From an optimization exercise on the open Yosys and OpenROAD flow, aimed at small area and a short achievable clock period; shortcuts taken in it are not production practice. Function was checked by simulation only, so behaviour that the tests miss may differ from the original. Not every run is shown, and edits may drop behaviour that the tests do not exercise.

run_1/flops_by_reg.png
Drawn at 2 px/micron.
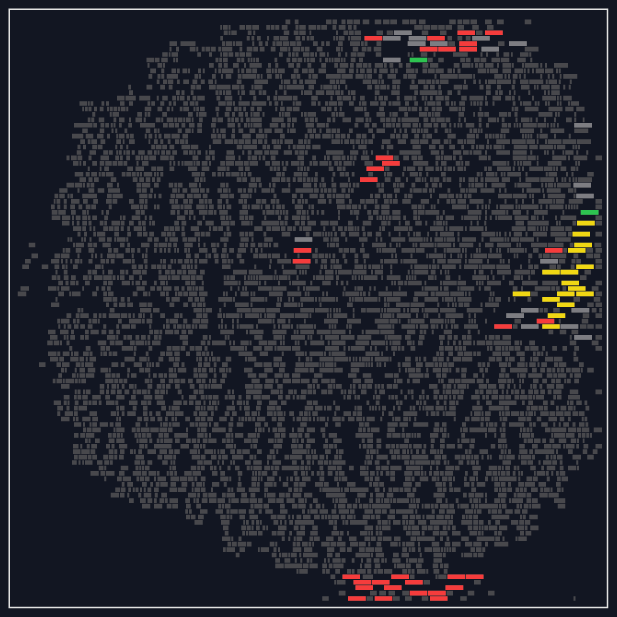
run_1/congestion.png
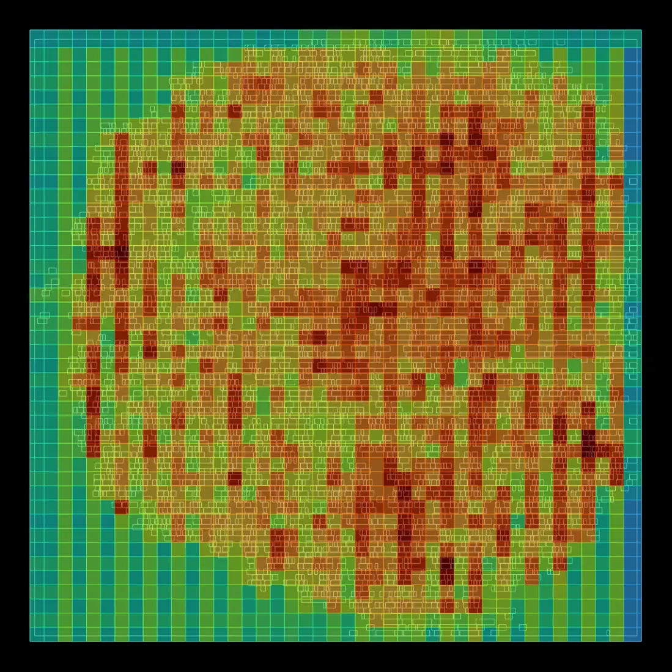
run_1/io_fan.png
Drawn at 2 px/micron.
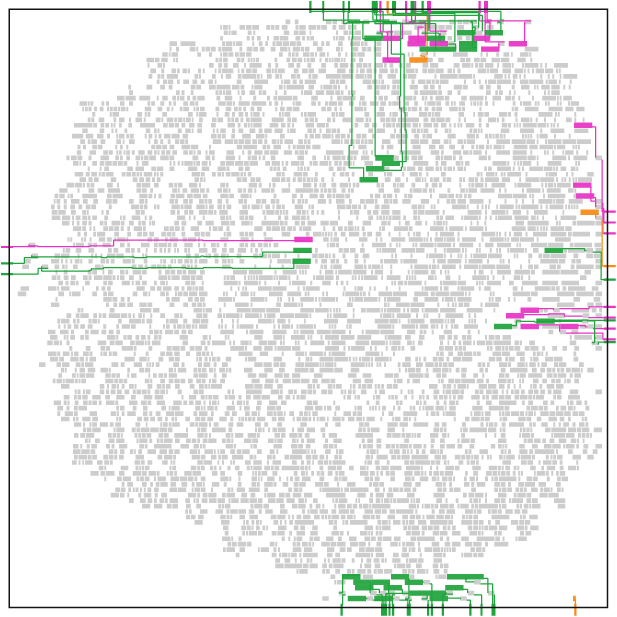
File: flow/config.mk
export PLATFORM = sky130hd
export DESIGN_NAME = ALU_TOP
export DESIGN_NICKNAME = ALU_TOP
export VERILOG_FILES = /design/flow/design.v
export SDC_FILE = /design/flow/constraint.sdc
export NUM_CORES = 4
export LEC_CHECK = 0
export CAP_MARGIN = 20
export CORE_MARGIN = 2
export CORE_UTILIZATION = 40
export SLEW_MARGIN = 20
File: flow/constraint.sdc
create_clock -name core_clock -period 110.0 [get_ports {CLK}]
set_input_delay 22.0000 -clock core_clock [delete_from_list [all_inputs] [get_ports {CLK}]]
set_output_delay 22.0000 -clock core_clock [all_outputs]
set_load 0.01 [all_outputs]
File: flow/design.v
module Decoder (
input  wire [1:0] IN ,
output reg  [3:0] OUT
);
always @(*)
  begin
  OUT = 4'b0000 ;
    case (IN)
     2'b00 : OUT = 4'b0001 ;
     2'b01 : OUT = 4'b0010 ;          
     2'b10 : OUT = 4'b0100 ;     
     2'b11 : OUT = 4'b1000 ;     
   endcase
 end 
 endmodule
module ARITHMATIC_UNIT
  #(parameter IN_DATA_WIDTH= 16,
              OUT_DATA_WIDTH=16
  )
  (
  input wire      [IN_DATA_WIDTH-1:0]        A,
  input wire      [IN_DATA_WIDTH-1:0]        B,
  input wire      [1:0]                      ALU_FUN,
  input wire                                 Clk,
  input wire                                 RST,
  input wire                                 Arithmaitc_Enable,
  output reg     [OUT_DATA_WIDTH-1:0]       Arith_out,
  output reg                                Arith_Flag,
  output reg                                Carry_out
  );
   reg     [OUT_DATA_WIDTH-1:0]       Arith_out_signal;
   reg     [1:0]                      Arith_Flag_signal;
   wire                              Carry_out_signal;
always@(posedge Clk or negedge RST)
begin
  if(!RST)
    begin
      Arith_out<=0;
      Arith_Flag<=0;
      Carry_out<=0;
    end
  else 
    begin
     Arith_out<=Arith_out_signal;
     Arith_Flag<=Arith_Flag_signal;
     Carry_out<=Carry_out_signal;
    end
end
always@(*)
begin
  Arith_out_signal=16'b0;
  Arith_Flag_signal=1'b0;
  if(Arithmaitc_Enable)
    begin
      case(ALU_FUN)
        2'b00:begin
          Arith_out_signal=A+B;
            Arith_Flag_signal=1'b1;
        end
        2'b01:begin
          Arith_out_signal=A-B;
            Arith_Flag_signal=1'b1;
        end
        2'b10:begin
          Arith_out_signal=A*B;
            Arith_Flag_signal=1'b1;
        end
        2'b11:begin
          Arith_out_signal=(B==0)?32'h0000FFFF:A/B;
            Arith_Flag_signal=1'b1;
        end   
    endcase
    end
    else
      begin
        Arith_out_signal=16'b0;
        Arith_Flag_signal=1'b0;
      end
end
assign  Carry_out_signal= Arith_out_signal[IN_DATA_WIDTH];
endmodule
module LOGIC_UNIT
   #(parameter IN_DATA_WIDTH= 16,
              OUT_DATA_WIDTH=16
  )
  (
  input wire      [IN_DATA_WIDTH-1:0]        A,
  input wire      [IN_DATA_WIDTH-1:0]        B,
  input wire      [1:0]                      ALU_FUN,
  input wire                                 Clk,
  input wire                                 RST,
  input wire                                 LOGIC_Enable,
  output reg     [OUT_DATA_WIDTH-1:0]        LOGICAL_out,
  output reg                                 LOGICAL_Flag
  );
  reg [OUT_DATA_WIDTH-1:0]        LOGICAL_out_signal;
  reg                             LOGICAL_Flag_siganl;
  always@(posedge Clk or negedge RST)
  begin
    if(!RST)
      begin
      LOGICAL_out<=16'b0;
      LOGICAL_Flag<=1'b0;
      end
    else
      begin
      LOGICAL_out<=LOGICAL_out_signal;
      LOGICAL_Flag<=LOGICAL_Flag_siganl;
      end
  end
  always@(*)
  begin
    LOGICAL_Flag_siganl=1'b0;
    LOGICAL_out_signal=16'b0;
    if(LOGIC_Enable)
      begin
        case(ALU_FUN)
           2'b00 : begin
              LOGICAL_out_signal = A & B ;
              LOGICAL_Flag_siganl = 1'b1 ;              
		      end
          2'b01 : begin
              LOGICAL_out_signal = A | B ;
              LOGICAL_Flag_siganl = 1'b1 ;           
		      end
         2'b10 : begin
              LOGICAL_out_signal = ~(A & B) ;
              LOGICAL_Flag_siganl = 1'b1 ;           
		      end
         2'b11 : begin
              LOGICAL_out_signal = ~(A | B) ;
              LOGICAL_Flag_siganl = 1'b1 ;           
		      end
		    endcase
		   end
		   else
		     begin
		        LOGICAL_Flag_siganl=1'b0;
            LOGICAL_out_signal=16'b0;
		       end
		end
		endmodule
module SHIFT_UNIT  
   #(parameter IN_DATA_WIDTH= 16,
              OUT_DATA_WIDTH=16
  )
  (
  input wire      [IN_DATA_WIDTH-1:0]        A,
  input wire      [IN_DATA_WIDTH-1:0]        B,
  input wire      [1:0]                      ALU_FUN,
  input wire                                 Clk,
  input wire                                 RST,
  input wire                                 SHIFT_Enable,
  output reg     [OUT_DATA_WIDTH-1:0]        SHIFT_OUT,
  output reg                                 SHIFT_FLAG
  );
  reg [OUT_DATA_WIDTH-1:0]        SHIFT_OUT_SIGNAL;
  reg                             SHIFT_FLAG_SIGNAL;
  always@(posedge Clk or negedge RST)
  begin
    if(!RST)
      begin
        SHIFT_OUT<=16'b0;
        SHIFT_FLAG<=1'b0;
      end
    else
      begin
      SHIFT_OUT<=SHIFT_OUT_SIGNAL;
      SHIFT_FLAG<=SHIFT_FLAG_SIGNAL;
      end
  end
  always@(*)
  begin 
    SHIFT_OUT_SIGNAL = 1'b0 ;
    SHIFT_FLAG_SIGNAL = 1'b0 ;
	if(SHIFT_Enable)
      case (ALU_FUN)
      2'b00 : begin
              SHIFT_OUT_SIGNAL = A >> 1  ;
              SHIFT_FLAG_SIGNAL = 1'b1 ;              
		      end
      2'b01 : begin
              SHIFT_OUT_SIGNAL = A << 1 ;
              SHIFT_FLAG_SIGNAL = 1'b1 ;           
		      end
      2'b10 : begin
              SHIFT_OUT_SIGNAL = B >> 1 ;
              SHIFT_FLAG_SIGNAL = 1'b1 ;           
		      end
      2'b11 : begin
              SHIFT_OUT_SIGNAL = B << 1 ;
              SHIFT_FLAG_SIGNAL = 1'b1 ;           
		      end
      endcase
	else
	 begin
      SHIFT_OUT_SIGNAL = 1'b0 ;
      SHIFT_FLAG_SIGNAL = 1'b0 ;
     end
 end
 endmodule
module CMP_UNIT 
  #(parameter IN_DATA_WIDTH= 16,
              OUT_DATA_WIDTH=16
  )
    (
  input wire      [IN_DATA_WIDTH-1:0]        A,
  input wire      [IN_DATA_WIDTH-1:0]        B,
  input wire      [1:0]                      ALU_FUN,
  input wire                                 Clk,
  input wire                                 RST,
  input wire                                 CMP_Enable,
  output reg     [OUT_DATA_WIDTH-1:0]        CMP_out,
  output reg                                 CMP_Flag
  );
  reg [OUT_DATA_WIDTH-1:0]        CMP_out_signal;
  reg                             CMP_Flag_siganl;
  always@(posedge Clk or negedge RST)
  begin
    if(!RST)
      begin
        CMP_out<=16'b0;
        CMP_Flag<=1'b0; 
      end
    else
      begin
      CMP_out<=CMP_out_signal;
      CMP_Flag<=CMP_Flag_siganl;
      end
  end
  always@(*)
  begin
    CMP_Flag_siganl=1'b0;
    CMP_out_signal=16'b0;
    if(CMP_Enable)
      begin
        case(ALU_FUN)
           2'b00 : begin
              CMP_out_signal = 16'b0  ;
              CMP_Flag_siganl = 1'b1 ;              
		               end
           2'b01 : begin
              CMP_Flag_siganl = 1'b1 ;  
              if (A==B)
                CMP_out_signal = 16'b1;
              else
                CMP_out_signal = 16'b0;			  
		               end
          2'b10 : begin
              CMP_Flag_siganl = 1'b1 ;  
              if (A>B)
                CMP_out_signal = 16'b10;
              else
                CMP_out_signal = 16'b0;			  
		              end
          2'b11 : begin
              CMP_Flag_siganl = 1'b1 ; 
              if (A<B)
                CMP_out_signal = 16'b11;
              else
                CMP_out_signal = 16'b0;			  
		              end
		         endcase
		     end
		   else
		     begin
		        CMP_Flag_siganl=1'b0;
            CMP_out_signal=16'b0;
		       end
		end
		endmodule
module ALU_TOP 
  #(parameter INDATA_WIDTH=16,
              Arithmatic_width=INDATA_WIDTH+INDATA_WIDTH,
              Logic_Width= INDATA_WIDTH,
              Shift_Width=INDATA_WIDTH,
              CMP_Width=3
  )
(
input wire [INDATA_WIDTH-1:0]           A,
input wire [INDATA_WIDTH-1:0]           B,
input wire [3:0]                        ALU_FUN,
input wire                              CLK,
input wire                              RST,
output wire [Arithmatic_width-1:0]      Arith_OUT,
output wire [Logic_Width-1:0]           Logic_OUT,
output wire [Shift_Width-1:0]           Shift_OUT,
output wire [CMP_Width-1:0]             CMP_OUT,
output wire                             Arith_FLAG,
output wire                             Carry_OUT,
output wire                             Logic_FLAG,
output wire                             Shift_FLAG,
output wire                             CMP_FLAG
);
wire                  Arith_enable ;
wire                  Logic_enable ;
wire                  Shift_enable ;
wire                  CMP_enable ;
Decoder mapping_Decoder(
.IN(ALU_FUN[3:2]),
.OUT({Shift_enable,CMP_enable,Logic_enable,Arith_enable})
);
ARITHMATIC_UNIT #(.IN_DATA_WIDTH(INDATA_WIDTH),.OUT_DATA_WIDTH(Arithmatic_width))mapping_Arith
(
.A(A),
.B(B),
.ALU_FUN(ALU_FUN[1:0]),
.Clk(CLK),
.RST(RST),
.Arithmaitc_Enable(Arith_enable),
.Arith_out(Arith_OUT),
.Arith_Flag(Arith_FLAG),
.Carry_out(Carry_OUT)
);
LOGIC_UNIT #(.IN_DATA_WIDTH(INDATA_WIDTH),.OUT_DATA_WIDTH(Logic_Width))mapping_Logic
(
.A(A),
.B(B),
.ALU_FUN(ALU_FUN[1:0]),
.Clk(CLK),
.RST(RST),
.LOGIC_Enable(Logic_enable),
.LOGICAL_out(Logic_OUT),
.LOGICAL_Flag(Logic_FLAG)
);
SHIFT_UNIT  #(.IN_DATA_WIDTH(INDATA_WIDTH),.OUT_DATA_WIDTH(Shift_Width))mapping_Shift
(
.A(A),
.B(B),
.ALU_FUN(ALU_FUN[1:0]),
.Clk(CLK),
.RST(RST),
.SHIFT_Enable(Shift_enable),
.SHIFT_OUT(Shift_OUT),
.SHIFT_FLAG(Shift_FLAG)
);
CMP_UNIT #(.IN_DATA_WIDTH(INDATA_WIDTH),.OUT_DATA_WIDTH(CMP_Width))mapping_Cmp
(
.A(A),
.B(B),
.ALU_FUN(ALU_FUN[1:0]),
.Clk(CLK),
.RST(RST),
.CMP_Enable(CMP_enable),
.CMP_out(CMP_OUT),
.CMP_Flag(CMP_FLAG)
);
endmodule
File: flow/run.sh
#!/bin/bash
# synth_recipe.tcl (not shown) runs the flow's synth.tcl, then flattens the netlist and writes it again
# the make line also repeats each setting of config.mk as NAME=value (left out here)
make -C /OpenROAD-flow-scripts/flow DESIGN_CONFIG=/design/flow/config.mk WORK_HOME=/design/flow/orfs CLKGATE_MAP_FILE= SYNTH_SCRIPT=/design/flow/synth_recipe.tcl finish
==> impl_metrics.tcl, run 1 <==
set metrics [dict create \
    ant_nets 0 \
    syn_to_final_growth_pct 17.4 \
    row_count 107 \
    grt-ovfl-total 0 \
    nNetsFinal 5668 \
    ys.flop_type "dfrtp_1" \
    worst_path_max_delay_cell "clkdlybuf4s50_1" \
    cts_tree "done" \
    crit_required_ns 110.25 \
    coreArea_sq_mm 0.0855 \
    yosys_warnings 5 \
    endpoint "mapping_Arith.Arith_out[0]$_DFF_PN0_" \
    status "complete, no violations" \
    die_y_microns 298 \
    io_buffers 108 \
    start_util_pct 40.5 \
    synth_top_area_share_pct 19.7 \
    cts.sinks 70 \
    cap_violations 0 \
    die_w_microns 298 \
    path_clk_slew_ns 0.06 \
    fin_cells 6039 \
    fp.dieArea_sq_mm 0.0890 \
    grt_first_pass_wirelength_microns 193000 \
    fillers 8465 \
    drt_first_pass_iters 6 \
    clockRootBuffer "clkbuf_16" \
    final_common_cell "ha_1" \
    finalWorstSetupSlack_ns 4.46 \
    drt-initial-drc-count 2742 \
    ys_seq_area_share_pct 5.05 \
    pin_count 110 \
    yosysTopAreaCell "ha_1" \
    path_depth 435 \
    path_buf_inv 20 \
    totalWireLength_microns 126000 \
    grt_max_degree 56 \
    cts_max_path_buffers 2 \
    synth.most_common_cell "ha_1" \
    dpl_worst_slack_ns -1.69 \
    end_kind "register" \
    cp_max_fo 16 \
    hold_viol_final 0 \
    period_needed_ns 105.54 \
    min_period_over_period_pct 95.9 \
    hpwl_microns 97700 \
    ys_async_sr_fraction_pct 100 \
    crit_path_start "B[13]" \
    synth.cell_area_sq_mm 0.0347 \
    crit_path_start_kind "input port" \
]
Notes on flops_by_reg.png above:
Key: green = mapping_Cmp.CMP_out [placed flops 2]; red = mapping_Arith.Arith_out [placed flops 32]; yellow = mapping_Shift.SHIFT_OUT [placed flops 16, where right middle]
Another 20 sequential cells are not coloured.
Final Util: 47.6%

Notes on congestion.png above:
Tot GR Track Use: 27.3%
Most Used Layer, Global Route: met2
met3 Usage GRT: 2.95%
grt met1 use: 38.1%
GR Util met2: 44.3%

Notes on io_fan.png above:
Key: orange = CMP_OUT [bits 3, direction output, end cells 3, buffers 2, wire 80.2 microns]; magenta = Logic_OUT [bits 16, direction output, end cells 16, buffers 16, wire 583 microns]; green = Arith_OUT [bits 32, direction output, end cells 32, buffers 32, wire 1520 microns]

[run 1: area by class of cell]
type | count | area (sq um) | area share [%]
multi-input cells | 4031 | 32200 | 79.0
repair buffers | 434 | 3730 | 9.17
well taps | 1144 | 1430 | 3.52
clock inverters | 7 | 103 | 0.252
flip-flops and latches | 70 | 1750 | 4.30
inverters | 342 | 1290 | 3.16
diodes | 2 | 5.00 | 0.0123
clock buffers | 9 | 225 | 0.553
[run 1: flip-flops by register name, summed over array words and instances (netlist names)]
signal                      flops
mapping_Cmp.CMP_out             2
mapping_Cmp.CMP_Flag            1
mapping_Logic.LOGICAL_out      16
mapping_Arith.Arith_out        32
mapping_Arith.Arith_Flag        1
mapping_Shift.SHIFT_OUT        16
mapping_Logic.LOGICAL_Flag      1
mapping_Shift.SHIFT_FLAG        1
[run 1: what timing repair did]
item / in CTS / in global routing
setup buffers: 1 / 72
setup endpoints to repair: 1 / 2
pin swaps: 1 / 76
gates cloned: 1 / 8
resized for setup: 15 / 235
endpoints found under the hold margin: 0 / 0
hold buffers: 0 / 0
[run 1: cells by family (layout without fill, tap and decap cells)]
family / Yosys count / count (layout) / share of synthesized area (%)
XOR/XNOR: 249 / 249 / 6.38
other: 1 / 19 / 0.0108
flip-flops: 70 / 70 / 5.05
multiplexers: 124 / 124 / 4.37
AO/OA/AOI/OAI: 1263 / 1263 / 24.8
AND/OR/NAND/NOR: 1634 / 1636 / 22.5
adder cells (fa/ha/maj): 742 / 742 / 31.0
buffers and inverters: 513 / 792 / 5.81
[run 1: per-stage QoR]
step	instance area (sq um)	setup TNS, ns	util, %	hold slack, ns
detailed placement	38500	-1.69	45.0	21.89
CTS	38900	0	45.5	21.48
floorplan	34900	0	-	21.70
global route	40700	-0.458	47.6	21.50
finish	40700	0	47.6	21.48
global placement	38500	-0.0294	45.0	21.89
[run 1: metal layers]
metal / up-vias / global-route usage [%] / share of wire, % / wire length (microns)
met3: 191 / 2.95 / 6.5 / 8270
met4: 2 / 8.30 / 3.1 / 3970
met1: 17100 / 38.1 / 45 / 57100
met5: - / 0 / 0.010 / 13
li1: 17100 / - / - / -
met2: 1176 / 44.3 / 45 / 56900
run_1/clocks.png
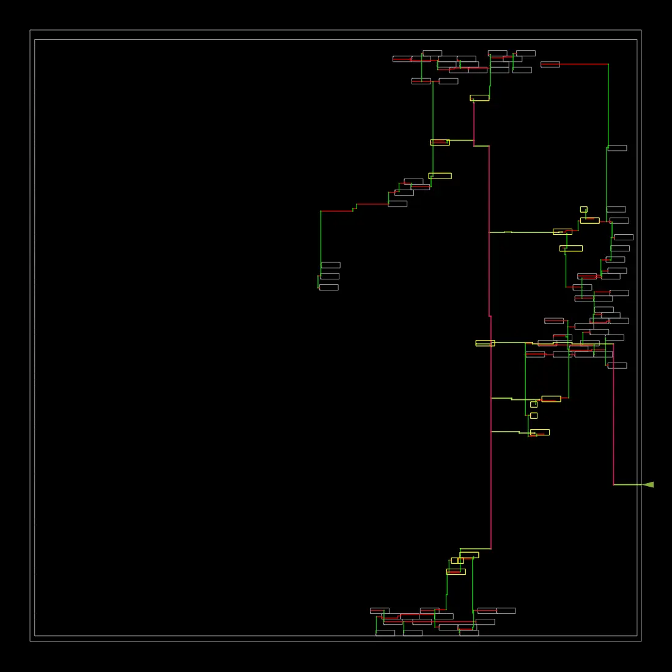

==> run 2: a larger rewrite; changed files in full <==
==> flow/design.v <==
module ALU_TOP (
  input  wire [15:0] A,
  input  wire [15:0] B,
  input  wire [3:0]  ALU_FUN,
  input  wire        CLK,
  input  wire        RST,
  output wire [31:0] Arith_OUT,
  output wire [15:0] Logic_OUT,
  output wire [15:0] Shift_OUT,
  output wire [2:0]  CMP_OUT,
  output wire        Arith_FLAG,
  output wire        Carry_OUT,
  output wire        Logic_FLAG,
  output wire        Shift_FLAG,
  output wire        CMP_FLAG
);
  wire [0:0] s1x15 = A[15];
  wire [1:0] s1d15 = {1'b0, s1x15} - {1'b0, B[0:0]};
  wire q15 = ~|B[15:1] & ~s1d15[1];
  wire [0:0] s1r15 = q15 ? s1d15[0:0] : s1x15;
  wire [1:0] s1x14 = {s1r15, A[14]};
  wire [2:0] s1d14 = {1'b0, s1x14} - {1'b0, B[1:0]};
  wire q14 = ~|B[15:2] & ~s1d14[2];
  wire [1:0] s1r14 = q14 ? s1d14[1:0] : s1x14;
  wire [2:0] s1x13 = {s1r14, A[13]};
  wire [3:0] s1d13 = {1'b0, s1x13} - {1'b0, B[2:0]};
  wire q13 = ~|B[15:3] & ~s1d13[3];
  wire [2:0] s1r13 = q13 ? s1d13[2:0] : s1x13;
  wire [3:0] s1x12 = {s1r13, A[12]};
  wire [4:0] s1d12 = {1'b0, s1x12} - {1'b0, B[3:0]};
  wire q12 = ~|B[15:4] & ~s1d12[4];
  wire [3:0] s1r12 = q12 ? s1d12[3:0] : s1x12;
  wire [4:0] s1x11 = {s1r12, A[11]};
  wire [5:0] s1d11 = {1'b0, s1x11} - {1'b0, B[4:0]};
  wire q11 = ~|B[15:5] & ~s1d11[5];
  wire [4:0] s1r11 = q11 ? s1d11[4:0] : s1x11;
  wire [5:0] s1x10 = {s1r11, A[10]};
  wire [6:0] s1d10 = {1'b0, s1x10} - {1'b0, B[5:0]};
  wire q10 = ~|B[15:6] & ~s1d10[6];
  wire [5:0] s1r10 = q10 ? s1d10[5:0] : s1x10;
  wire [6:0] s1x9 = {s1r10, A[9]};
  wire [7:0] s1d9 = {1'b0, s1x9} - {1'b0, B[6:0]};
  wire q9 = ~|B[15:7] & ~s1d9[7];
  wire [6:0] s1r9 = q9 ? s1d9[6:0] : s1x9;
  wire [7:0] s1x8 = {s1r9, A[8]};
  wire [8:0] s1d8 = {1'b0, s1x8} - {1'b0, B[7:0]};
  wire q8 = ~|B[15:8] & ~s1d8[8];
  wire [7:0] s1r8 = q8 ? s1d8[7:0] : s1x8;
  wire [8:0] s1x7 = {s1r8, A[7]};
  wire [9:0] s1d7 = {1'b0, s1x7} - {1'b0, B[8:0]};
  wire q7 = ~|B[15:9] & ~s1d7[9];
  wire [8:0] s1r7 = q7 ? s1d7[8:0] : s1x7;
  reg [15:0] a_r, b_r;
  reg [3:0] f_r;
  reg v_r;
  reg [8:0] rem_r;
  reg [15:7] qh_r;
  always @(posedge CLK or negedge RST)
    if (!RST) v_r <= 1'b0; else v_r <= 1'b1;
  always @(posedge CLK) begin
    a_r <= A; b_r <= B; f_r <= ALU_FUN;
    rem_r <= s1r7;
    qh_r <= {q15, q14, q13, q12, q11, q10, q9, q8, q7};
  end
  wire [9:0] s2x6 = {rem_r, a_r[6]};
  wire [10:0] s2d6 = {1'b0, s2x6} - {1'b0, b_r[9:0]};
  wire q6 = ~|b_r[15:10] & ~s2d6[10];
  wire [9:0] s2r6 = q6 ? s2d6[9:0] : s2x6;
  wire [10:0] s2x5 = {s2r6, a_r[5]};
  wire [11:0] s2d5 = {1'b0, s2x5} - {1'b0, b_r[10:0]};
  wire q5 = ~|b_r[15:11] & ~s2d5[11];
  wire [10:0] s2r5 = q5 ? s2d5[10:0] : s2x5;
  wire [11:0] s2x4 = {s2r5, a_r[4]};
  wire [12:0] s2d4 = {1'b0, s2x4} - {1'b0, b_r[11:0]};
  wire q4 = ~|b_r[15:12] & ~s2d4[12];
  wire [11:0] s2r4 = q4 ? s2d4[11:0] : s2x4;
  wire [12:0] s2x3 = {s2r4, a_r[3]};
  wire [13:0] s2d3 = {1'b0, s2x3} - {1'b0, b_r[12:0]};
  wire q3 = ~|b_r[15:13] & ~s2d3[13];
  wire [12:0] s2r3 = q3 ? s2d3[12:0] : s2x3;
  wire [13:0] s2x2 = {s2r3, a_r[2]};
  wire [14:0] s2d2 = {1'b0, s2x2} - {1'b0, b_r[13:0]};
  wire q2 = ~|b_r[15:14] & ~s2d2[14];
  wire [13:0] s2r2 = q2 ? s2d2[13:0] : s2x2;
  wire [14:0] s2x1 = {s2r2, a_r[1]};
  wire [15:0] s2d1 = {1'b0, s2x1} - {1'b0, b_r[14:0]};
  wire q1 = ~|b_r[15:15] & ~s2d1[15];
  wire [14:0] s2r1 = q1 ? s2d1[14:0] : s2x1;
  wire [15:0] s2x0 = {s2r1, a_r[0]};
  wire [16:0] s2d0 = {1'b0, s2x0} - {1'b0, b_r[15:0]};
  wire q0 = 1'b1 & ~s2d0[16];
  wire [15:0] quo = {qh_r, q6, q5, q4, q3, q2, q1, q0};
  wire en_a = v_r & (f_r[3:2] == 2'b00);
  wire en_l = v_r & (f_r[3:2] == 2'b01);
  wire en_c = v_r & (f_r[3:2] == 2'b10);
  wire en_s = v_r & (f_r[3:2] == 2'b11);
  wire [16:0] sum  = {1'b0, a_r} + {1'b0, b_r};
  wire [16:0] dif  = {1'b0, a_r} - {1'b0, b_r};
  wire [31:0] prod = a_r * b_r;
  reg  [31:0] ar;
  always @(*)
    case (f_r[1:0])
      2'b00: ar = {15'b0, sum};
      2'b01: ar = {{15{dif[16]}}, dif};
      2'b10: ar = prod;
      default: ar = {16'b0, quo};
    endcase
  assign Arith_OUT  = en_a ? ar : 32'b0;
  assign Carry_OUT  = Arith_OUT[16];
  assign Arith_FLAG = en_a;
  reg [15:0] lo;
  always @(*)
    case (f_r[1:0])
      2'b00: lo = a_r & b_r;
      2'b01: lo = a_r | b_r;
      2'b10: lo = ~(a_r & b_r);
      default: lo = ~(a_r | b_r);
    endcase
  assign Logic_OUT  = en_l ? lo : 16'b0;
  assign Logic_FLAG = en_l;
  wire [15:0] sx = f_r[1] ? b_r : a_r;
  wire [15:0] sh = f_r[0] ? {sx[14:0], 1'b0} : {1'b0, sx[15:1]};
  assign Shift_OUT  = en_s ? sh : 16'b0;
  assign Shift_FLAG = en_s;
  wire eq = (a_r == b_r);
  wire lt = dif[16];
  wire gt = ~lt & ~eq;
  assign CMP_OUT[2] = 1'b0;
  assign CMP_OUT[1] = en_c & f_r[1] & (f_r[0] ? lt : gt);
  assign CMP_OUT[0] = en_c & f_r[0] & (f_r[1] ? lt : eq);
  assign CMP_FLAG   = en_c;
endmodule
run_2/clocks.png
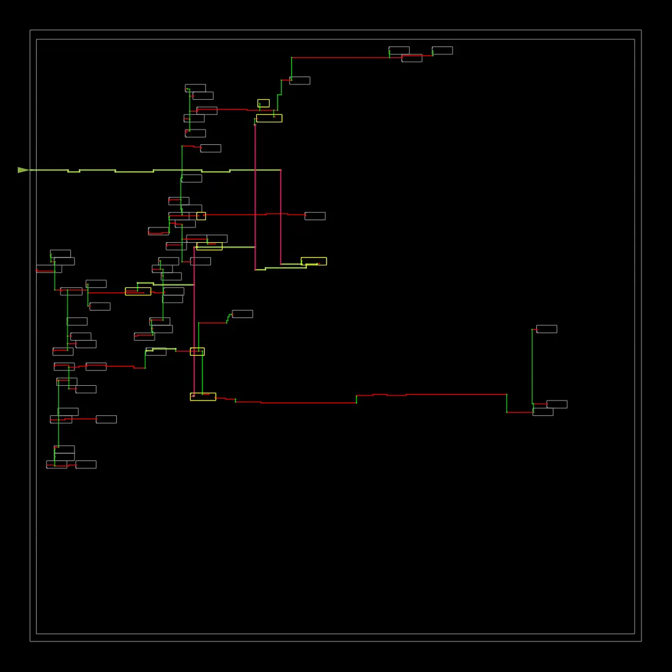
Seq cells: 55
Sink Count: 55
Layout clock buffers: 6
total CTS buffers: 5

run_2/io_fan.png
Drawn at 2 px/micron.
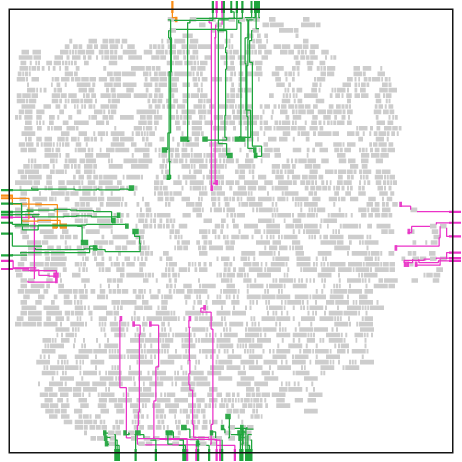
Key: orange = CMP_OUT [bits 3, direction output, end cells 3, buffers 2, wire 90.9 microns]; magenta = Logic_OUT [bits 16, direction output, end cells 16, buffers 16, wire 904 microns]; green = Arith_OUT [bits 32, direction output, end cells 32, buffers 32, wire 1410 microns]

run_2/layer_met4.png
Drawn at 2 px/micron. Cells faint in the background.
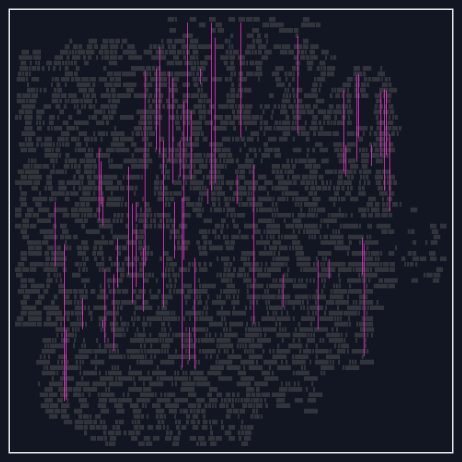
The wires run mostly vertical. 43 nets have wire on it.
Routed WL: 60800 microns
vias post-DR: 16600

run_2/layer_met2.png
Drawn at 2 px/micron.
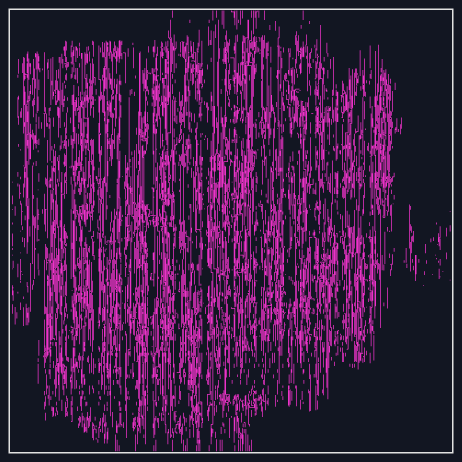
The wires run mostly vertical. The longest straight run is 71.0 microns. 2445 nets have wire on it. The layer holds 45% of the routed length.

==> run 2 against run 1 <==
Setup slack improved by 65 ns. Global-route usage fell by 2.7 points. Highest routed layer is now met4. Routed wire length fell by 52%. Area after synthesis fell by 46%. Critical path depth fell by 368. Worst hold slack improved by 0.34 ns. Final cell count fell by 51%. Maximum frequency rose to 2.6 times the previous value.
==> impl_metrics.tcl, run 2 <==
set metrics [dict create \
    yosysTopAreaCell "fa_1" \
    die_y_microns 221 \
    syn_to_final_growth_pct 10.5 \
    syn-instance-count 2285 \
    wl_met1_microns 27000 \
    clockRootBuffer "clkbuf_16" \
    syn_avg_cell_area_sq_um 8.24 \
    diodes 0 \
    holdWs_ns 21.82 \
    synth_commonest_cells "inv_1, ha_1, nand2_1" \
    drive_gt1_share_pct 7.19 \
    nNetsFinal 2905 \
    cp_max_fo 22 \
    routedWlPerCell_microns 20.5 \
    final_common_cell "inv_1" \
    row_count 79 \
    netlist_top_cells_area "fa_1, ha_1, inv_1" \
    final_max_slew_viol_count 0 \
    cts_max_path_buffers 2 \
    postCtsSetupBuffers 0 \
    setup_violations 0 \
    timing.setup.tns_ns 0 \
    grt_first_pass_wirelength_microns 94900 \
    path_buf_inv 8 \
    ctsHoldBuffers 0 \
    drt_first_pass_iters 6 \
    ys_async_sr_fraction_pct 1.82 \
    die_w_microns 221 \
    grt-ovfl-total 0 \
    start_util_pct 40.5 \
    synth.distinct_cells 88 \
    cap_violations 0 \
    finalInstanceArea_sq_mm 0.0208 \
    critical_path.top_delay_family "compound AO/OA/AOI/OAI gates" \
    path_clk_slew_ns 0.08 \
    hpwl_microns 48300 \
    post_cts_resized 0 \
    status "complete, no violations" \
    cp_data_arrival_time_ns 18.13 \
    largestRegisters "a_r (16), b_r (16)" \
    tightestPinTransition_ns 1.04 \
    crit_top_cell "ha_1" \
    pin_count 110 \
    crit_path_start_kind "register" \
    met3_length_microns 4330 \
    ys_seq_area_share_pct 5.87 \
    gp_congestion 0.949 \
    period_needed_ns 40.13 \
    grt.total_usage_pct 24.7 \
    worst_path_max_delay_cell "dfxtp_1" \
    synth_edf_count 0 \
    io_buffers 108 \
    rsz0062_at_grt "false" \
    final_cell_mix "inv_1, ha_1, nand2_1" \
    drt-initial-drc-count 1010 \
    drc_errors 0 \
    yosys_warnings 1 \
    fmax_ghz 0.0249 \
    fp.dieArea_sq_mm 0.0488 \
    coreArea_sq_mm 0.0465 \
    end_kind "primary output" \
    met2_length_microns 27400 \
    antenna_found_initial 1 \
    synth_top_area_share_pct 22.3 \
    top_layer_used "met4" \
    synth_seq_cells 55 \
    first_global_vias 16700 \
    viasPerCell 5.60 \
    ant_nets 0 \
    hp-class "in2async" \
    synth.most_common_cell "inv_1" \
    hold_viol_final 0 \
    placed_cell_area_sq_mm 0.0206 \
    ys.flop_type "dfxtp_1" \
    synth.cell_area_sq_mm 0.0188 \
    min_period_over_period_pct 36.5 \
    crit_path_max_incr_delay_ns 0.94 \
    crit_required_ns 88.00 \
    slew_headroom_pct 29.4 \
    worstSetupPathType "reg2out" \
    cts_tree "done" \
    cts.htree.levels 2 \
    grt_max_degree 67 \
]
-- run 2: final timing paths --
path | startpoint | endpoint | slack, ns | cells after the start
worst max-delay path | b_r[1]$_DFF_P_ | Arith_OUT[0] | 69.87 | 67
worst min-delay path | RST | v_r$_DFF_PN0_ | 21.82 | 1
max in group asynchronous | RST | v_r$_DFF_PN0_ | 88.08 | 1
min in group core_clock | ALU_FUN[1] | f_r[1]$_DFF_P_ | 22.08 | 1
-- run 2: per-stage QoR --
step                std cells  setup slack [ns]  utilization [%]
floorplan                2285             72.68                -
global placement         2965             70.36             44.4
detailed placement       2965             69.99             44.4
CTS                      2973             69.57             44.8
global route             2973             68.36             44.8
finish                   2973             69.87             44.8
-- run 2: layer usage --
layer	GRT usage, %	up-vias
met1	34.0	8137
met3	3.43	116
met4	7.79	0
met2	39.9	624
met5	0	-
li1	-	7767
-- run 2: logic make-up after synthesis --
group	synth area share (%)
adder cells (fa/ha/maj)	41.7
multiplexers	7.98
XOR/XNOR	6.09
buffers and inverters	8.53
flip-flops	5.87
AND/OR/NAND/NOR	15.4
other	0.0399
AO/OA/AOI/OAI	14.4
-- run 2: layout make-up --
cell class              instances  area, sq um
repair buffers                143         1340
clock inverters                 2         20.0
flip-flops and latches         55         1110
clock buffers                   6          139
fillers                      4637        25600
multi-input cells            1811        16100
well taps                     607          759
inverters                     349         1310
run_2/congestion.png
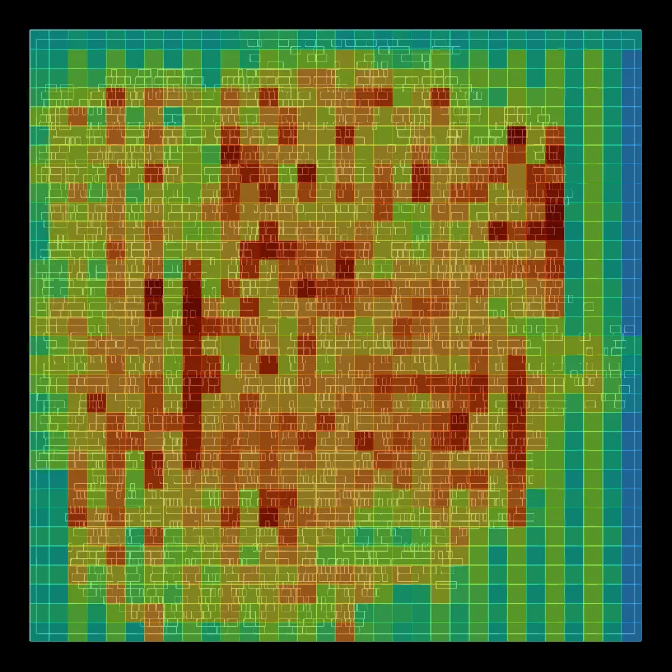

## Run 3: large edit since run 2, in outline
flow/design.v: 132 -> 1809 lines; modules unchanged: 0
  mul16: new, 824 lines
  FA: new, 4 lines
  ALU_TOP: edited, 132 -> 981 lines
==> module FA as of run 3 <==
module FA (input wire a, input wire b, input wire c, output wire s, output wire co);
  assign s = a ^ b ^ c;
  assign co = (a & b) | (a & c) | (b & c);
endmodule
--- a/flow/config.mk
+++ b/flow/config.mk
@@ -6,6 +6,9 @@
 export NUM_CORES = 4
 export LEC_CHECK = 0
+export ABC_AREA = 1
 export CAP_MARGIN = 20
 export CORE_MARGIN = 2
 export CORE_UTILIZATION = 40
 export SLEW_MARGIN = 20
+export SYNTH_HIERARCHICAL = 1
+export SYNTH_MINIMUM_KEEP_SIZE = 0
run_3/congestion.png
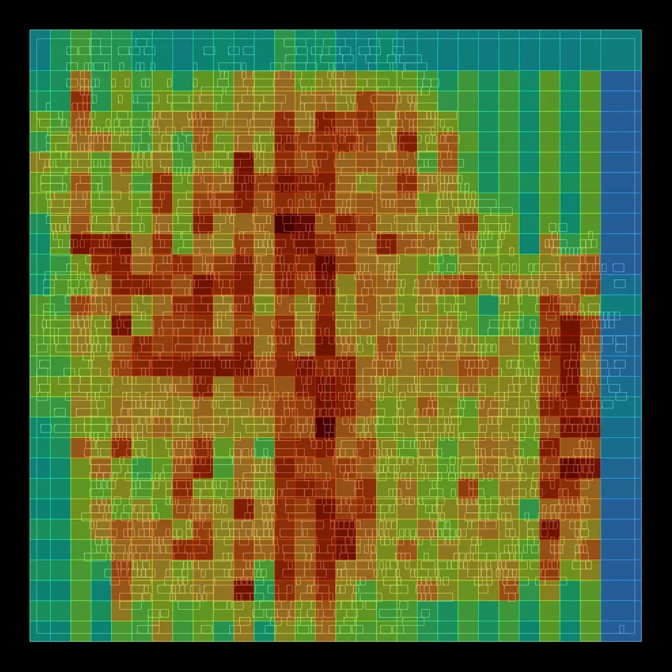
grt met1 use: 32.8%
WL/cell: 19.9 microns
Final Util: 44.6%
met3 Usage GRT: 4.13%

run_3/io_fan.png
Drawn at 3 px/micron.
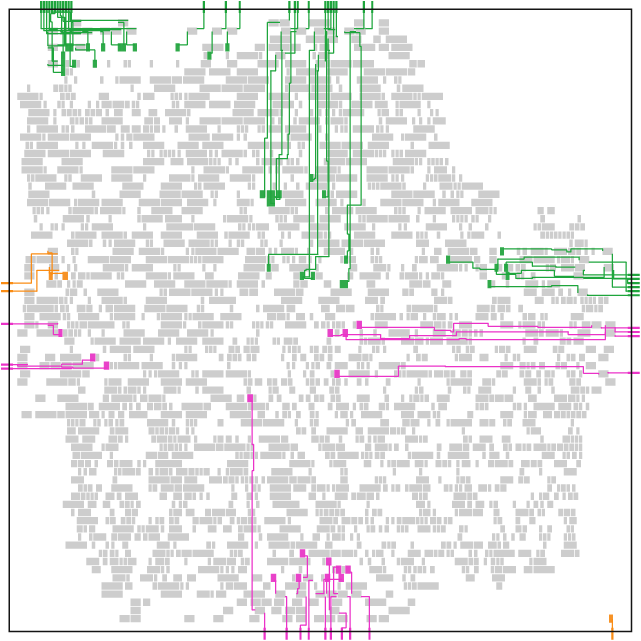
Key: green = Arith_OUT [bits 32, direction output, end cells 32, buffers 32, wire 1580 microns]; magenta = Logic_OUT [bits 16, direction output, end cells 16, buffers 16, wire 739 microns]; orange = CMP_OUT [bits 3, direction output, end cells 3, buffers 2, wire 67.6 microns]
Port Buffers: 108
IO Count: 110

==> run 3 against run 2 <==
Area after synthesis decreased by 12%. Maximum frequency increased by 5.8%. Critical path depth increased by 14. Global-route usage increased by 1.3 points. First-iteration DRC count increased by 0.79%. Flip-flop and latch count unchanged. Synthesized cell count decreased by 8.2%. Final cell count decreased by 9.7%. Largest cell class unchanged. Highest routed layer unchanged.
==> impl_metrics.tcl, run 3 <==
set metrics [dict create \
    n_all_inverters 281 \
    crit_required_ns 88.00 \
    ys_seq_area_share_pct 6.71 \
    diodes 0 \
    multiInputGateArea_sq_mm 0.0138 \
    clockRootBuffer "clkbuf_16" \
    ys.flop_type "dfxtp_1" \
    biggestCellCategory "multi-input gates" \
    die_w_microns 207 \
    path_buf_inv 9 \
    totalWireLength_microns 53500 \
    grt_max_degree 33 \
    fp.dieArea_sq_mm 0.0428 \
    multi_input_gates 1666 \
    grt.total_usage_pct 26.0 \
    grt_first_pass_wirelength_microns 84300 \
    post_cts_resized 0 \
    cp_data_arrival_time_ns 15.92 \
    yosysTopAreaCell "fa_1" \
    seq_share_pct 6.08 \
    setup_violations 0 \
    drive_gt1_share_pct 7.34 \
    buffers_excl_clock 144 \
    ctsHoldBuffers 0 \
    critical_path.top_delay_family "simple AND/OR/NAND/NOR gates" \
    crit_top_cell "nand2_1" \
    seq_cell_count 55 \
    tightestPinTransition_ns 1.13 \
    largestRegisters "a_r (16), b_r (16)" \
    postCtsSetupBuffers 0 \
    ys_async_sr_fraction_pct 1.82 \
    clockNetworkAreaShare_pct 0.874 \
    row_count 74 \
    synth_seq_cells 55 \
    ant_nets 0 \
    drt-initial-drc-count 1018 \
    synth.most_common_cell "nand2_1" \
    status "complete, no violations" \
    min_period_over_period_pct 34.5 \
    hpwl_microns 42000 \
    syn-instance-count 2098 \
    grt-ovfl-total 0 \
    nClkBuffers 5 \
    syn_to_final_growth_pct 10.3 \
    worst_path_max_delay_cell "dfxtp_1" \
    synth.cell_area_sq_mm 0.0165 \
    syn_avg_cell_area_sq_um 7.85 \
    synth.distinct_cells 60 \
]
run_3/layer_met2.png
Drawn at 3 px/micron.
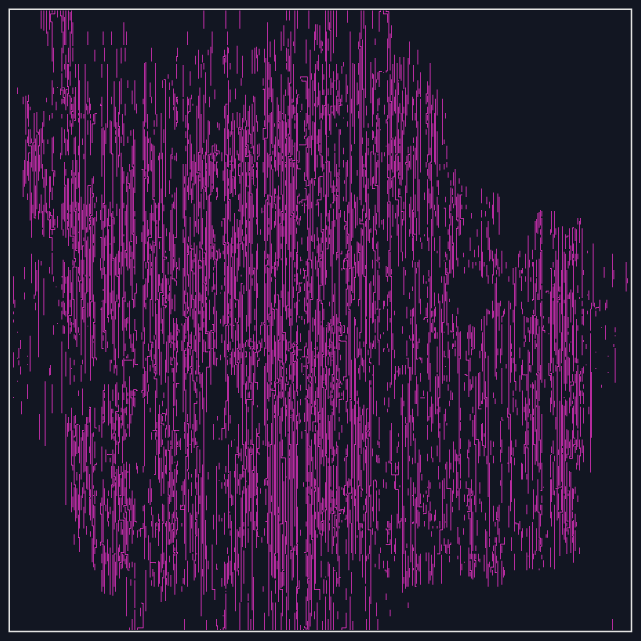
The layer holds 48% of the routed length. 2209 nets have wire on it.

run_3/flops_by_reg.png
Drawn at 3 px/micron.
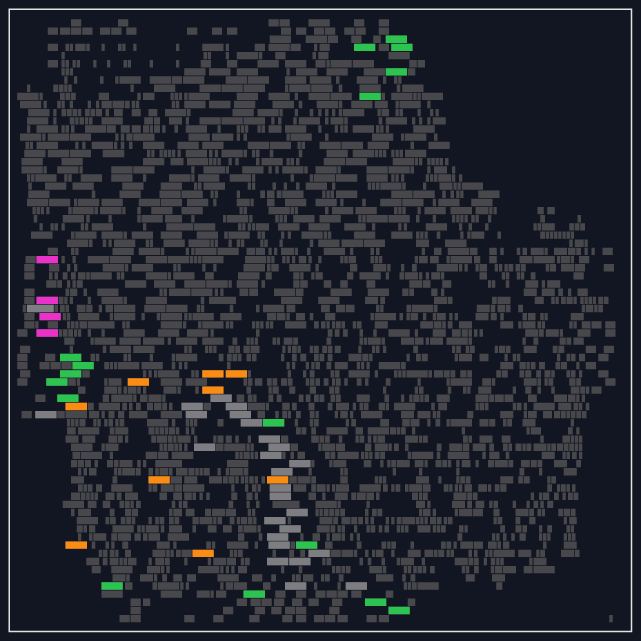
Key: green = a_r [placed flops 16]; orange = qh_r [placed flops 9]; magenta = f_r [placed flops 4, where left middle]
Another 26 sequential cells are not coloured.
Reg area: 0.00111 sq mm

[run 3: cell count changes after synthesis, moves of 33 or more]
cell     change
xnor2_1     -74
mux2_2      -66
nor2b_1     -33
fa_1        +92
buf_2       +38
inv_1       -78
nand3_1    +109
ha_1       -158
a21oi_1     -67
nand2_1    +372
nor2_1     -166
[run 3: worst max path at each step]
stage                               from          endpoint  slack, ns  cells past startpoint
after global routing      b_r[3]$_DFF_P_      Arith_OUT[0]      70.54                     77
after floorplan                     B[4]  rem_r[0]$_DFF_P_      76.44                     69
after CTS                 b_r[3]$_DFF_P_      Arith_OUT[0]      72.02                     77
after detailed placement  b_r[3]$_DFF_P_      Arith_OUT[0]      72.41                     79
final                     b_r[3]$_DFF_P_      Arith_OUT[0]      72.08                     81
after global placement    b_r[3]$_DFF_P_      Arith_OUT[0]      72.37                     77
[run 3: layer usage]
layer	vias up	wire, microns	track usage [%]
met5	-	0	0
met4	0	2400	10.9
met3	162	3560	4.13
met2	562	25700	44.3
met1	7066	21800	32.8
li1	6647	-	-
[run 3: logic make-up (layout without fill, tap and decap cells)]
logic type | Yosys count | after routing | share of synthesized area [%]
AO/OA/AOI/OAI | 223 | 223 | 8.09
XOR/XNOR | 57 | 57 | 3.03
adder cells (fa/ha/maj) | 439 | 439 | 47.1
buffers and inverters | 381 | 433 | 9.44
flip-flops | 55 | 55 | 6.71
multiplexers | 6 | 6 | 0.365
other | 4 | 8 | 0.0911
AND/OR/NAND/NOR | 933 | 933 | 25.2
[run 3: per-stage QoR]
stage / cells / hold WS, ns / worst slack, ns / instance area (sq um)
6_report: 2686 / 21.81 / 72.08 / 18200
5_1_grt: 2686 / 21.80 / 70.54 / 18200
4_1_cts: 2686 / 21.81 / 72.02 / 18200
3_5_place_dp: 2678 / 22.15 / 72.41 / 18000
3_3_place_gp: 2678 / 22.15 / 72.37 / 18000
2_1_floorplan: 2102 / 21.70 / 76.44 / 16500
[run 3: modules after synthesis, one instance, submodules excluded]
module / copies in the design / cells
ALU_TOP: 1 / 1357
mul16: 1 / 484
FA: 257 / 1
run_3/clocks.png
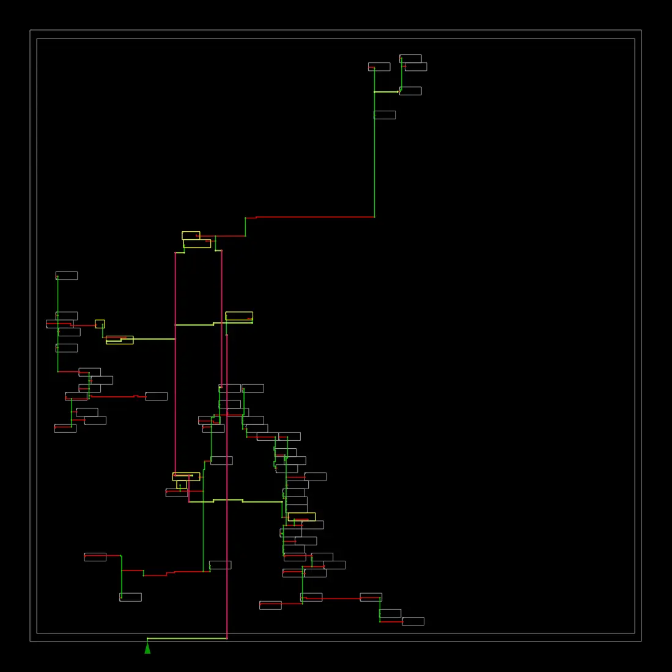

==> inputs of run 4 (changes only) <==
==> flow/flow/run.sh (new file) <==
#!/bin/bash
set -euo pipefail
bash standard.sh SETUP_SLACK_MARGIN=76 finish > standard.log 2>&1
==> flow/standard.sh (new file) <==
#!/bin/bash
# synth_recipe.tcl (not shown) runs the flow's synth.tcl, then flattens the netlist and writes it again
# the make line also repeats each setting of config.mk as NAME=value (left out here)
make -C /OpenROAD-flow-scripts/flow DESIGN_CONFIG=/design/flow/config.mk WORK_HOME=/design/flow/orfs CLKGATE_MAP_FILE= SYNTH_SCRIPT=/design/flow/synth_recipe.tcl "${@:-finish}"
removed: flow/run.sh
run_4/clocks.png
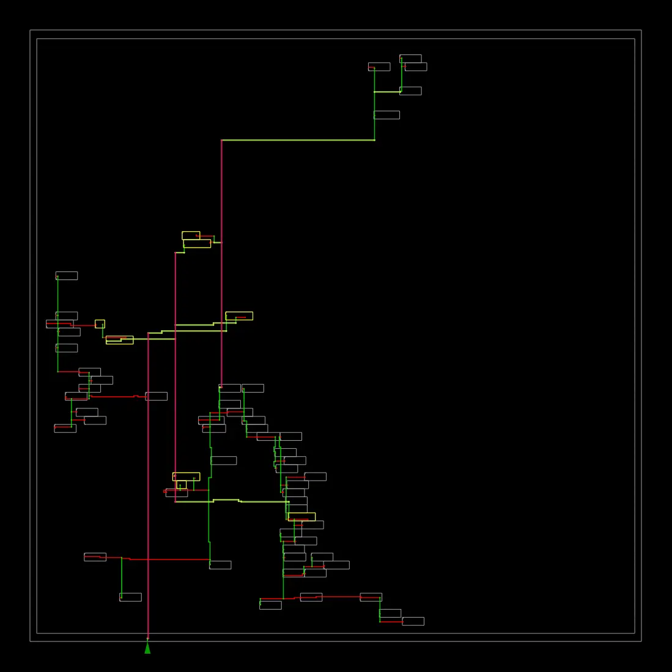
Layout clock buffers: 5

run_4/layer_met2.png
Drawn at 3 px/micron.
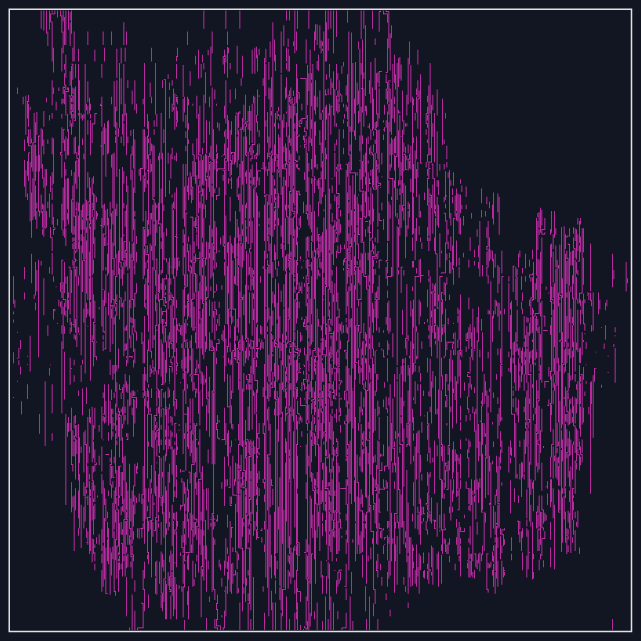
The layer holds 49% of the routed length. The layer carries 27.9 mm of wire. The longest straight run is 67.7 microns. 2334 nets have wire on it.
GR Util met2: 45.7%
vias post-DR: 15100
Routed WL: 57300 microns

==> run 4 against run 3 <==
Maximum frequency rose by 13%. Critical path depth shrank 7. Worst hold slack gained 0.0011 ns. Area after synthesis stayed put. Global-route usage grew 0.86 points. Synthesized cell count unchanged. Setup slack better by 4.3 ns. Cell area up 9.3%. Highest routed layer unchanged. Sequential share of layout area down 0.40 points.
==> impl_metrics.tcl, run 4 <==
set metrics [dict create \
    crit_path_max_incr_delay_ns 0.49 \
    synth_edf_count 0 \
    largestRegisters "a_r (16), b_r (16)" \
    syn_avg_cell_area_sq_um 7.85 \
    placed_cell_area_sq_mm 0.0180 \
    cts.sinks 55 \
    grt-ovfl-total 0 \
    ant_nets 0 \
    pin_count 110 \
    cp_max_fo 10 \
    row_count 74 \
    worstSetupPathType "in2reg" \
    clockRootBuffer "clkbuf_16" \
    synth_seq_cells 55 \
    tightestPinTransition_ns 1.13 \
    synth_commonest_cells "nand2_1, fa_1, inv_1" \
    drt-initial-drc-count 1216 \
    crit_required_ns 110.26 \
    viasPerCell 5.41 \
    netlist_top_cells_area "fa_1, nand2_1, ha_1" \
    drc_errors 0 \
    crit_path_start "B[10]" \
    yosysTopAreaCell "fa_1" \
    hold_viol_final 0 \
    ys.flop_type "dfxtp_1" \
    fp.dieArea_sq_mm 0.0428 \
    cts.htree.levels 2 \
    grt_max_degree 33 \
    slew_headroom_pct 24.6 \
    first_global_vias 15500 \
    setup_violations 0 \
    cts_max_path_buffers 2 \
    io_buffers 108 \
    ctsHoldBuffers 0 \
    coreArea_sq_mm 0.0407 \
    final_max_slew_viol_count 0 \
    hp-class "in2async" \
    yosys_warnings 7 \
    timing.setup.tns_ns 0 \
    rsz0062_at_grt "false" \
    start_util_pct 40.4 \
    period_needed_ns 33.62 \
    cp_data_arrival_time_ns 33.88 \
    synth.cell_area_sq_mm 0.0165 \
    drt_first_pass_iters 5 \
    syn-instance-count 2098 \
    drive_gt1_share_pct 17.9 \
    cts_tree "done" \
    status "complete, no violations" \
    end_kind "register" \
    synth.distinct_cells 60 \
    min_period_over_period_pct 30.6 \
    utilization_pct 48.8 \
    ys_seq_area_share_pct 6.71 \
    syn_to_final_growth_pct 20.6 \
    crit_path_start_kind "input port" \
    worst_path_max_delay_cell "clkdlybuf4s50_1" \
    cts_buffers 5 \
    hpwl_microns 42000 \
    die_y_microns 207 \
    gp_congestion 0.915 \
    synth.most_common_cell "nand2_1" \
    path_clk_slew_ns 0.08 \
]
run_4/io_fan.png
Drawn at 3 px/micron.
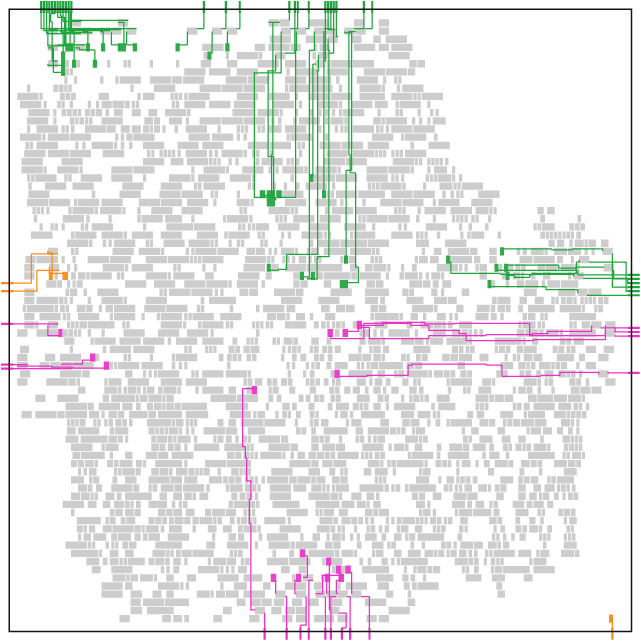
Key: magenta = Logic_OUT [bits 16, direction output, end cells 16, buffers 16, wire 770 microns]; green = Arith_OUT [bits 32, direction output, end cells 32, buffers 32, wire 1580 microns]; orange = CMP_OUT [bits 3, direction output, end cells 3, buffers 2, wire 67.6 microns]

run_4/congestion.png
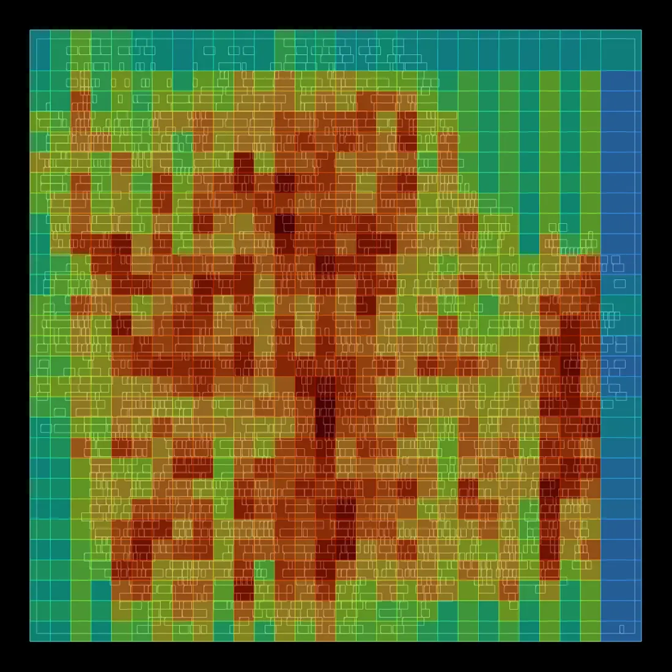
WL/cell: 20.6 microns
met3 Usage GRT: 4.24%
grt met1 use: 33.7%
Tot GR Track Use: 26.8%

run 4: cell counts after synthesis:
Identical to the previous run, type by type.
run 4: per-stage QoR:
| stage | setup WS [ns] | cells |
|---|---|---|
| global placement | 72.37 | 2678 |
| CTS | 76.01 | 2732 |
| global route | 75.74 | 2784 |
| finish | 76.38 | 2784 |
| detailed placement | 72.41 | 2678 |
| floorplan | 76.44 | 2102 |
run 4: critical path, delay by kind of cell:
family,cells,cell delay (ns)
AOI/OAI and AO/OA,13,1.65
buffers and inverters,8,1.09
and+or+nand+nor,40,4.63
adders and majority gates,13,4.45
run 4: cell type report:
class	instances	area, sq um
clock buffer	5	125
clock inverter	3	33.8
fill	3973	20900
inverter	281	1140
multi-input combinational	1669	14500
sequential	55	1130
tap	532	666
timing repair buffer	238	2240
timing repair inverter	1	8.76
run 4: modules after synthesis (local to each module, per instance):
module | flops+latches | times used
mul16 | 0 | 1
ALU_TOP | 55 | 1
FA | 0 | 257
run 4: how the worst max path moves through the flow:
stage                                   to  slack, ns  cells past startpoint
after global placement        Arith_OUT[0]      72.37                     77
after floorplan           rem_r[0]$_DFF_P_      76.44                     69
after detailed placement      Arith_OUT[0]      72.41                     79
final                     rem_r[5]$_DFF_P_      76.38                     74
after CTS                     Arith_OUT[0]      76.01                     77
after global routing      rem_r[8]$_DFF_P_      75.74                     78
run 4: what timing repair did:
action                                  4_1_cts  5_1_grt
gates cloned                                  3        5
buffers inserted                             43       47
endpoints found under the setup margin       13       11
hold endpoints to repair                      0        0
gates resized for setup                     104      134
pin swaps                                    21       64
run 4: logic make-up (layout without fill, tap and decap cells):
logic type               after synthesis  count (layout)  share of synthesized area (%)
buffers and inverters                381             528                           9.44
XOR/XNOR                              57              57                           3.03
AO/OA/AOI/OAI                        223             223                           8.09
multiplexers                           6               6                          0.365
AND/OR/NAND/NOR                      933             936                           25.2
other                                  4               8                         0.0911
adder cells (fa/ha/maj)              439             439                           47.1
flip-flops                            55              55                           6.71
run 4: layer usage:
layer / global-route usage, % / wire length (microns)
met1: 33.7 / 22700
met2: 45.7 / 27900
met3: 4.24 / 3930
met4: 11.8 / 2720
met5: 0 / 0
run_4/layer_met4.png
Drawn at 2 px/micron. Cells faint in the background.
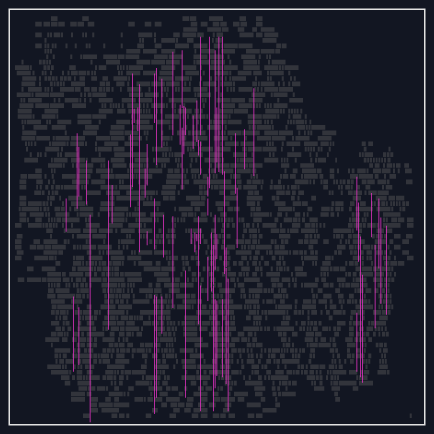

==> inputs of run 5 (changes only) <==
==> flow/flow/run.sh (replaced) <==
#!/bin/bash
set -euo pipefail
bash standard.sh SETUP_SLACK_MARGIN=79 finish > standard.log 2>&1
run_5/layer_met4.png
Drawn at 2 px/micron. Cells faint in the background.
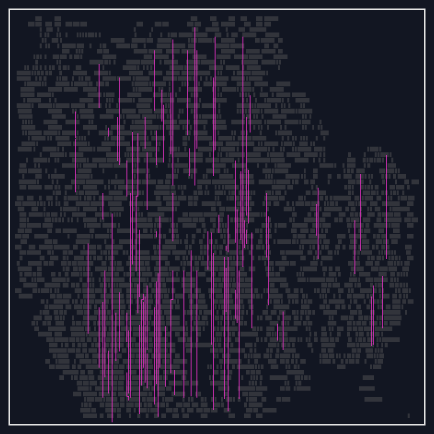
The layer carries 3360 microns of wire. 75 nets have wire on it.
Routed WL: 60200 microns
vias post-DR: 15800

run_5/congestion.png
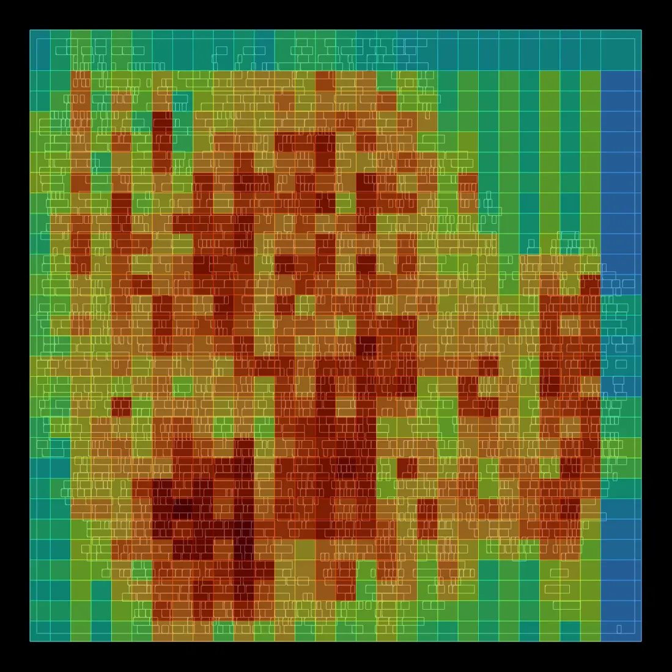
met3 Usage GRT: 4.02%
grt met1 use: 35.6%
Final Util: 53.1%

run_5/flops_by_reg.png
Drawn at 3 px/micron.
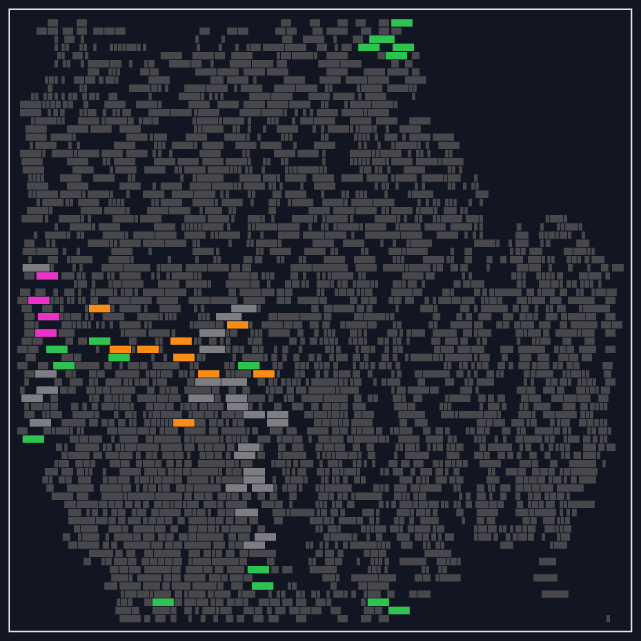
Key: green = a_r [placed flops 16]; orange = qh_r [placed flops 9, where left middle]; magenta = f_r [placed flops 4, where left middle]
Seq area share: 5.26%

run_5/io_fan.png
Drawn at 3 px/micron.
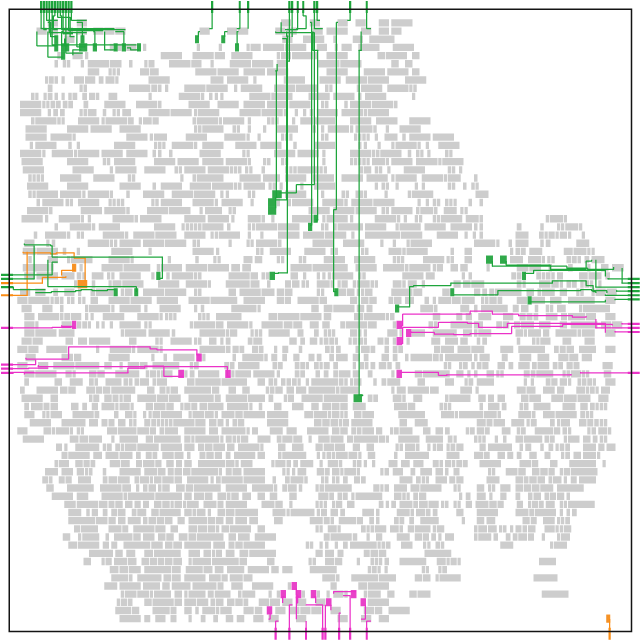
Key: magenta = Logic_OUT [bits 16, direction output, end cells 16, buffers 16, wire 666 microns]; green = Arith_OUT [bits 32, direction output, end cells 32, buffers 32, wire 1520 microns]; orange = CMP_OUT [bits 3, direction output, end cells 3, buffers 2, wire 81.0 microns]

==> run 5 against run 4 <==
Flip-flop and latch count unchanged. Critical endpoint is now Arith_OUT[0]. Still clean on timing, DRC and antenna. Utilization grew 4.4 points. Critical path depth stayed put. Critical path type is now reg2out. First-iteration DRC count increased by 12%. Final cell count up 3.7%.
==> impl_metrics.tcl, run 5 <==
set metrics [dict create \
    coreArea_sq_mm 0.0407 \
    ys_seq_area_share_pct 6.71 \
    ys_async_sr_fraction_pct 1.82 \
    period_needed_ns 33.15 \
    yosys_warnings 7 \
    worstSetupPathType "reg2out" \
    ys.flop_type "dfxtp_1" \
    hpwl_microns 42000 \
    hp-class "in2reg" \
    grt.total_usage_pct 28.0 \
    rsz0062_at_grt "true" \
    path_buf_inv 13 \
    io_buffers 108 \
    fin_cells 2887 \
    drt_first_pass_iters 7 \
    cts_buffers 5 \
    yosysTopAreaCell "fa_1" \
    first_global_vias 16100 \
    fmax_ghz 0.0302 \
    start_util_pct 40.4 \
    drc_errors 0 \
    fillers 3748 \
    nNetsFinal 2828 \
    syn-instance-count 2098 \
    cap_violations 0 \
    crit_top_cell "nand2_2" \
    status "complete, no violations" \
    synth_top_area_share_pct 36.7 \
    hold_viol_final 0 \
    critical_path.top_delay_family "simple AND/OR/NAND/NOR gates" \
    synth.most_common_cell "nand2_1" \
    crit_path_max_incr_delay_ns 0.45 \
    diodes 0 \
    cp_data_arrival_time_ns 11.15 \
    syn_to_final_growth_pct 31.3 \
    synthMuxAreaShare_pct 0.365 \
    finalInstanceArea_sq_mm 0.0216 \
    fp.dieArea_sq_mm 0.0428 \
    synth_commonest_cells "nand2_1, fa_1, inv_1" \
    use_met2_pct 47.1 \
    cts_max_path_buffers 2 \
    die_w_microns 207 \
    tightestPinTransition_ns 1.05 \
    crit_required_ns 88.00 \
    ctsHoldBuffers 0 \
    clockRootBuffer "clkbuf_16" \
    slew_headroom_pct 30.1 \
    grt_first_pass_wirelength_microns 90600 \
    cts.sinks 55 \
    synth-compound-area-share_pct 8.09 \
    syn_avg_cell_area_sq_um 7.85 \
    final_max_slew_viol_count 0 \
    ant_nets 0 \
    crit_path_start_kind "register" \
    path_clk_slew_ns 0.08 \
    path_depth 74 \
    synth_simple_gate_area_share_pct 25.2 \
    row_count 74 \
    synth_xor_area_share_pct 3.03 \
    synth_top_family_by_area "adder cells" \
    dp.cells 2677 \
    synth.cell_area_sq_mm 0.0165 \
    pin_count 110 \
    endpoint "Arith_OUT[0]" \
    timing.setup.tns_ns 0 \
    largestRegisters "a_r (16), b_r (16)" \
    grt.busiest_layer "met2" \
    setup_violations 0 \
    cp_max_fo 7 \
    viasPerCell 5.48 \
    cts_tree "done" \
]
==> run 5: changes by cell type in the layout (fill, tap and decap cells not counted), moves of 17 or more <==
cell     previous run  this run
nand2_4            12        41
buf_6               4        21
nand2_2            46        64
ha_4               16        38
nand2_1           583       534
ha_1              118        95
buf_4             113       204
inv_1             245       227
==> run 5: final cells by class <==
cell class	instances	area, sq um	area share (%)
Clock buffer	5	125	0.578
Clock inverter	3	33.8	0.156
Inverter	281	1170	5.41
Multi-Input combinational cell	1673	15500	71.8
Sequential cell	55	1140	5.26
Tap cell	532	666	3.08
Timing Repair Buffer	336	2970	13.7
Timing Repair inverter	2	13.8	0.0636
==> run 5: per-stage QoR <==
stage / worst slack [ns] / hold slack, ns / utilization (%)
3_3_place_gp: 74.42 / 22.15 / 45.2
4_1_cts: 76.92 / 21.78 / 50.2
2_1_floorplan: 77.52 / 21.70 / -
6_report: 76.85 / 21.79 / 53.1
5_1_grt: 76.30 / 21.79 / 53.1
3_5_place_dp: 74.04 / 22.15 / 45.2
==> run 5: routing by layer <==
layer  share of wire [%]  routed length, microns  up-vias
met1                  39                   23200     7838
met4                 5.6                    3360        0
li1                    -                       -     7066
met3                 7.3                    4420      188
met2                  49                   29200      719
met5                   0                       0        -
==> run 5: what timing repair did <==
| action | 4_1_cts | 5_1_grt |
|---|---|---|
| cloned | 9 | 2 |
| endpoints found under the setup margin | 33 | 33 |
| setup buffers | 126 | 65 |
| pin swaps | 99 | 116 |
| gates resized for setup | 282 | 150 |
==> run 5: Yosys stat by module, one instance, submodules excluded <==
module	flip-flops and latches	copies in the design
ALU_TOP	55	1
mul16	0	1
FA	0	257
==> run 5: how the worst min path moves through the flow <==
stage | from | endpoint | cells after the start
2_1_floorplan | RST | v_r$_DFF_PN0_ | 0
3_3_place_gp | RST | v_r$_DFF_PN0_ | 1
3_5_place_dp | RST | v_r$_DFF_PN0_ | 1
4_1_cts | A[15] | a_r[15]$_DFF_P_ | 1
5_1_grt | A[15] | a_r[15]$_DFF_P_ | 1
6_report | A[15] | a_r[15]$_DFF_P_ | 1
run_5/layer_met2.png
Drawn at 3 px/micron.
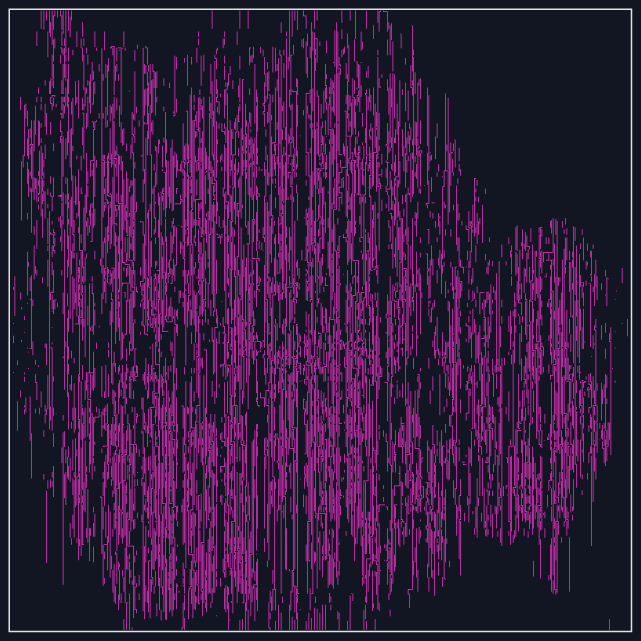

==> inputs of run 6 (changes only) <==
==> flow/run.sh (new file) <==
#!/bin/bash
# synth_recipe.tcl (not shown) runs the flow's synth.tcl, then flattens the netlist and writes it again
# the make line also repeats each setting of config.mk as NAME=value (left out here)
make -C /OpenROAD-flow-scripts/flow DESIGN_CONFIG=/design/flow/config.mk WORK_HOME=/design/flow/orfs CLKGATE_MAP_FILE= SYNTH_SCRIPT=/design/flow/synth_recipe.tcl finish
--- a/flow/config.mk
+++ b/flow/config.mk
@@ -6,9 +6,9 @@
 export NUM_CORES = 4
 export LEC_CHECK = 0
 export ABC_AREA = 1
-export CAP_MARGIN = 20
+export CAP_MARGIN = 80
 export CORE_MARGIN = 2
 export CORE_UTILIZATION = 40
-export SLEW_MARGIN = 20
+export SLEW_MARGIN = 80
 export SYNTH_HIERARCHICAL = 1
 export SYNTH_MINIMUM_KEEP_SIZE = 0
removed: flow/flow/run.sh
removed: flow/standard.sh
run_6/layer_met2.png
Drawn at 3 px/micron.
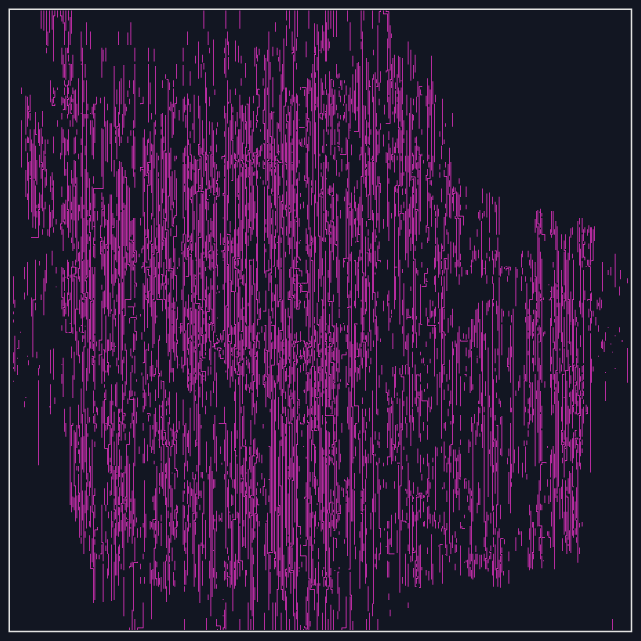
The wires run mostly vertical. The layer carries 25.8 mm of wire. The layer holds 48% of the routed length.

run_6/flops_by_reg.png
Drawn at 3 px/micron.
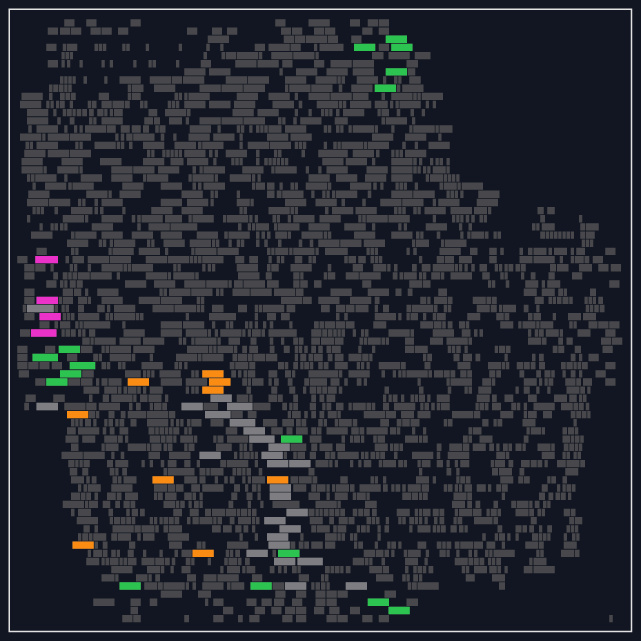
Key: orange = qh_r [placed flops 9]; green = a_r [placed flops 16]; magenta = f_r [placed flops 4, where left middle]
Another 26 sequential cells are not coloured.
Seq area share: 6.01%
Reg area: 0.00114 sq mm

run_6/layer_met4.png
Drawn at 2 px/micron. Cells faint in the background.
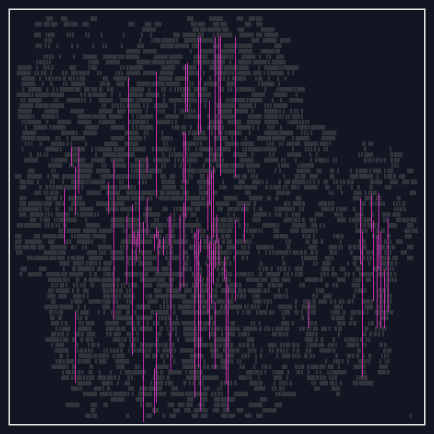
The wires run mostly vertical. The layer holds 4.8% of the routed length. 60 nets have wire on it. The longest straight run is 100 microns.
vias post-DR: 14700
Routed WL: 53800 microns

run_6/clocks.png
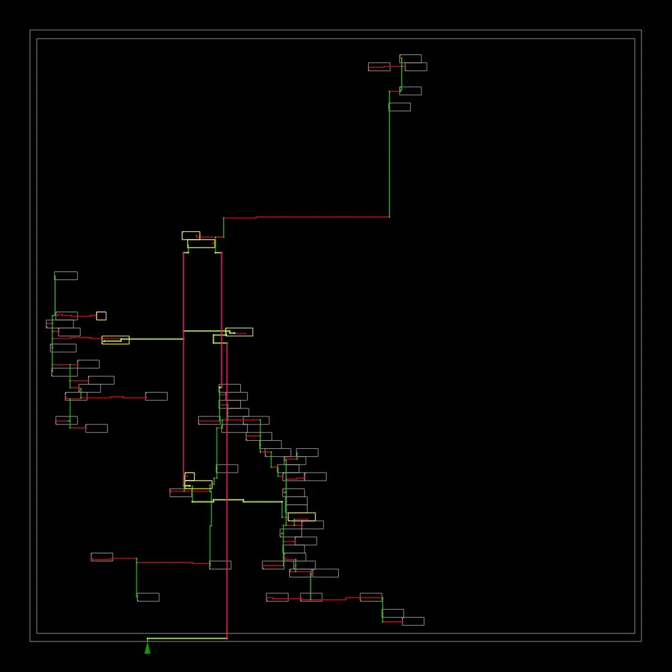

==> run 6 against run 5 <==
Critical endpoint unchanged. Synthesized cell count stayed put. Routed wire length decreased by 11%. Cell area is 13% lower. Worst hold slack gained 0.026 ns. Sequential share of layout area up 0.76 points. Maximum frequency decreased by 6.3%. Highest routed layer unchanged.
==> impl_metrics.tcl, run 6 <==
set metrics [dict create \
    critical_path.top_delay_family "simple AND/OR/NAND/NOR gates" \
    start_util_pct 40.4 \
    crit_top_cell "nand2_1" \
    crit_path_start_kind "register" \
    cap_violations 0 \
    crit_path_start "a_r[6]$_DFF_P_" \
    nNetsFinal 2653 \
    grt_first_pass_wirelength_microns 84700 \
    drt_first_pass_iters 6 \
    setup_violations 0 \
    postCtsSetupBuffers 0 \
    syn_avg_cell_area_sq_um 7.85 \
    clockRootBuffer "clkbuf_16" \
    cts_tree "done" \
    fillers 4065 \
    ys_async_sr_fraction_pct 1.82 \
    post_cts_resized 0 \
    path_clk_slew_ns 0.09 \
    path_buf_inv 11 \
    holdWs_ns 21.81 \
    final_common_cell "nand2_1" \
    worstSetupPathType "reg2out" \
    cts_buffers 5 \
    die_y_microns 207 \
    synth_seq_cells 55 \
    cts_max_path_buffers 2 \
    largestRegisters "a_r (16), b_r (16)" \
    min_period_over_period_pct 32.2 \
    syn_to_final_growth_pct 14.8 \
    hpwl_microns 42500 \
    yosys_warnings 7 \
    cp_data_arrival_time_ns 13.39 \
    drt-initial-drc-count 1039 \
    worst_path_max_delay_cell "clkdlybuf4s50_1" \
    io_buffers 108 \
    drc_errors 0 \
    grt.total_usage_pct 26.1 \
    row_count 74 \
    synth_edf_count 0 \
    hold_viol_final 0 \
    gp_congestion 0.915 \
    final_max_slew_viol_count 0 \
    status "complete, no violations" \
    end_kind "primary output" \
    crit_required_ns 88.00 \
    crit_path_max_incr_delay_ns 0.49 \
    synth_top_area_share_pct 36.7 \
    ant_nets 0 \
    period_needed_ns 35.39 \
    fp.dieArea_sq_mm 0.0428 \
    synth_commonest_cells "nand2_1, fa_1, inv_1" \
    synth.cell_area_sq_mm 0.0165 \
    yosysTopAreaCell "fa_1" \
    cts.htree.levels 2 \
    antenna_found_initial 2 \
    timing.setup.tns_ns 0 \
    multiInputGateArea_sq_mm 0.0142 \
]
## run 6: layout make-up
| type | count | share of cell area, % |
|---|---|---|
| diodes | 2 | 0.0265 |
| multi-input cells | 1666 | 74.9 |
| well taps | 532 | 3.52 |
| inverters | 281 | 5.77 |
| repair buffers | 170 | 8.96 |
| clock inverters | 3 | 0.179 |
| flip-flops and latches | 55 | 6.01 |
| clock buffers | 5 | 0.662 |
## run 6: per-layer routing
layer  global-route usage [%]  vias up  share of wire, %
met4                     11.8        0               4.8
met2                     44.3      618                48
met3                     4.25      162               7.1
met5                        0        -                 0
li1                         -     6713                 -
met1                     32.8     7174                40
## run 6: per-module statistics from Yosys (local to each module, per instance)
module / flip-flops and latches / copies in the design / area, sq um
FA: 0 / 257 / 20.0
mul16: 0 / 1 / 2160
ALU_TOP: 55 / 1 / 9170
## run 6: kinds of logic after synthesis
| family | count (synthesis) | synth area share, % |
|---|---|---|
| DFF | 55 | 6.71 |
| muxes | 6 | 0.365 |
| and+or+nand+nor | 933 | 25.2 |
| adders and majority gates | 439 | 47.1 |
| AOI/OAI and AO/OA | 223 | 8.09 |
| buffers and inverters | 381 | 9.44 |
| other | 4 | 0.0911 |
| xor gates and xnor gates | 57 | 3.03 |
## run 6: worst max path at each step
stage                             to  depth (start not counted)
floorplan           rem_r[0]$_DFF_P_                         69
global placement        Arith_OUT[0]                         77
global route            Arith_OUT[0]                         84
CTS                     Arith_OUT[0]                         85
detailed placement  rem_r[6]$_DFF_P_                         73
finish                  Arith_OUT[0]                         84
## run 6: stage by stage
step / instance area (sq um) / util, % / setup WS, ns / std cells
finish: 18900 / 46.4 / 74.61 / 2714
global route: 18900 / 46.4 / 73.39 / 2712
global placement: 18000 / 44.2 / 72.37 / 2678
floorplan: 16500 / - / 76.44 / 2102
detailed placement: 18600 / 45.6 / 74.84 / 2695
CTS: 18700 / 46.0 / 74.60 / 2703
run_6/congestion.png
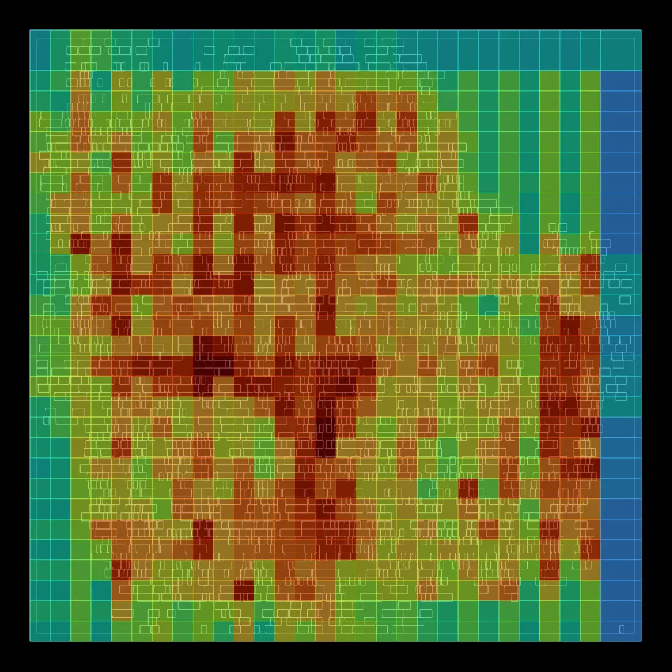

==> inputs of run 7 (changes only) <==
==> flow/flow/run.sh (new file) <==
#!/bin/bash
set -euo pipefail
bash standard.sh "BUFFER_PORTS_ARGS=-buffer_cell sky130_fd_sc_hd__buf_1" finish > standard.log 2>&1
==> flow/standard.sh (new file) <==
#!/bin/bash
# synth_recipe.tcl (not shown) runs the flow's synth.tcl, then flattens the netlist and writes it again
# the make line also repeats each setting of config.mk as NAME=value (left out here)
make -C /OpenROAD-flow-scripts/flow DESIGN_CONFIG=/design/flow/config.mk WORK_HOME=/design/flow/orfs CLKGATE_MAP_FILE= SYNTH_SCRIPT=/design/flow/synth_recipe.tcl "${@:-finish}"
removed: flow/run.sh
run_7/congestion.png
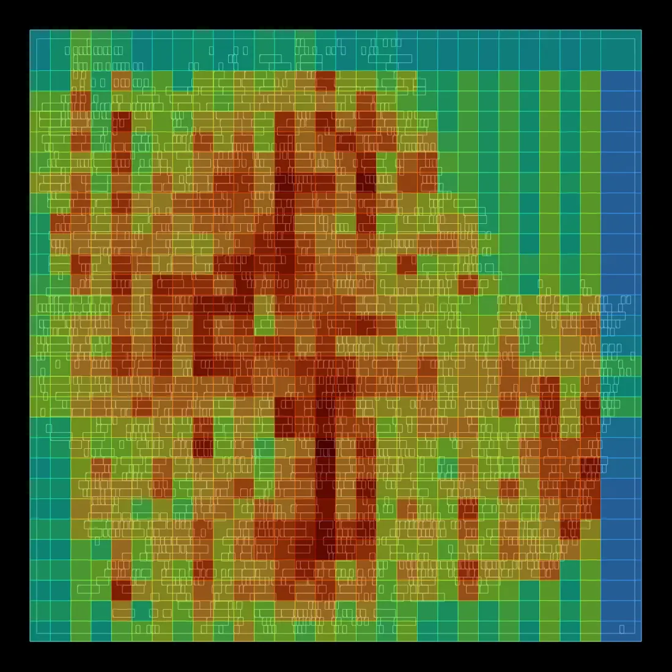
Final Util: 44.7%
WL/cell: 19.3 microns
GR Util met2: 42.7%
Tot GR Track Use: 25.3%
met3 Usage GRT: 4.84%

run_7/clocks.png
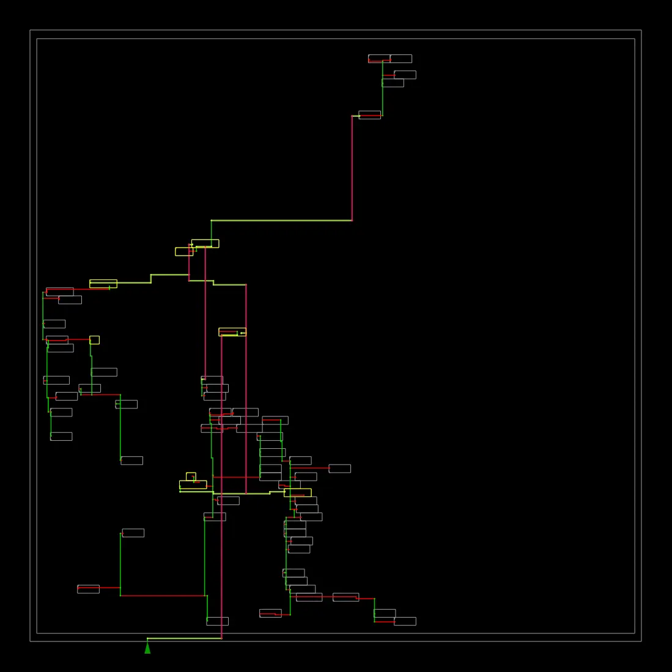

run_7/flops_by_reg.png
Drawn at 3 px/micron.
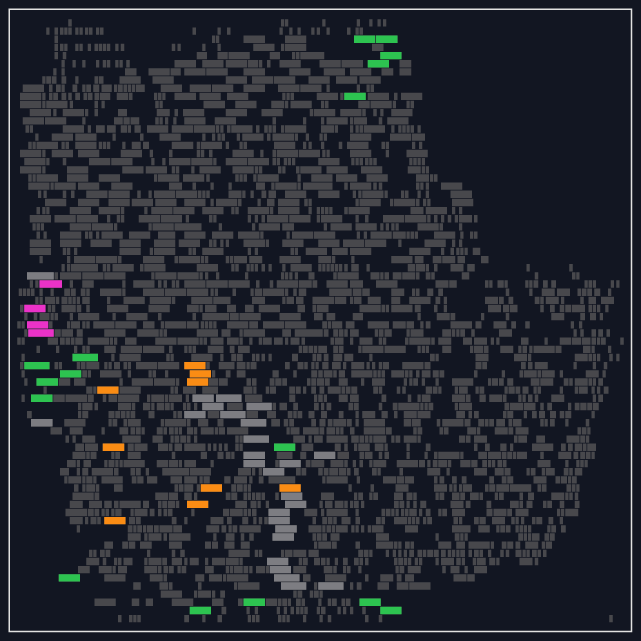
Key: green = a_r [placed flops 16]; magenta = f_r [placed flops 4, where left middle]; orange = qh_r [placed flops 9]
Another 26 sequential cells are not coloured.
Reg area: 0.00115 sq mm
Seq area share: 6.31%

run_7/layer_met2.png
Drawn at 3 px/micron.
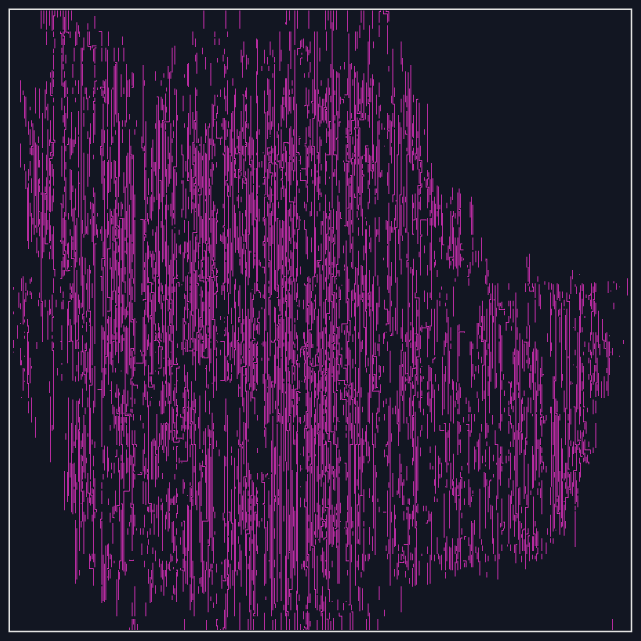
The longest straight run is 80.8 microns. The layer holds 47% of the routed length. 2222 nets have wire on it.

==> run 7 against run 6 <==
Still clean on timing, DRC and antenna. Worst hold slack worse by 0.38 ns. Count of clock-buffer cells in the layout is the same. Flip-flop and latch count did not move. Critical path depth rose by 2. Global-route usage decreased by 0.83 points.
==> impl_metrics.tcl, run 7 <==
set metrics [dict create \
    synth_seq_cells 55 \
    viasPerCell 5.33 \
    met2_length_microns 24700 \
    grt_first_pass_wirelength_microns 82300 \
    syn_avg_cell_area_sq_um 7.85 \
    rsz0062_at_grt "false" \
    grt_max_degree 33 \
    nNetsFinal 2646 \
    synth_edf_count 0 \
    post_cts_resized 0 \
    die_w_microns 207 \
    wl_met1_microns 21000 \
    met3_length_microns 3900 \
    crit_path_max_incr_delay_ns 0.47 \
    totalWireLength_microns 52300 \
    period_needed_ns 35.03 \
    synth.cell_area_sq_mm 0.0165 \
    clockRootBuffer "clkbuf_16" \
    pin_count 110 \
    fp.dieArea_sq_mm 0.0428 \
    synth.distinct_cells 60 \
    synth_top_area_share_pct 36.7 \
    postCtsSetupBuffers 0 \
    coreArea_sq_mm 0.0407 \
    ys.flop_type "dfxtp_1" \
    crit_path_start_kind "register" \
    worstSetupPathType "reg2out" \
    cp_max_fo 22 \
    top_layer_used "met4" \
    worst_path_max_delay_cell "fa_1" \
    die_y_microns 207 \
    hp-class "in2async" \
    start_util_pct 40.4 \
    io_buffers 108 \
    netlist_top_cells_area "fa_1, nand2_1, ha_1" \
    largestRegisters "a_r (16), b_r (16)" \
    min_period_over_period_pct 31.8 \
    ctsHoldBuffers 0 \
    synth_commonest_cells "nand2_1, fa_1, inv_1" \
    cp_data_arrival_time_ns 13.03 \
    antenna_found_initial 1 \
    drt-initial-drc-count 890 \
    cts_tree "done" \
    final_max_slew_viol_count 0 \
    ys_async_sr_fraction_pct 1.82 \
    hpwl_microns 41700 \
    row_count 74 \
    vias 14400 \
    end_kind "primary output" \
    first_global_vias 15100 \
    crit_required_ns 88.00 \
    fillers 4098 \
    cts_max_path_buffers 2 \
    fmax_ghz 0.0285 \
    cts.sinks 55 \
    setup_violations 0 \
    ys_seq_area_share_pct 6.71 \
    yosysTopAreaCell "fa_1" \
    timing.setup.tns_ns 0 \
    status "complete, no violations" \
    fin_cells 2705 \
    dp.cells 2692 \
    syn_to_final_growth_pct 10.5 \
    crit_top_cell "nand2_1" \
    hold_viol_final 0 \
    grt-ovfl-total 0 \
    final_common_cell "nand2_1" \
    yosys_warnings 7 \
    synth.most_common_cell "nand2_1" \
    diodes 0 \
    drt_first_pass_iters 5 \
    syn-instance-count 2098 \
    multiInputGateArea_sq_mm 0.0142 \
    cap_violations 0 \
    cts.htree.levels 2 \
    cts_buffers 5 \
    gp_congestion 0.904 \
    drive_gt1_share_pct 12.5 \
    ant_nets 0 \
    final_cell_mix "nand2_1, fa_1, inv_1" \
    path_clk_slew_ns 0.09 \
    drc_errors 0 \
]
[run 7: cell count changes in the layout (fill, tap and decap cells not counted), moves of 3 or more]
cell / previous run / this run
nor2_1: 34 / 37
dfxtp_1: 45 / 42
o21ai_2: 36 / 42
dfxtp_4: 8 / 11
nor2_2: 12 / 8
clkdlybuf4s50_1: 104 / 2
buf_1: 4 / 106
buf_4: 14 / 10
o21ai_1: 31 / 24
[run 7: cell families (layout without fill, tap and decap cells)]
group	after synthesis	after routing	synth area share, %
flops	55	55	6.71
fa+ha+maj	439	439	47.1
compound gates	223	223	8.09
buf+inv	381	452	9.44
xor+xnor	57	57	3.03
other cells	4	8	0.0911
mux	6	6	0.365
simple gates	933	933	25.2
[run 7: final timing paths]
kind | to | startpoint | cells past startpoint | slack, ns
setup / recovery | Arith_OUT[0] | a_r[6]$_DFF_P_ | 86 | 74.97
hold / removal | v_r$_DFF_PN0_ | RST | 1 | 21.43
max in group asynchronous | v_r$_DFF_PN0_ | RST | 1 | 88.46
min in group core_clock | a_r[3]$_DFF_P_ | A[3] | 1 | 21.76
[run 7: worst max-delay path: cells and delay by family (launching register included)]
family | cells | cell delay (ns)
AO/OA/AOI/OAI | 19 | 2.76
adder cells (fa/ha/maj) | 8 | 2.67
buffers and inverters | 11 | 1.63
flip-flops | 1 | 0.33
AND/OR/NAND/NOR | 48 | 5.25
[run 7: stage by stage]
step	worst slack (ns)	area (sq um)	util, %	hold slack (ns)
finish	74.97	18200	44.7	21.43
global placement	72.78	17300	42.5	21.77
floorplan	76.44	16500	-	21.70
global route	73.65	18200	44.7	21.43
CTS	74.64	18100	44.3	21.43
detailed placement	75.01	17900	43.9	21.77
[run 7: cell type report]
class,count,share of cell area [%]
Multi-Input combinational cell,1666,77.9
Timing Repair Buffer,163,5.31
Inverter,281,5.99
Clock inverter,3,0.186
Sequential cell,55,6.31
Tap cell,532,3.66
Clock buffer,5,0.687
[run 7: routing by layer]
layer | vias to the layer above | track usage [%]
met5 | - | 0
met4 | 0 | 12.2
met3 | 139 | 4.84
met2 | 565 | 42.7
met1 | 7027 | 31.2
li1 | 6684 | -
run_7/io_fan.png
Drawn at 3 px/micron.
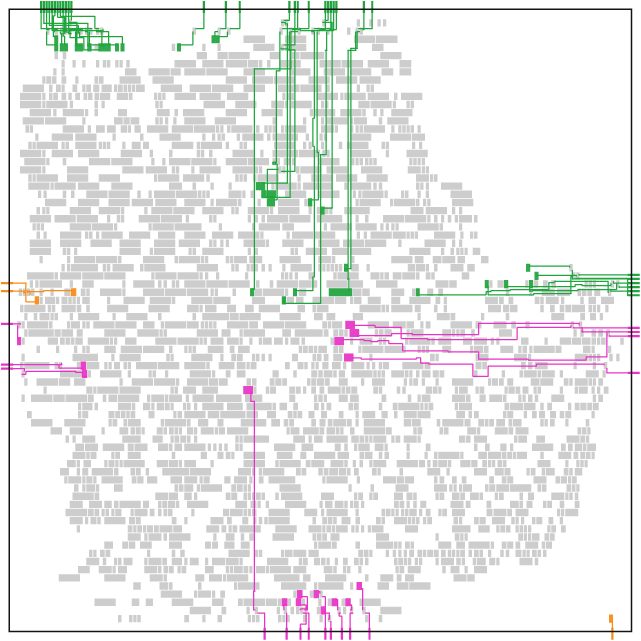

==> inputs of run 8 (changes only) <==
--- a/flow/design.v
+++ b/flow/design.v
@@ -1,4 +1,4 @@
-module mul16 (input wire [15:0] a, input wire [15:0] b, output wire [31:0] p);
+module mul16 (input wire [15:0] a, input wire [15:0] b, output wire [31:0] pn);
   wire m1 = ~(a[0] & b[0]);
   wire m2 = ~(a[0] & b[1]);
   wire m3 = ~(a[0] & b[2]);
@@ -702,7 +702,7 @@
   wire m701, m702;
   FA um701 (m642, m643, m700, m701, m702);
   wire m703, m704;
-  FA um703 (m644, m645, 1'b1, m703, m704);
+  FA um703 (m644, m645, m702, m703, m704);
   wire m705, m706;
   FA um705 (m646, m647, m704, m705, m706);
   wire m707, m708;
@@ -714,113 +714,93 @@
   wire m713, m714;
   FA um713 (m654, m655, m712, m713, m714);
   wire m715, m716;
-  FA um715 (m644, m645, 1'b0, m715, m716);
+  FA um715 (m656, m657, 1'b1, m715, m716);
   wire m717, m718;
-  FA um717 (m646, m647, m716, m717, m718);
+  FA um717 (m658, m659, m716, m717, m718);
   wire m719, m720;
-  FA um719 (m648, m649, m718, m719, m720);
+  FA um719 (m660, m661, m718, m719, m720);
   wire m721, m722;
-  FA um721 (m650, m651, m720, m721, m722);
+  FA um721 (m662, m663, m720, m721, m722);
   wire m723, m724;
-  FA um723 (m652, m653, m722, m723, m724);
+  FA um723 (m664, m665, m722, m723, m724);
   wire m725, m726;
-  FA um725 (m654, m655, m724, m725, m726);
-  wire m727 = m702 ? m703 : m715;
-  wire m728 = m702 ? m705 : m717;
-  wire m729 = m702 ? m707 : m719;
-  wire m730 = m702 ? m709 : m721;
-  wire m731 = m702 ? m711 : m723;
-  wire m732 = m702 ? m713 : m725;
-  wire m733 = m702 ? m714 : m726;
-  wire m734, m735;
-  FA um734 (m656, m657, 1'b1, m734, m735);
-  wire m736, m737;
-  FA um736 (m658, m659, m735, m736, m737);
-  wire m738, m739;
-  FA um738 (m660, m661, m737, m738, m739);
-  wire m740, m741;
-  FA um740 (m662, m663, m739, m740, m741);
-  wire m742, m743;
-  FA um742 (m664, m665, m741, m742, m743);
-  wire m744, m745;
-  FA um744 (m666, m667, m743, m744, m745);
-  wire m746, m747;
-  FA um746 (m656, m657, 1'b0, m746, m747);
-  wire m748, m749;
-  FA um748 (m658, m659, m747, m748, m749);
-  wire m750, m751;
-  FA um750 (m660, m661, m749, m750, m751);
-  wire m752, m753;
-  FA um752 (m662, m663, m751, m752, m753);
-  wire m754, m755;
-  FA um754 (m664, m665, m753, m754, m755);
-  wire m756, m757;
-  FA um756 (m666, m667, m755, m756, m757);
-  wire m758 = m733 ? m734 : m746;
-  wire m759 = m733 ? m736 : m748;
-  wire m760 = m733 ? m738 : m750;
-  wire m761 = m733 ? m740 : m752;
-  wire m762 = m733 ? m742 : m754;
-  wire m763 = m733 ? m744 : m756;
-  wire m764 = m733 ? m745 : m757;
-  wire m765, m766;
-  FA um765 (m668, m669, 1'b1, m765, m766);
-  wire m767, m768;
-  FA um767 (m670, m671, m766, m767, m768);
-  wire m769, m770;
-  FA um769 (m672, m673, m768, m769, m770);
-  wire m771, m772;
-  FA um771 (m674, m675, m770, m771, m772);
-  wire m773, m774;
-  FA um773 (m256, m676, m772, m773, m774);
-  wire m775, m776;
-  FA um775 (m668, m669, 1'b0, m775, m776);
-  wire m777, m778;
-  FA um777 (m670, m671, m776, m777, m778);
-  wire m779, m780;
-  FA um779 (m672, m673, m778, m779, m780);
-  wire m781, m782;
-  FA um781 (m674, m675, m780, m781, m782);
-  wire m783, m784;
-  FA um783 (m256, m676, m782, m783, m784);
-  wire m785 = m764 ? m765 : m775;
-  wire m786 = m764 ? m767 : m777;
-  wire m787 = m764 ? m769 : m779;
-  wire m788 = m764 ? m771 : m781;
-  wire m789 = m764 ? m773 : m783;
-  wire m790 = m764 ? m774 : m784;
-  assign p[0] = ~m1;
-  assign p[1] = ~m677;
-  assign p[2] = ~m679;
-  assign p[3] = ~m681;
-  assign p[4] = ~m683;
-  assign p[5] = ~m685;
-  assign p[6] = ~m687;
-  assign p[7] = ~m689;
-  assign p[8] = ~m691;
-  assign p[9] = ~m693;
-  assign p[10] = ~m695;
-  assign p[11] = ~m697;
-  assign p[12] = ~m699;
-  assign p[13] = ~m701;
-  assign p[14] = ~m727;
-  assign p[15] = ~m728;
-  assign p[16] = ~m729;
-  assign p[17] = ~m730;
-  assign p[18] = ~m731;
-  assign p[19] = ~m732;
-  assign p[20] = ~m758;
-  assign p[21] = ~m759;
-  assign p[22] = ~m760;
-  assign p[23] = ~m761;
-  assign p[24] = ~m762;
-  assign p[25] = ~m763;
-  assign p[26] = ~m785;
-  assign p[27] = ~m786;
-  assign p[28] = ~m787;
-  assign p[29] = ~m788;
-  assign p[30] = ~m789;
-  assign p[31] = ~m790;
+  FA um725 (m666, m667, m724, m725, m726);
+  wire m727, m728;
+  FA um727 (m668, m669, m726, m727, m728);
+  wire m729, m730;
+  FA um729 (m670, m671, m728, m729, m730);
+  wire m731, m732;
+  FA um731 (m672, m673, m730, m731, m732);
+  wire m733, m734;
+  FA um733 (m674, m675, m732, m733, m734);
+  wire m735, m736;
+  FA um735 (m256, m676, m734, m735, m736);
+  wire m737, m738;
+  FA um737 (m656, m657, 1'b0, m737, m738);
+  wire m739, m740;
+  FA um739 (m658, m659, m738, m739, m740);
+  wire m741, m742;
+  FA um741 (m660, m661, m740, m741, m742);
+  wire m743, m744;
+  FA um743 (m662, m663, m742, m743, m744);
+  wire m745, m746;
+  FA um745 (m664, m665, m744, m745, m746);
+  wire m747, m748;
+  FA um747 (m666, m667, m746, m747, m748);
+  wire m749, m750;
+  FA um749 (m668, m669, m748, m749, m750);
+  wire m751, m752;
+  FA um751 (m670, m671, m750, m751, m752);
+  wire m753, m754;
+  FA um753 (m672, m673, m752, m753, m754);
+  wire m755, m756;
+  FA um755 (m674, m675, m754, m755, m756);
+  wire m757, m758;
+  FA um757 (m256, m676, m756, m757, m758);
+  wire m759 = m714 ? m715 : m737;
+  wire m760 = m714 ? m717 : m739;
+  wire m761 = m714 ? m719 : m741;
+  wire m762 = m714 ? m721 : m743;
+  wire m763 = m714 ? m723 : m745;
+  wire m764 = m714 ? m725 : m747;
+  wire m765 = m714 ? m727 : m749;
+  wire m766 = m714 ? m729 : m751;
+  wire m767 = m714 ? m731 : m753;
+  wire m768 = m714 ? m733 : m755;
+  wire m769 = m714 ? m735 : m757;
+  wire m770 = m714 ? m736 : m758;
+  assign pn[0] = m1;
+  assign pn[1] = m677;
+  assign pn[2] = m679;
+  assign pn[3] = m681;
+  assign pn[4] = m683;
+  assign pn[5] = m685;
+  assign pn[6] = m687;
+  assign pn[7] = m689;
+  assign pn[8] = m691;
+  assign pn[9] = m693;
+  assign pn[10] = m695;
+  assign pn[11] = m697;
+  assign pn[12] = m699;
+  assign pn[13] = m701;
+  assign pn[14] = m703;
+  assign pn[15] = m705;
+  assign pn[16] = m707;
+  assign pn[17] = m709;
+  assign pn[18] = m711;
+  assign pn[19] = m713;
+  assign pn[20] = m759;
+  assign pn[21] = m760;
+  assign pn[22] = m761;
+  assign pn[23] = m762;
+  assign pn[24] = m763;
+  assign pn[25] = m764;
+  assign pn[26] = m765;
+  assign pn[27] = m766;
+  assign pn[28] = m767;
+  assign pn[29] = m768;
+  assign pn[30] = m769;
+  assign pn[31] = m770;
 endmodule
 module FA (input wire a, input wire b, input wire c, output wire s, output wire co);
   assign s = a ^ b ^ c;
@@ -1750,8 +1730,9 @@
   assign s2d0[15] = s20_P15 ^ s20_g8_14;
   wire q0 = 1'b1 & s20_g8_15;
   wire [15:0] quo = {qh_r, q6, q5, q4, q3, q2, q1, q0};
-  wire [31:0] prod;
-  mul16 u_mul (.a(a_r), .b(b_r), .p(prod));
+  wire [31:0] prodn;   
+  mul16 u_mul (.a(a_r), .b(b_r), .pn(prodn));
+  wire [31:0] prod = ~prodn;
   wire en_a = v_r & ~f_r[3] & ~f_r[2];
   wire en_l = v_r & ~f_r[3] &  f_r[2];
   wire en_c = v_r &  f_r[3] & ~f_r[2];
run_8/io_fan.png
Drawn at 3 px/micron.
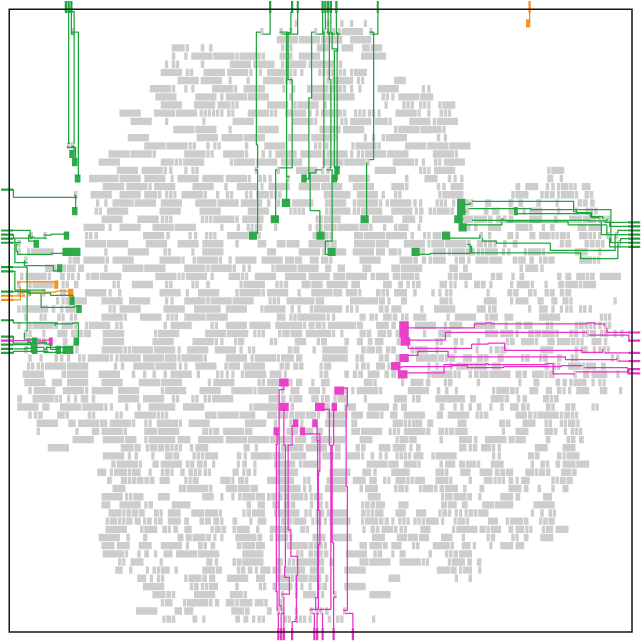
Key: orange = CMP_OUT [bits 3, direction output, end cells 3, buffers 2, wire 46.0 microns]; green = Arith_OUT [bits 32, direction output, end cells 32, buffers 44, wire 1570 microns]; magenta = Logic_OUT [bits 16, direction output, end cells 16, buffers 16, wire 1180 microns]

run_8/layer_met2.png
Drawn at 3 px/micron.
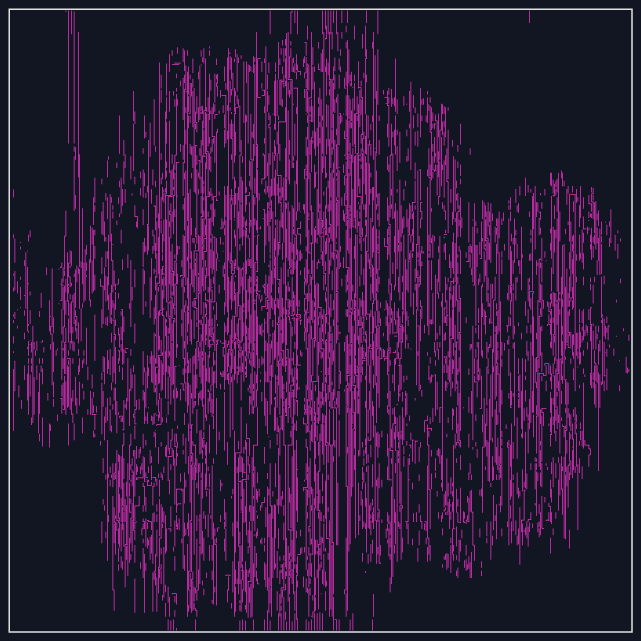
The wires run mostly vertical. The layer holds 48% of the routed length. 2138 nets have wire on it. The layer carries 24.6 mm of wire.
Routed WL: 51100 microns
GR Util met2: 40.7%

run_8/congestion.png
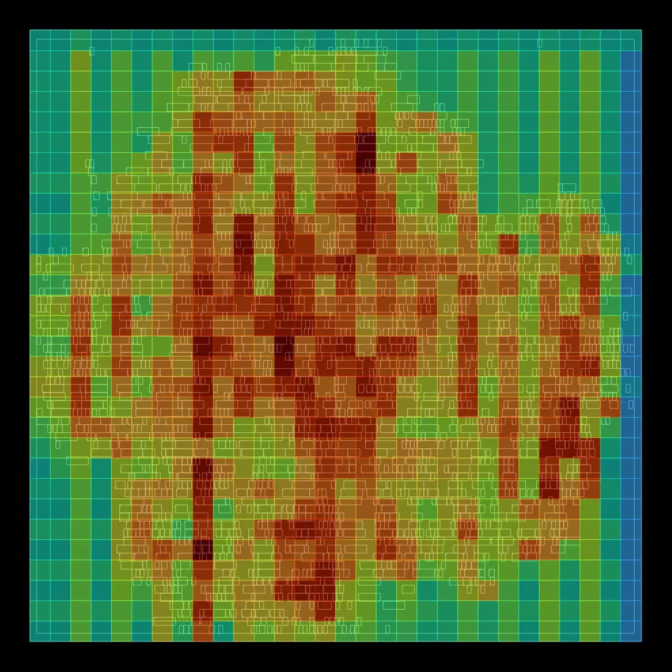
WL/cell: 19.4 microns
Final Util: 43.9%
met3 Usage GRT: 3.44%
Tot GR Track Use: 24.3%

run_8/flops_by_reg.png
Drawn at 3 px/micron.
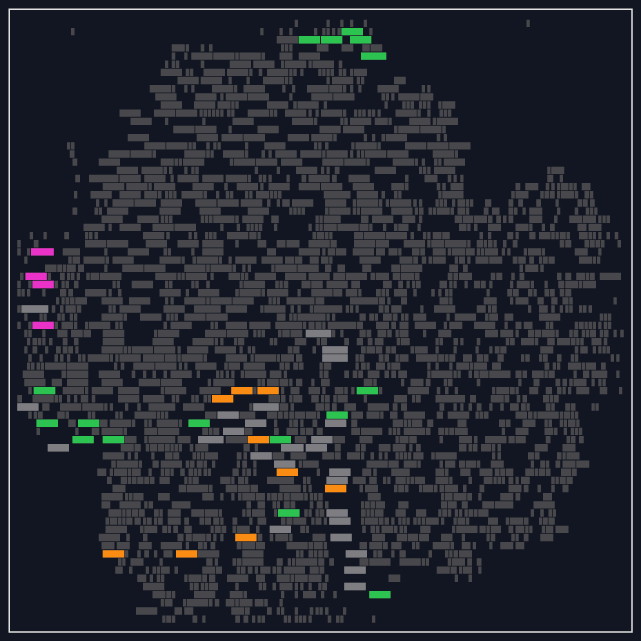
Key: green = a_r [placed flops 16]; orange = qh_r [placed flops 9]; magenta = f_r [placed flops 4, where left middle]
Seq area share: 6.33%
Reg area: 0.00113 sq mm

==> run 8 against run 7 <==
Still clean on timing, DRC and antenna. Maximum frequency grew 0.42%. Utilization fell by 0.82 points. Count of clock-buffer cells in the layout rose by 1. Die area rose by 0.16%. Critical path type unchanged. Critical endpoint unchanged.
==> impl_metrics.tcl, run 8 <==
set metrics [dict create \
    synth_top_family_by_area "adder cells" \
    grt_first_pass_wirelength_microns 82100 \
    grt-ovfl-total 0 \
    timing.setup.tns_ns 0 \
    hpwl_microns 40400 \
    gp_congestion 0.927 \
    postCtsSetupBuffers 0 \
    synth_seq_cells 55 \
    syn-instance-count 2058 \
    path_clk_slew_ns 0.10 \
    synthMuxAreaShare_pct 0 \
    syn_avg_cell_area_sq_um 8.02 \
    setup_violations 0 \
    netlist_top_cells_area "fa_1, nand2_1, ha_1" \
    synth_edf_count 0 \
    ys_async_sr_fraction_pct 1.82 \
    wl_met1_microns 20900 \
    fp.dieArea_sq_mm 0.0429 \
    cts.sinks 55 \
    drt_first_pass_iters 6 \
    cap_violations 0 \
    synth_simple_gate_area_share_pct 25.2 \
    yosys_warnings 7 \
    hp-class "in2async" \
    start_util_pct 40.5 \
    hold_viol_final 0 \
    cts_buffers 5 \
    crit_top_cell "nand2_1" \
    coreArea_sq_mm 0.0407 \
    die_w_microns 207 \
    worst_path_max_delay_cell "fa_1" \
    yosysTopAreaCell "fa_1" \
    ctsHoldBuffers 0 \
    status "complete, no violations" \
    cts_max_path_buffers 2 \
    synth-compound-area-share_pct 7.77 \
    synth.cell_area_sq_mm 0.0165 \
    crit_path_start_kind "register" \
    cp_data_arrival_time_ns 12.88 \
    min_period_over_period_pct 31.7 \
    synth.distinct_cells 59 \
    drt-initial-drc-count 1029 \
    cts.htree.levels 2 \
    drc_errors 0 \
    fmax_ghz 0.0287 \
    io_buffers 108 \
    pin_count 110 \
    crit_required_ns 88.00 \
    viasPerCell 5.36 \
    final_cell_mix "nand2_1, fa_1, inv_1" \
    nNetsFinal 2576 \
    antenna_found_initial 1 \
    die_y_microns 207 \
    cts_tree "done" \
    end_kind "primary output" \
    final_common_cell "nand2_1" \
    vias 14200 \
    final_max_slew_viol_count 0 \
    met2_length_microns 24600 \
    top_layer_used "met5" \
    drive_gt1_share_pct 13.0 \
    synth_commonest_cells "nand2_1, fa_1, inv_1" \
    period_needed_ns 34.88 \
    syn_to_final_growth_pct 8.31 \
    met3_length_microns 3500 \
    synth_fa_ha_area_share_pct 46.4 \
    first_global_vias 14800 \
    largestRegisters "a_r (16), b_r (16)" \
    post_cts_resized 0 \
    synth_xor_area_share_pct 2.97 \
    rsz0062_at_grt "false" \
    clockRootBuffer "clkbuf_16" \
    cp_max_fo 21 \
    grt.busiest_layer "met2" \
    grt_use_met1_pct 31.4 \
    ys.flop_type "dfxtp_1" \
    crit_path_max_incr_delay_ns 0.47 \
    synth.most_common_cell "nand2_1" \
    synth_top_area_share_pct 35.9 \
    ys_seq_area_share_pct 6.70 \
    row_count 74 \
    grt_max_degree 33 \
    ant_nets 0 \
    worstSetupPathType "reg2out" \
]
[run 8: cell count changes after synthesis, moves of 7 or more]
cell / before / now
a22oi_1: 13 / 3
buf_2: 40 / 7
buf_4: 6 / 64
clkbuf_1: 48 / 13
clkbuf_2: 0 / 30
inv_1: 260 / 227
nand2_1: 616 / 623
nand3_1: 138 / 106
nand3_2: 10 / 30
o211ai_1: 4 / 13
o21ai_2: 18 / 8
[run 8: per-module statistics from Yosys, one instance, submodules excluded]
module | cell area, sq um | flops+latches | cells inside
mul16 | 2240 | 0 | 473
FA | 20.0 | 0 | 1
ALU_TOP | 9240 | 55 | 1334
[run 8: area by class of cell]
class,count,area (sq um)
Timing Repair Buffer,171,975
Multi-Input combinational cell,1629,14000
Fill cell,4060,22900
Tap cell,532,666
Sequential cell,55,1130
Clock buffer,6,150
Clock inverter,2,25.0
Inverter,246,961
Antenna cell,1,2.50
[run 8: per-stage QoR]
| step | std cells | area, sq um | setup slack (ns) | hold WS, ns |
|---|---|---|---|---|
| finish | 2642 | 17900 | 75.12 | 21.41 |
| detailed placement | 2627 | 17500 | 75.39 | 21.77 |
| global route | 2641 | 17900 | 73.73 | 21.41 |
| floorplan | 2058 | 16500 | 76.42 | 21.70 |
| global placement | 2604 | 17000 | 73.91 | 21.77 |
| CTS | 2635 | 17700 | 75.14 | 21.41 |
[run 8: worst max-delay path: cells and delay by family (launching register included)]
kind	cells	cell delay (ns)
buffers and inverters	11	1.40
AND/OR/NAND/NOR	40	4.60
flip-flops	1	0.33
adder cells (fa/ha/maj)	9	3.16
AO/OA/AOI/OAI	19	2.98
[run 8: how the worst max path moves through the flow]
stage | startpoint | end | slack, ns | cells after the start
after floorplan | B[4] | rem_r[0]$_DFF_P_ | 76.42 | 69
after global placement | b_r[3]$_DFF_P_ | Arith_OUT[0] | 73.91 | 77
after detailed placement | B[6] | rem_r[7]$_DFF_P_ | 75.39 | 74
after CTS | a_r[6]$_DFF_P_ | Arith_OUT[0] | 75.14 | 79
after global routing | a_r[6]$_DFF_P_ | Arith_OUT[0] | 73.73 | 87
final | a_r[6]$_DFF_P_ | Arith_OUT[0] | 75.12 | 79

==> static timing again, ports no longer ideal <==
Ports are ideal in the flow. The routed layouts listed here were re-timed in OpenROAD.
Step 1 sets driving cells, clkbuf_16 on the clock port and buf_2 on the other inputs (assumed; they add their load-dependent delay and slew).
Step 2 adds t to the input delays and takes it off the output delays; t is the mean of the earliest and latest rising clock arrival at the registers after step 1. Input paths then give back, and output paths get back, about the clock's delay inside the block.
a / b / c = ideal / step 1 / step 2; a / b = the first two.
| run | t (ns) | slack for setup (ns) | worst data-port slew with drivers (ns) |
|---|---|---|---|
| run 1 | 0.430 | 4.456 / 4.472 / 4.042 | 0.09 |
| run 2 | 0.374 | 69.868 / 69.821 / 70.195 | 0.05 |
| run 3 | 0.369 | 72.082 / 72.038 / 72.407 | 0.04 |
| run 4 | 0.370 | 76.377 / 76.397 / 76.027 | 0.04 |
| run 5 | 0.370 | 76.853 / 76.804 / 76.738 | 0.06 |
| run 6 | 0.366 | 74.615 / 74.569 / 74.812 | 0.04 |
| run 7 | 0.366 | 74.970 / 74.922 / 75.120 | 0.04 |
| run 8 | 0.367 | 75.117 / 75.072 / 75.341 | 0.04 |
After both steps every run listed still meets setup and hold. For run 1, which loses most, drivers alone change the setup slack by +0.016 ns; drivers and shift together by -0.414 ns.
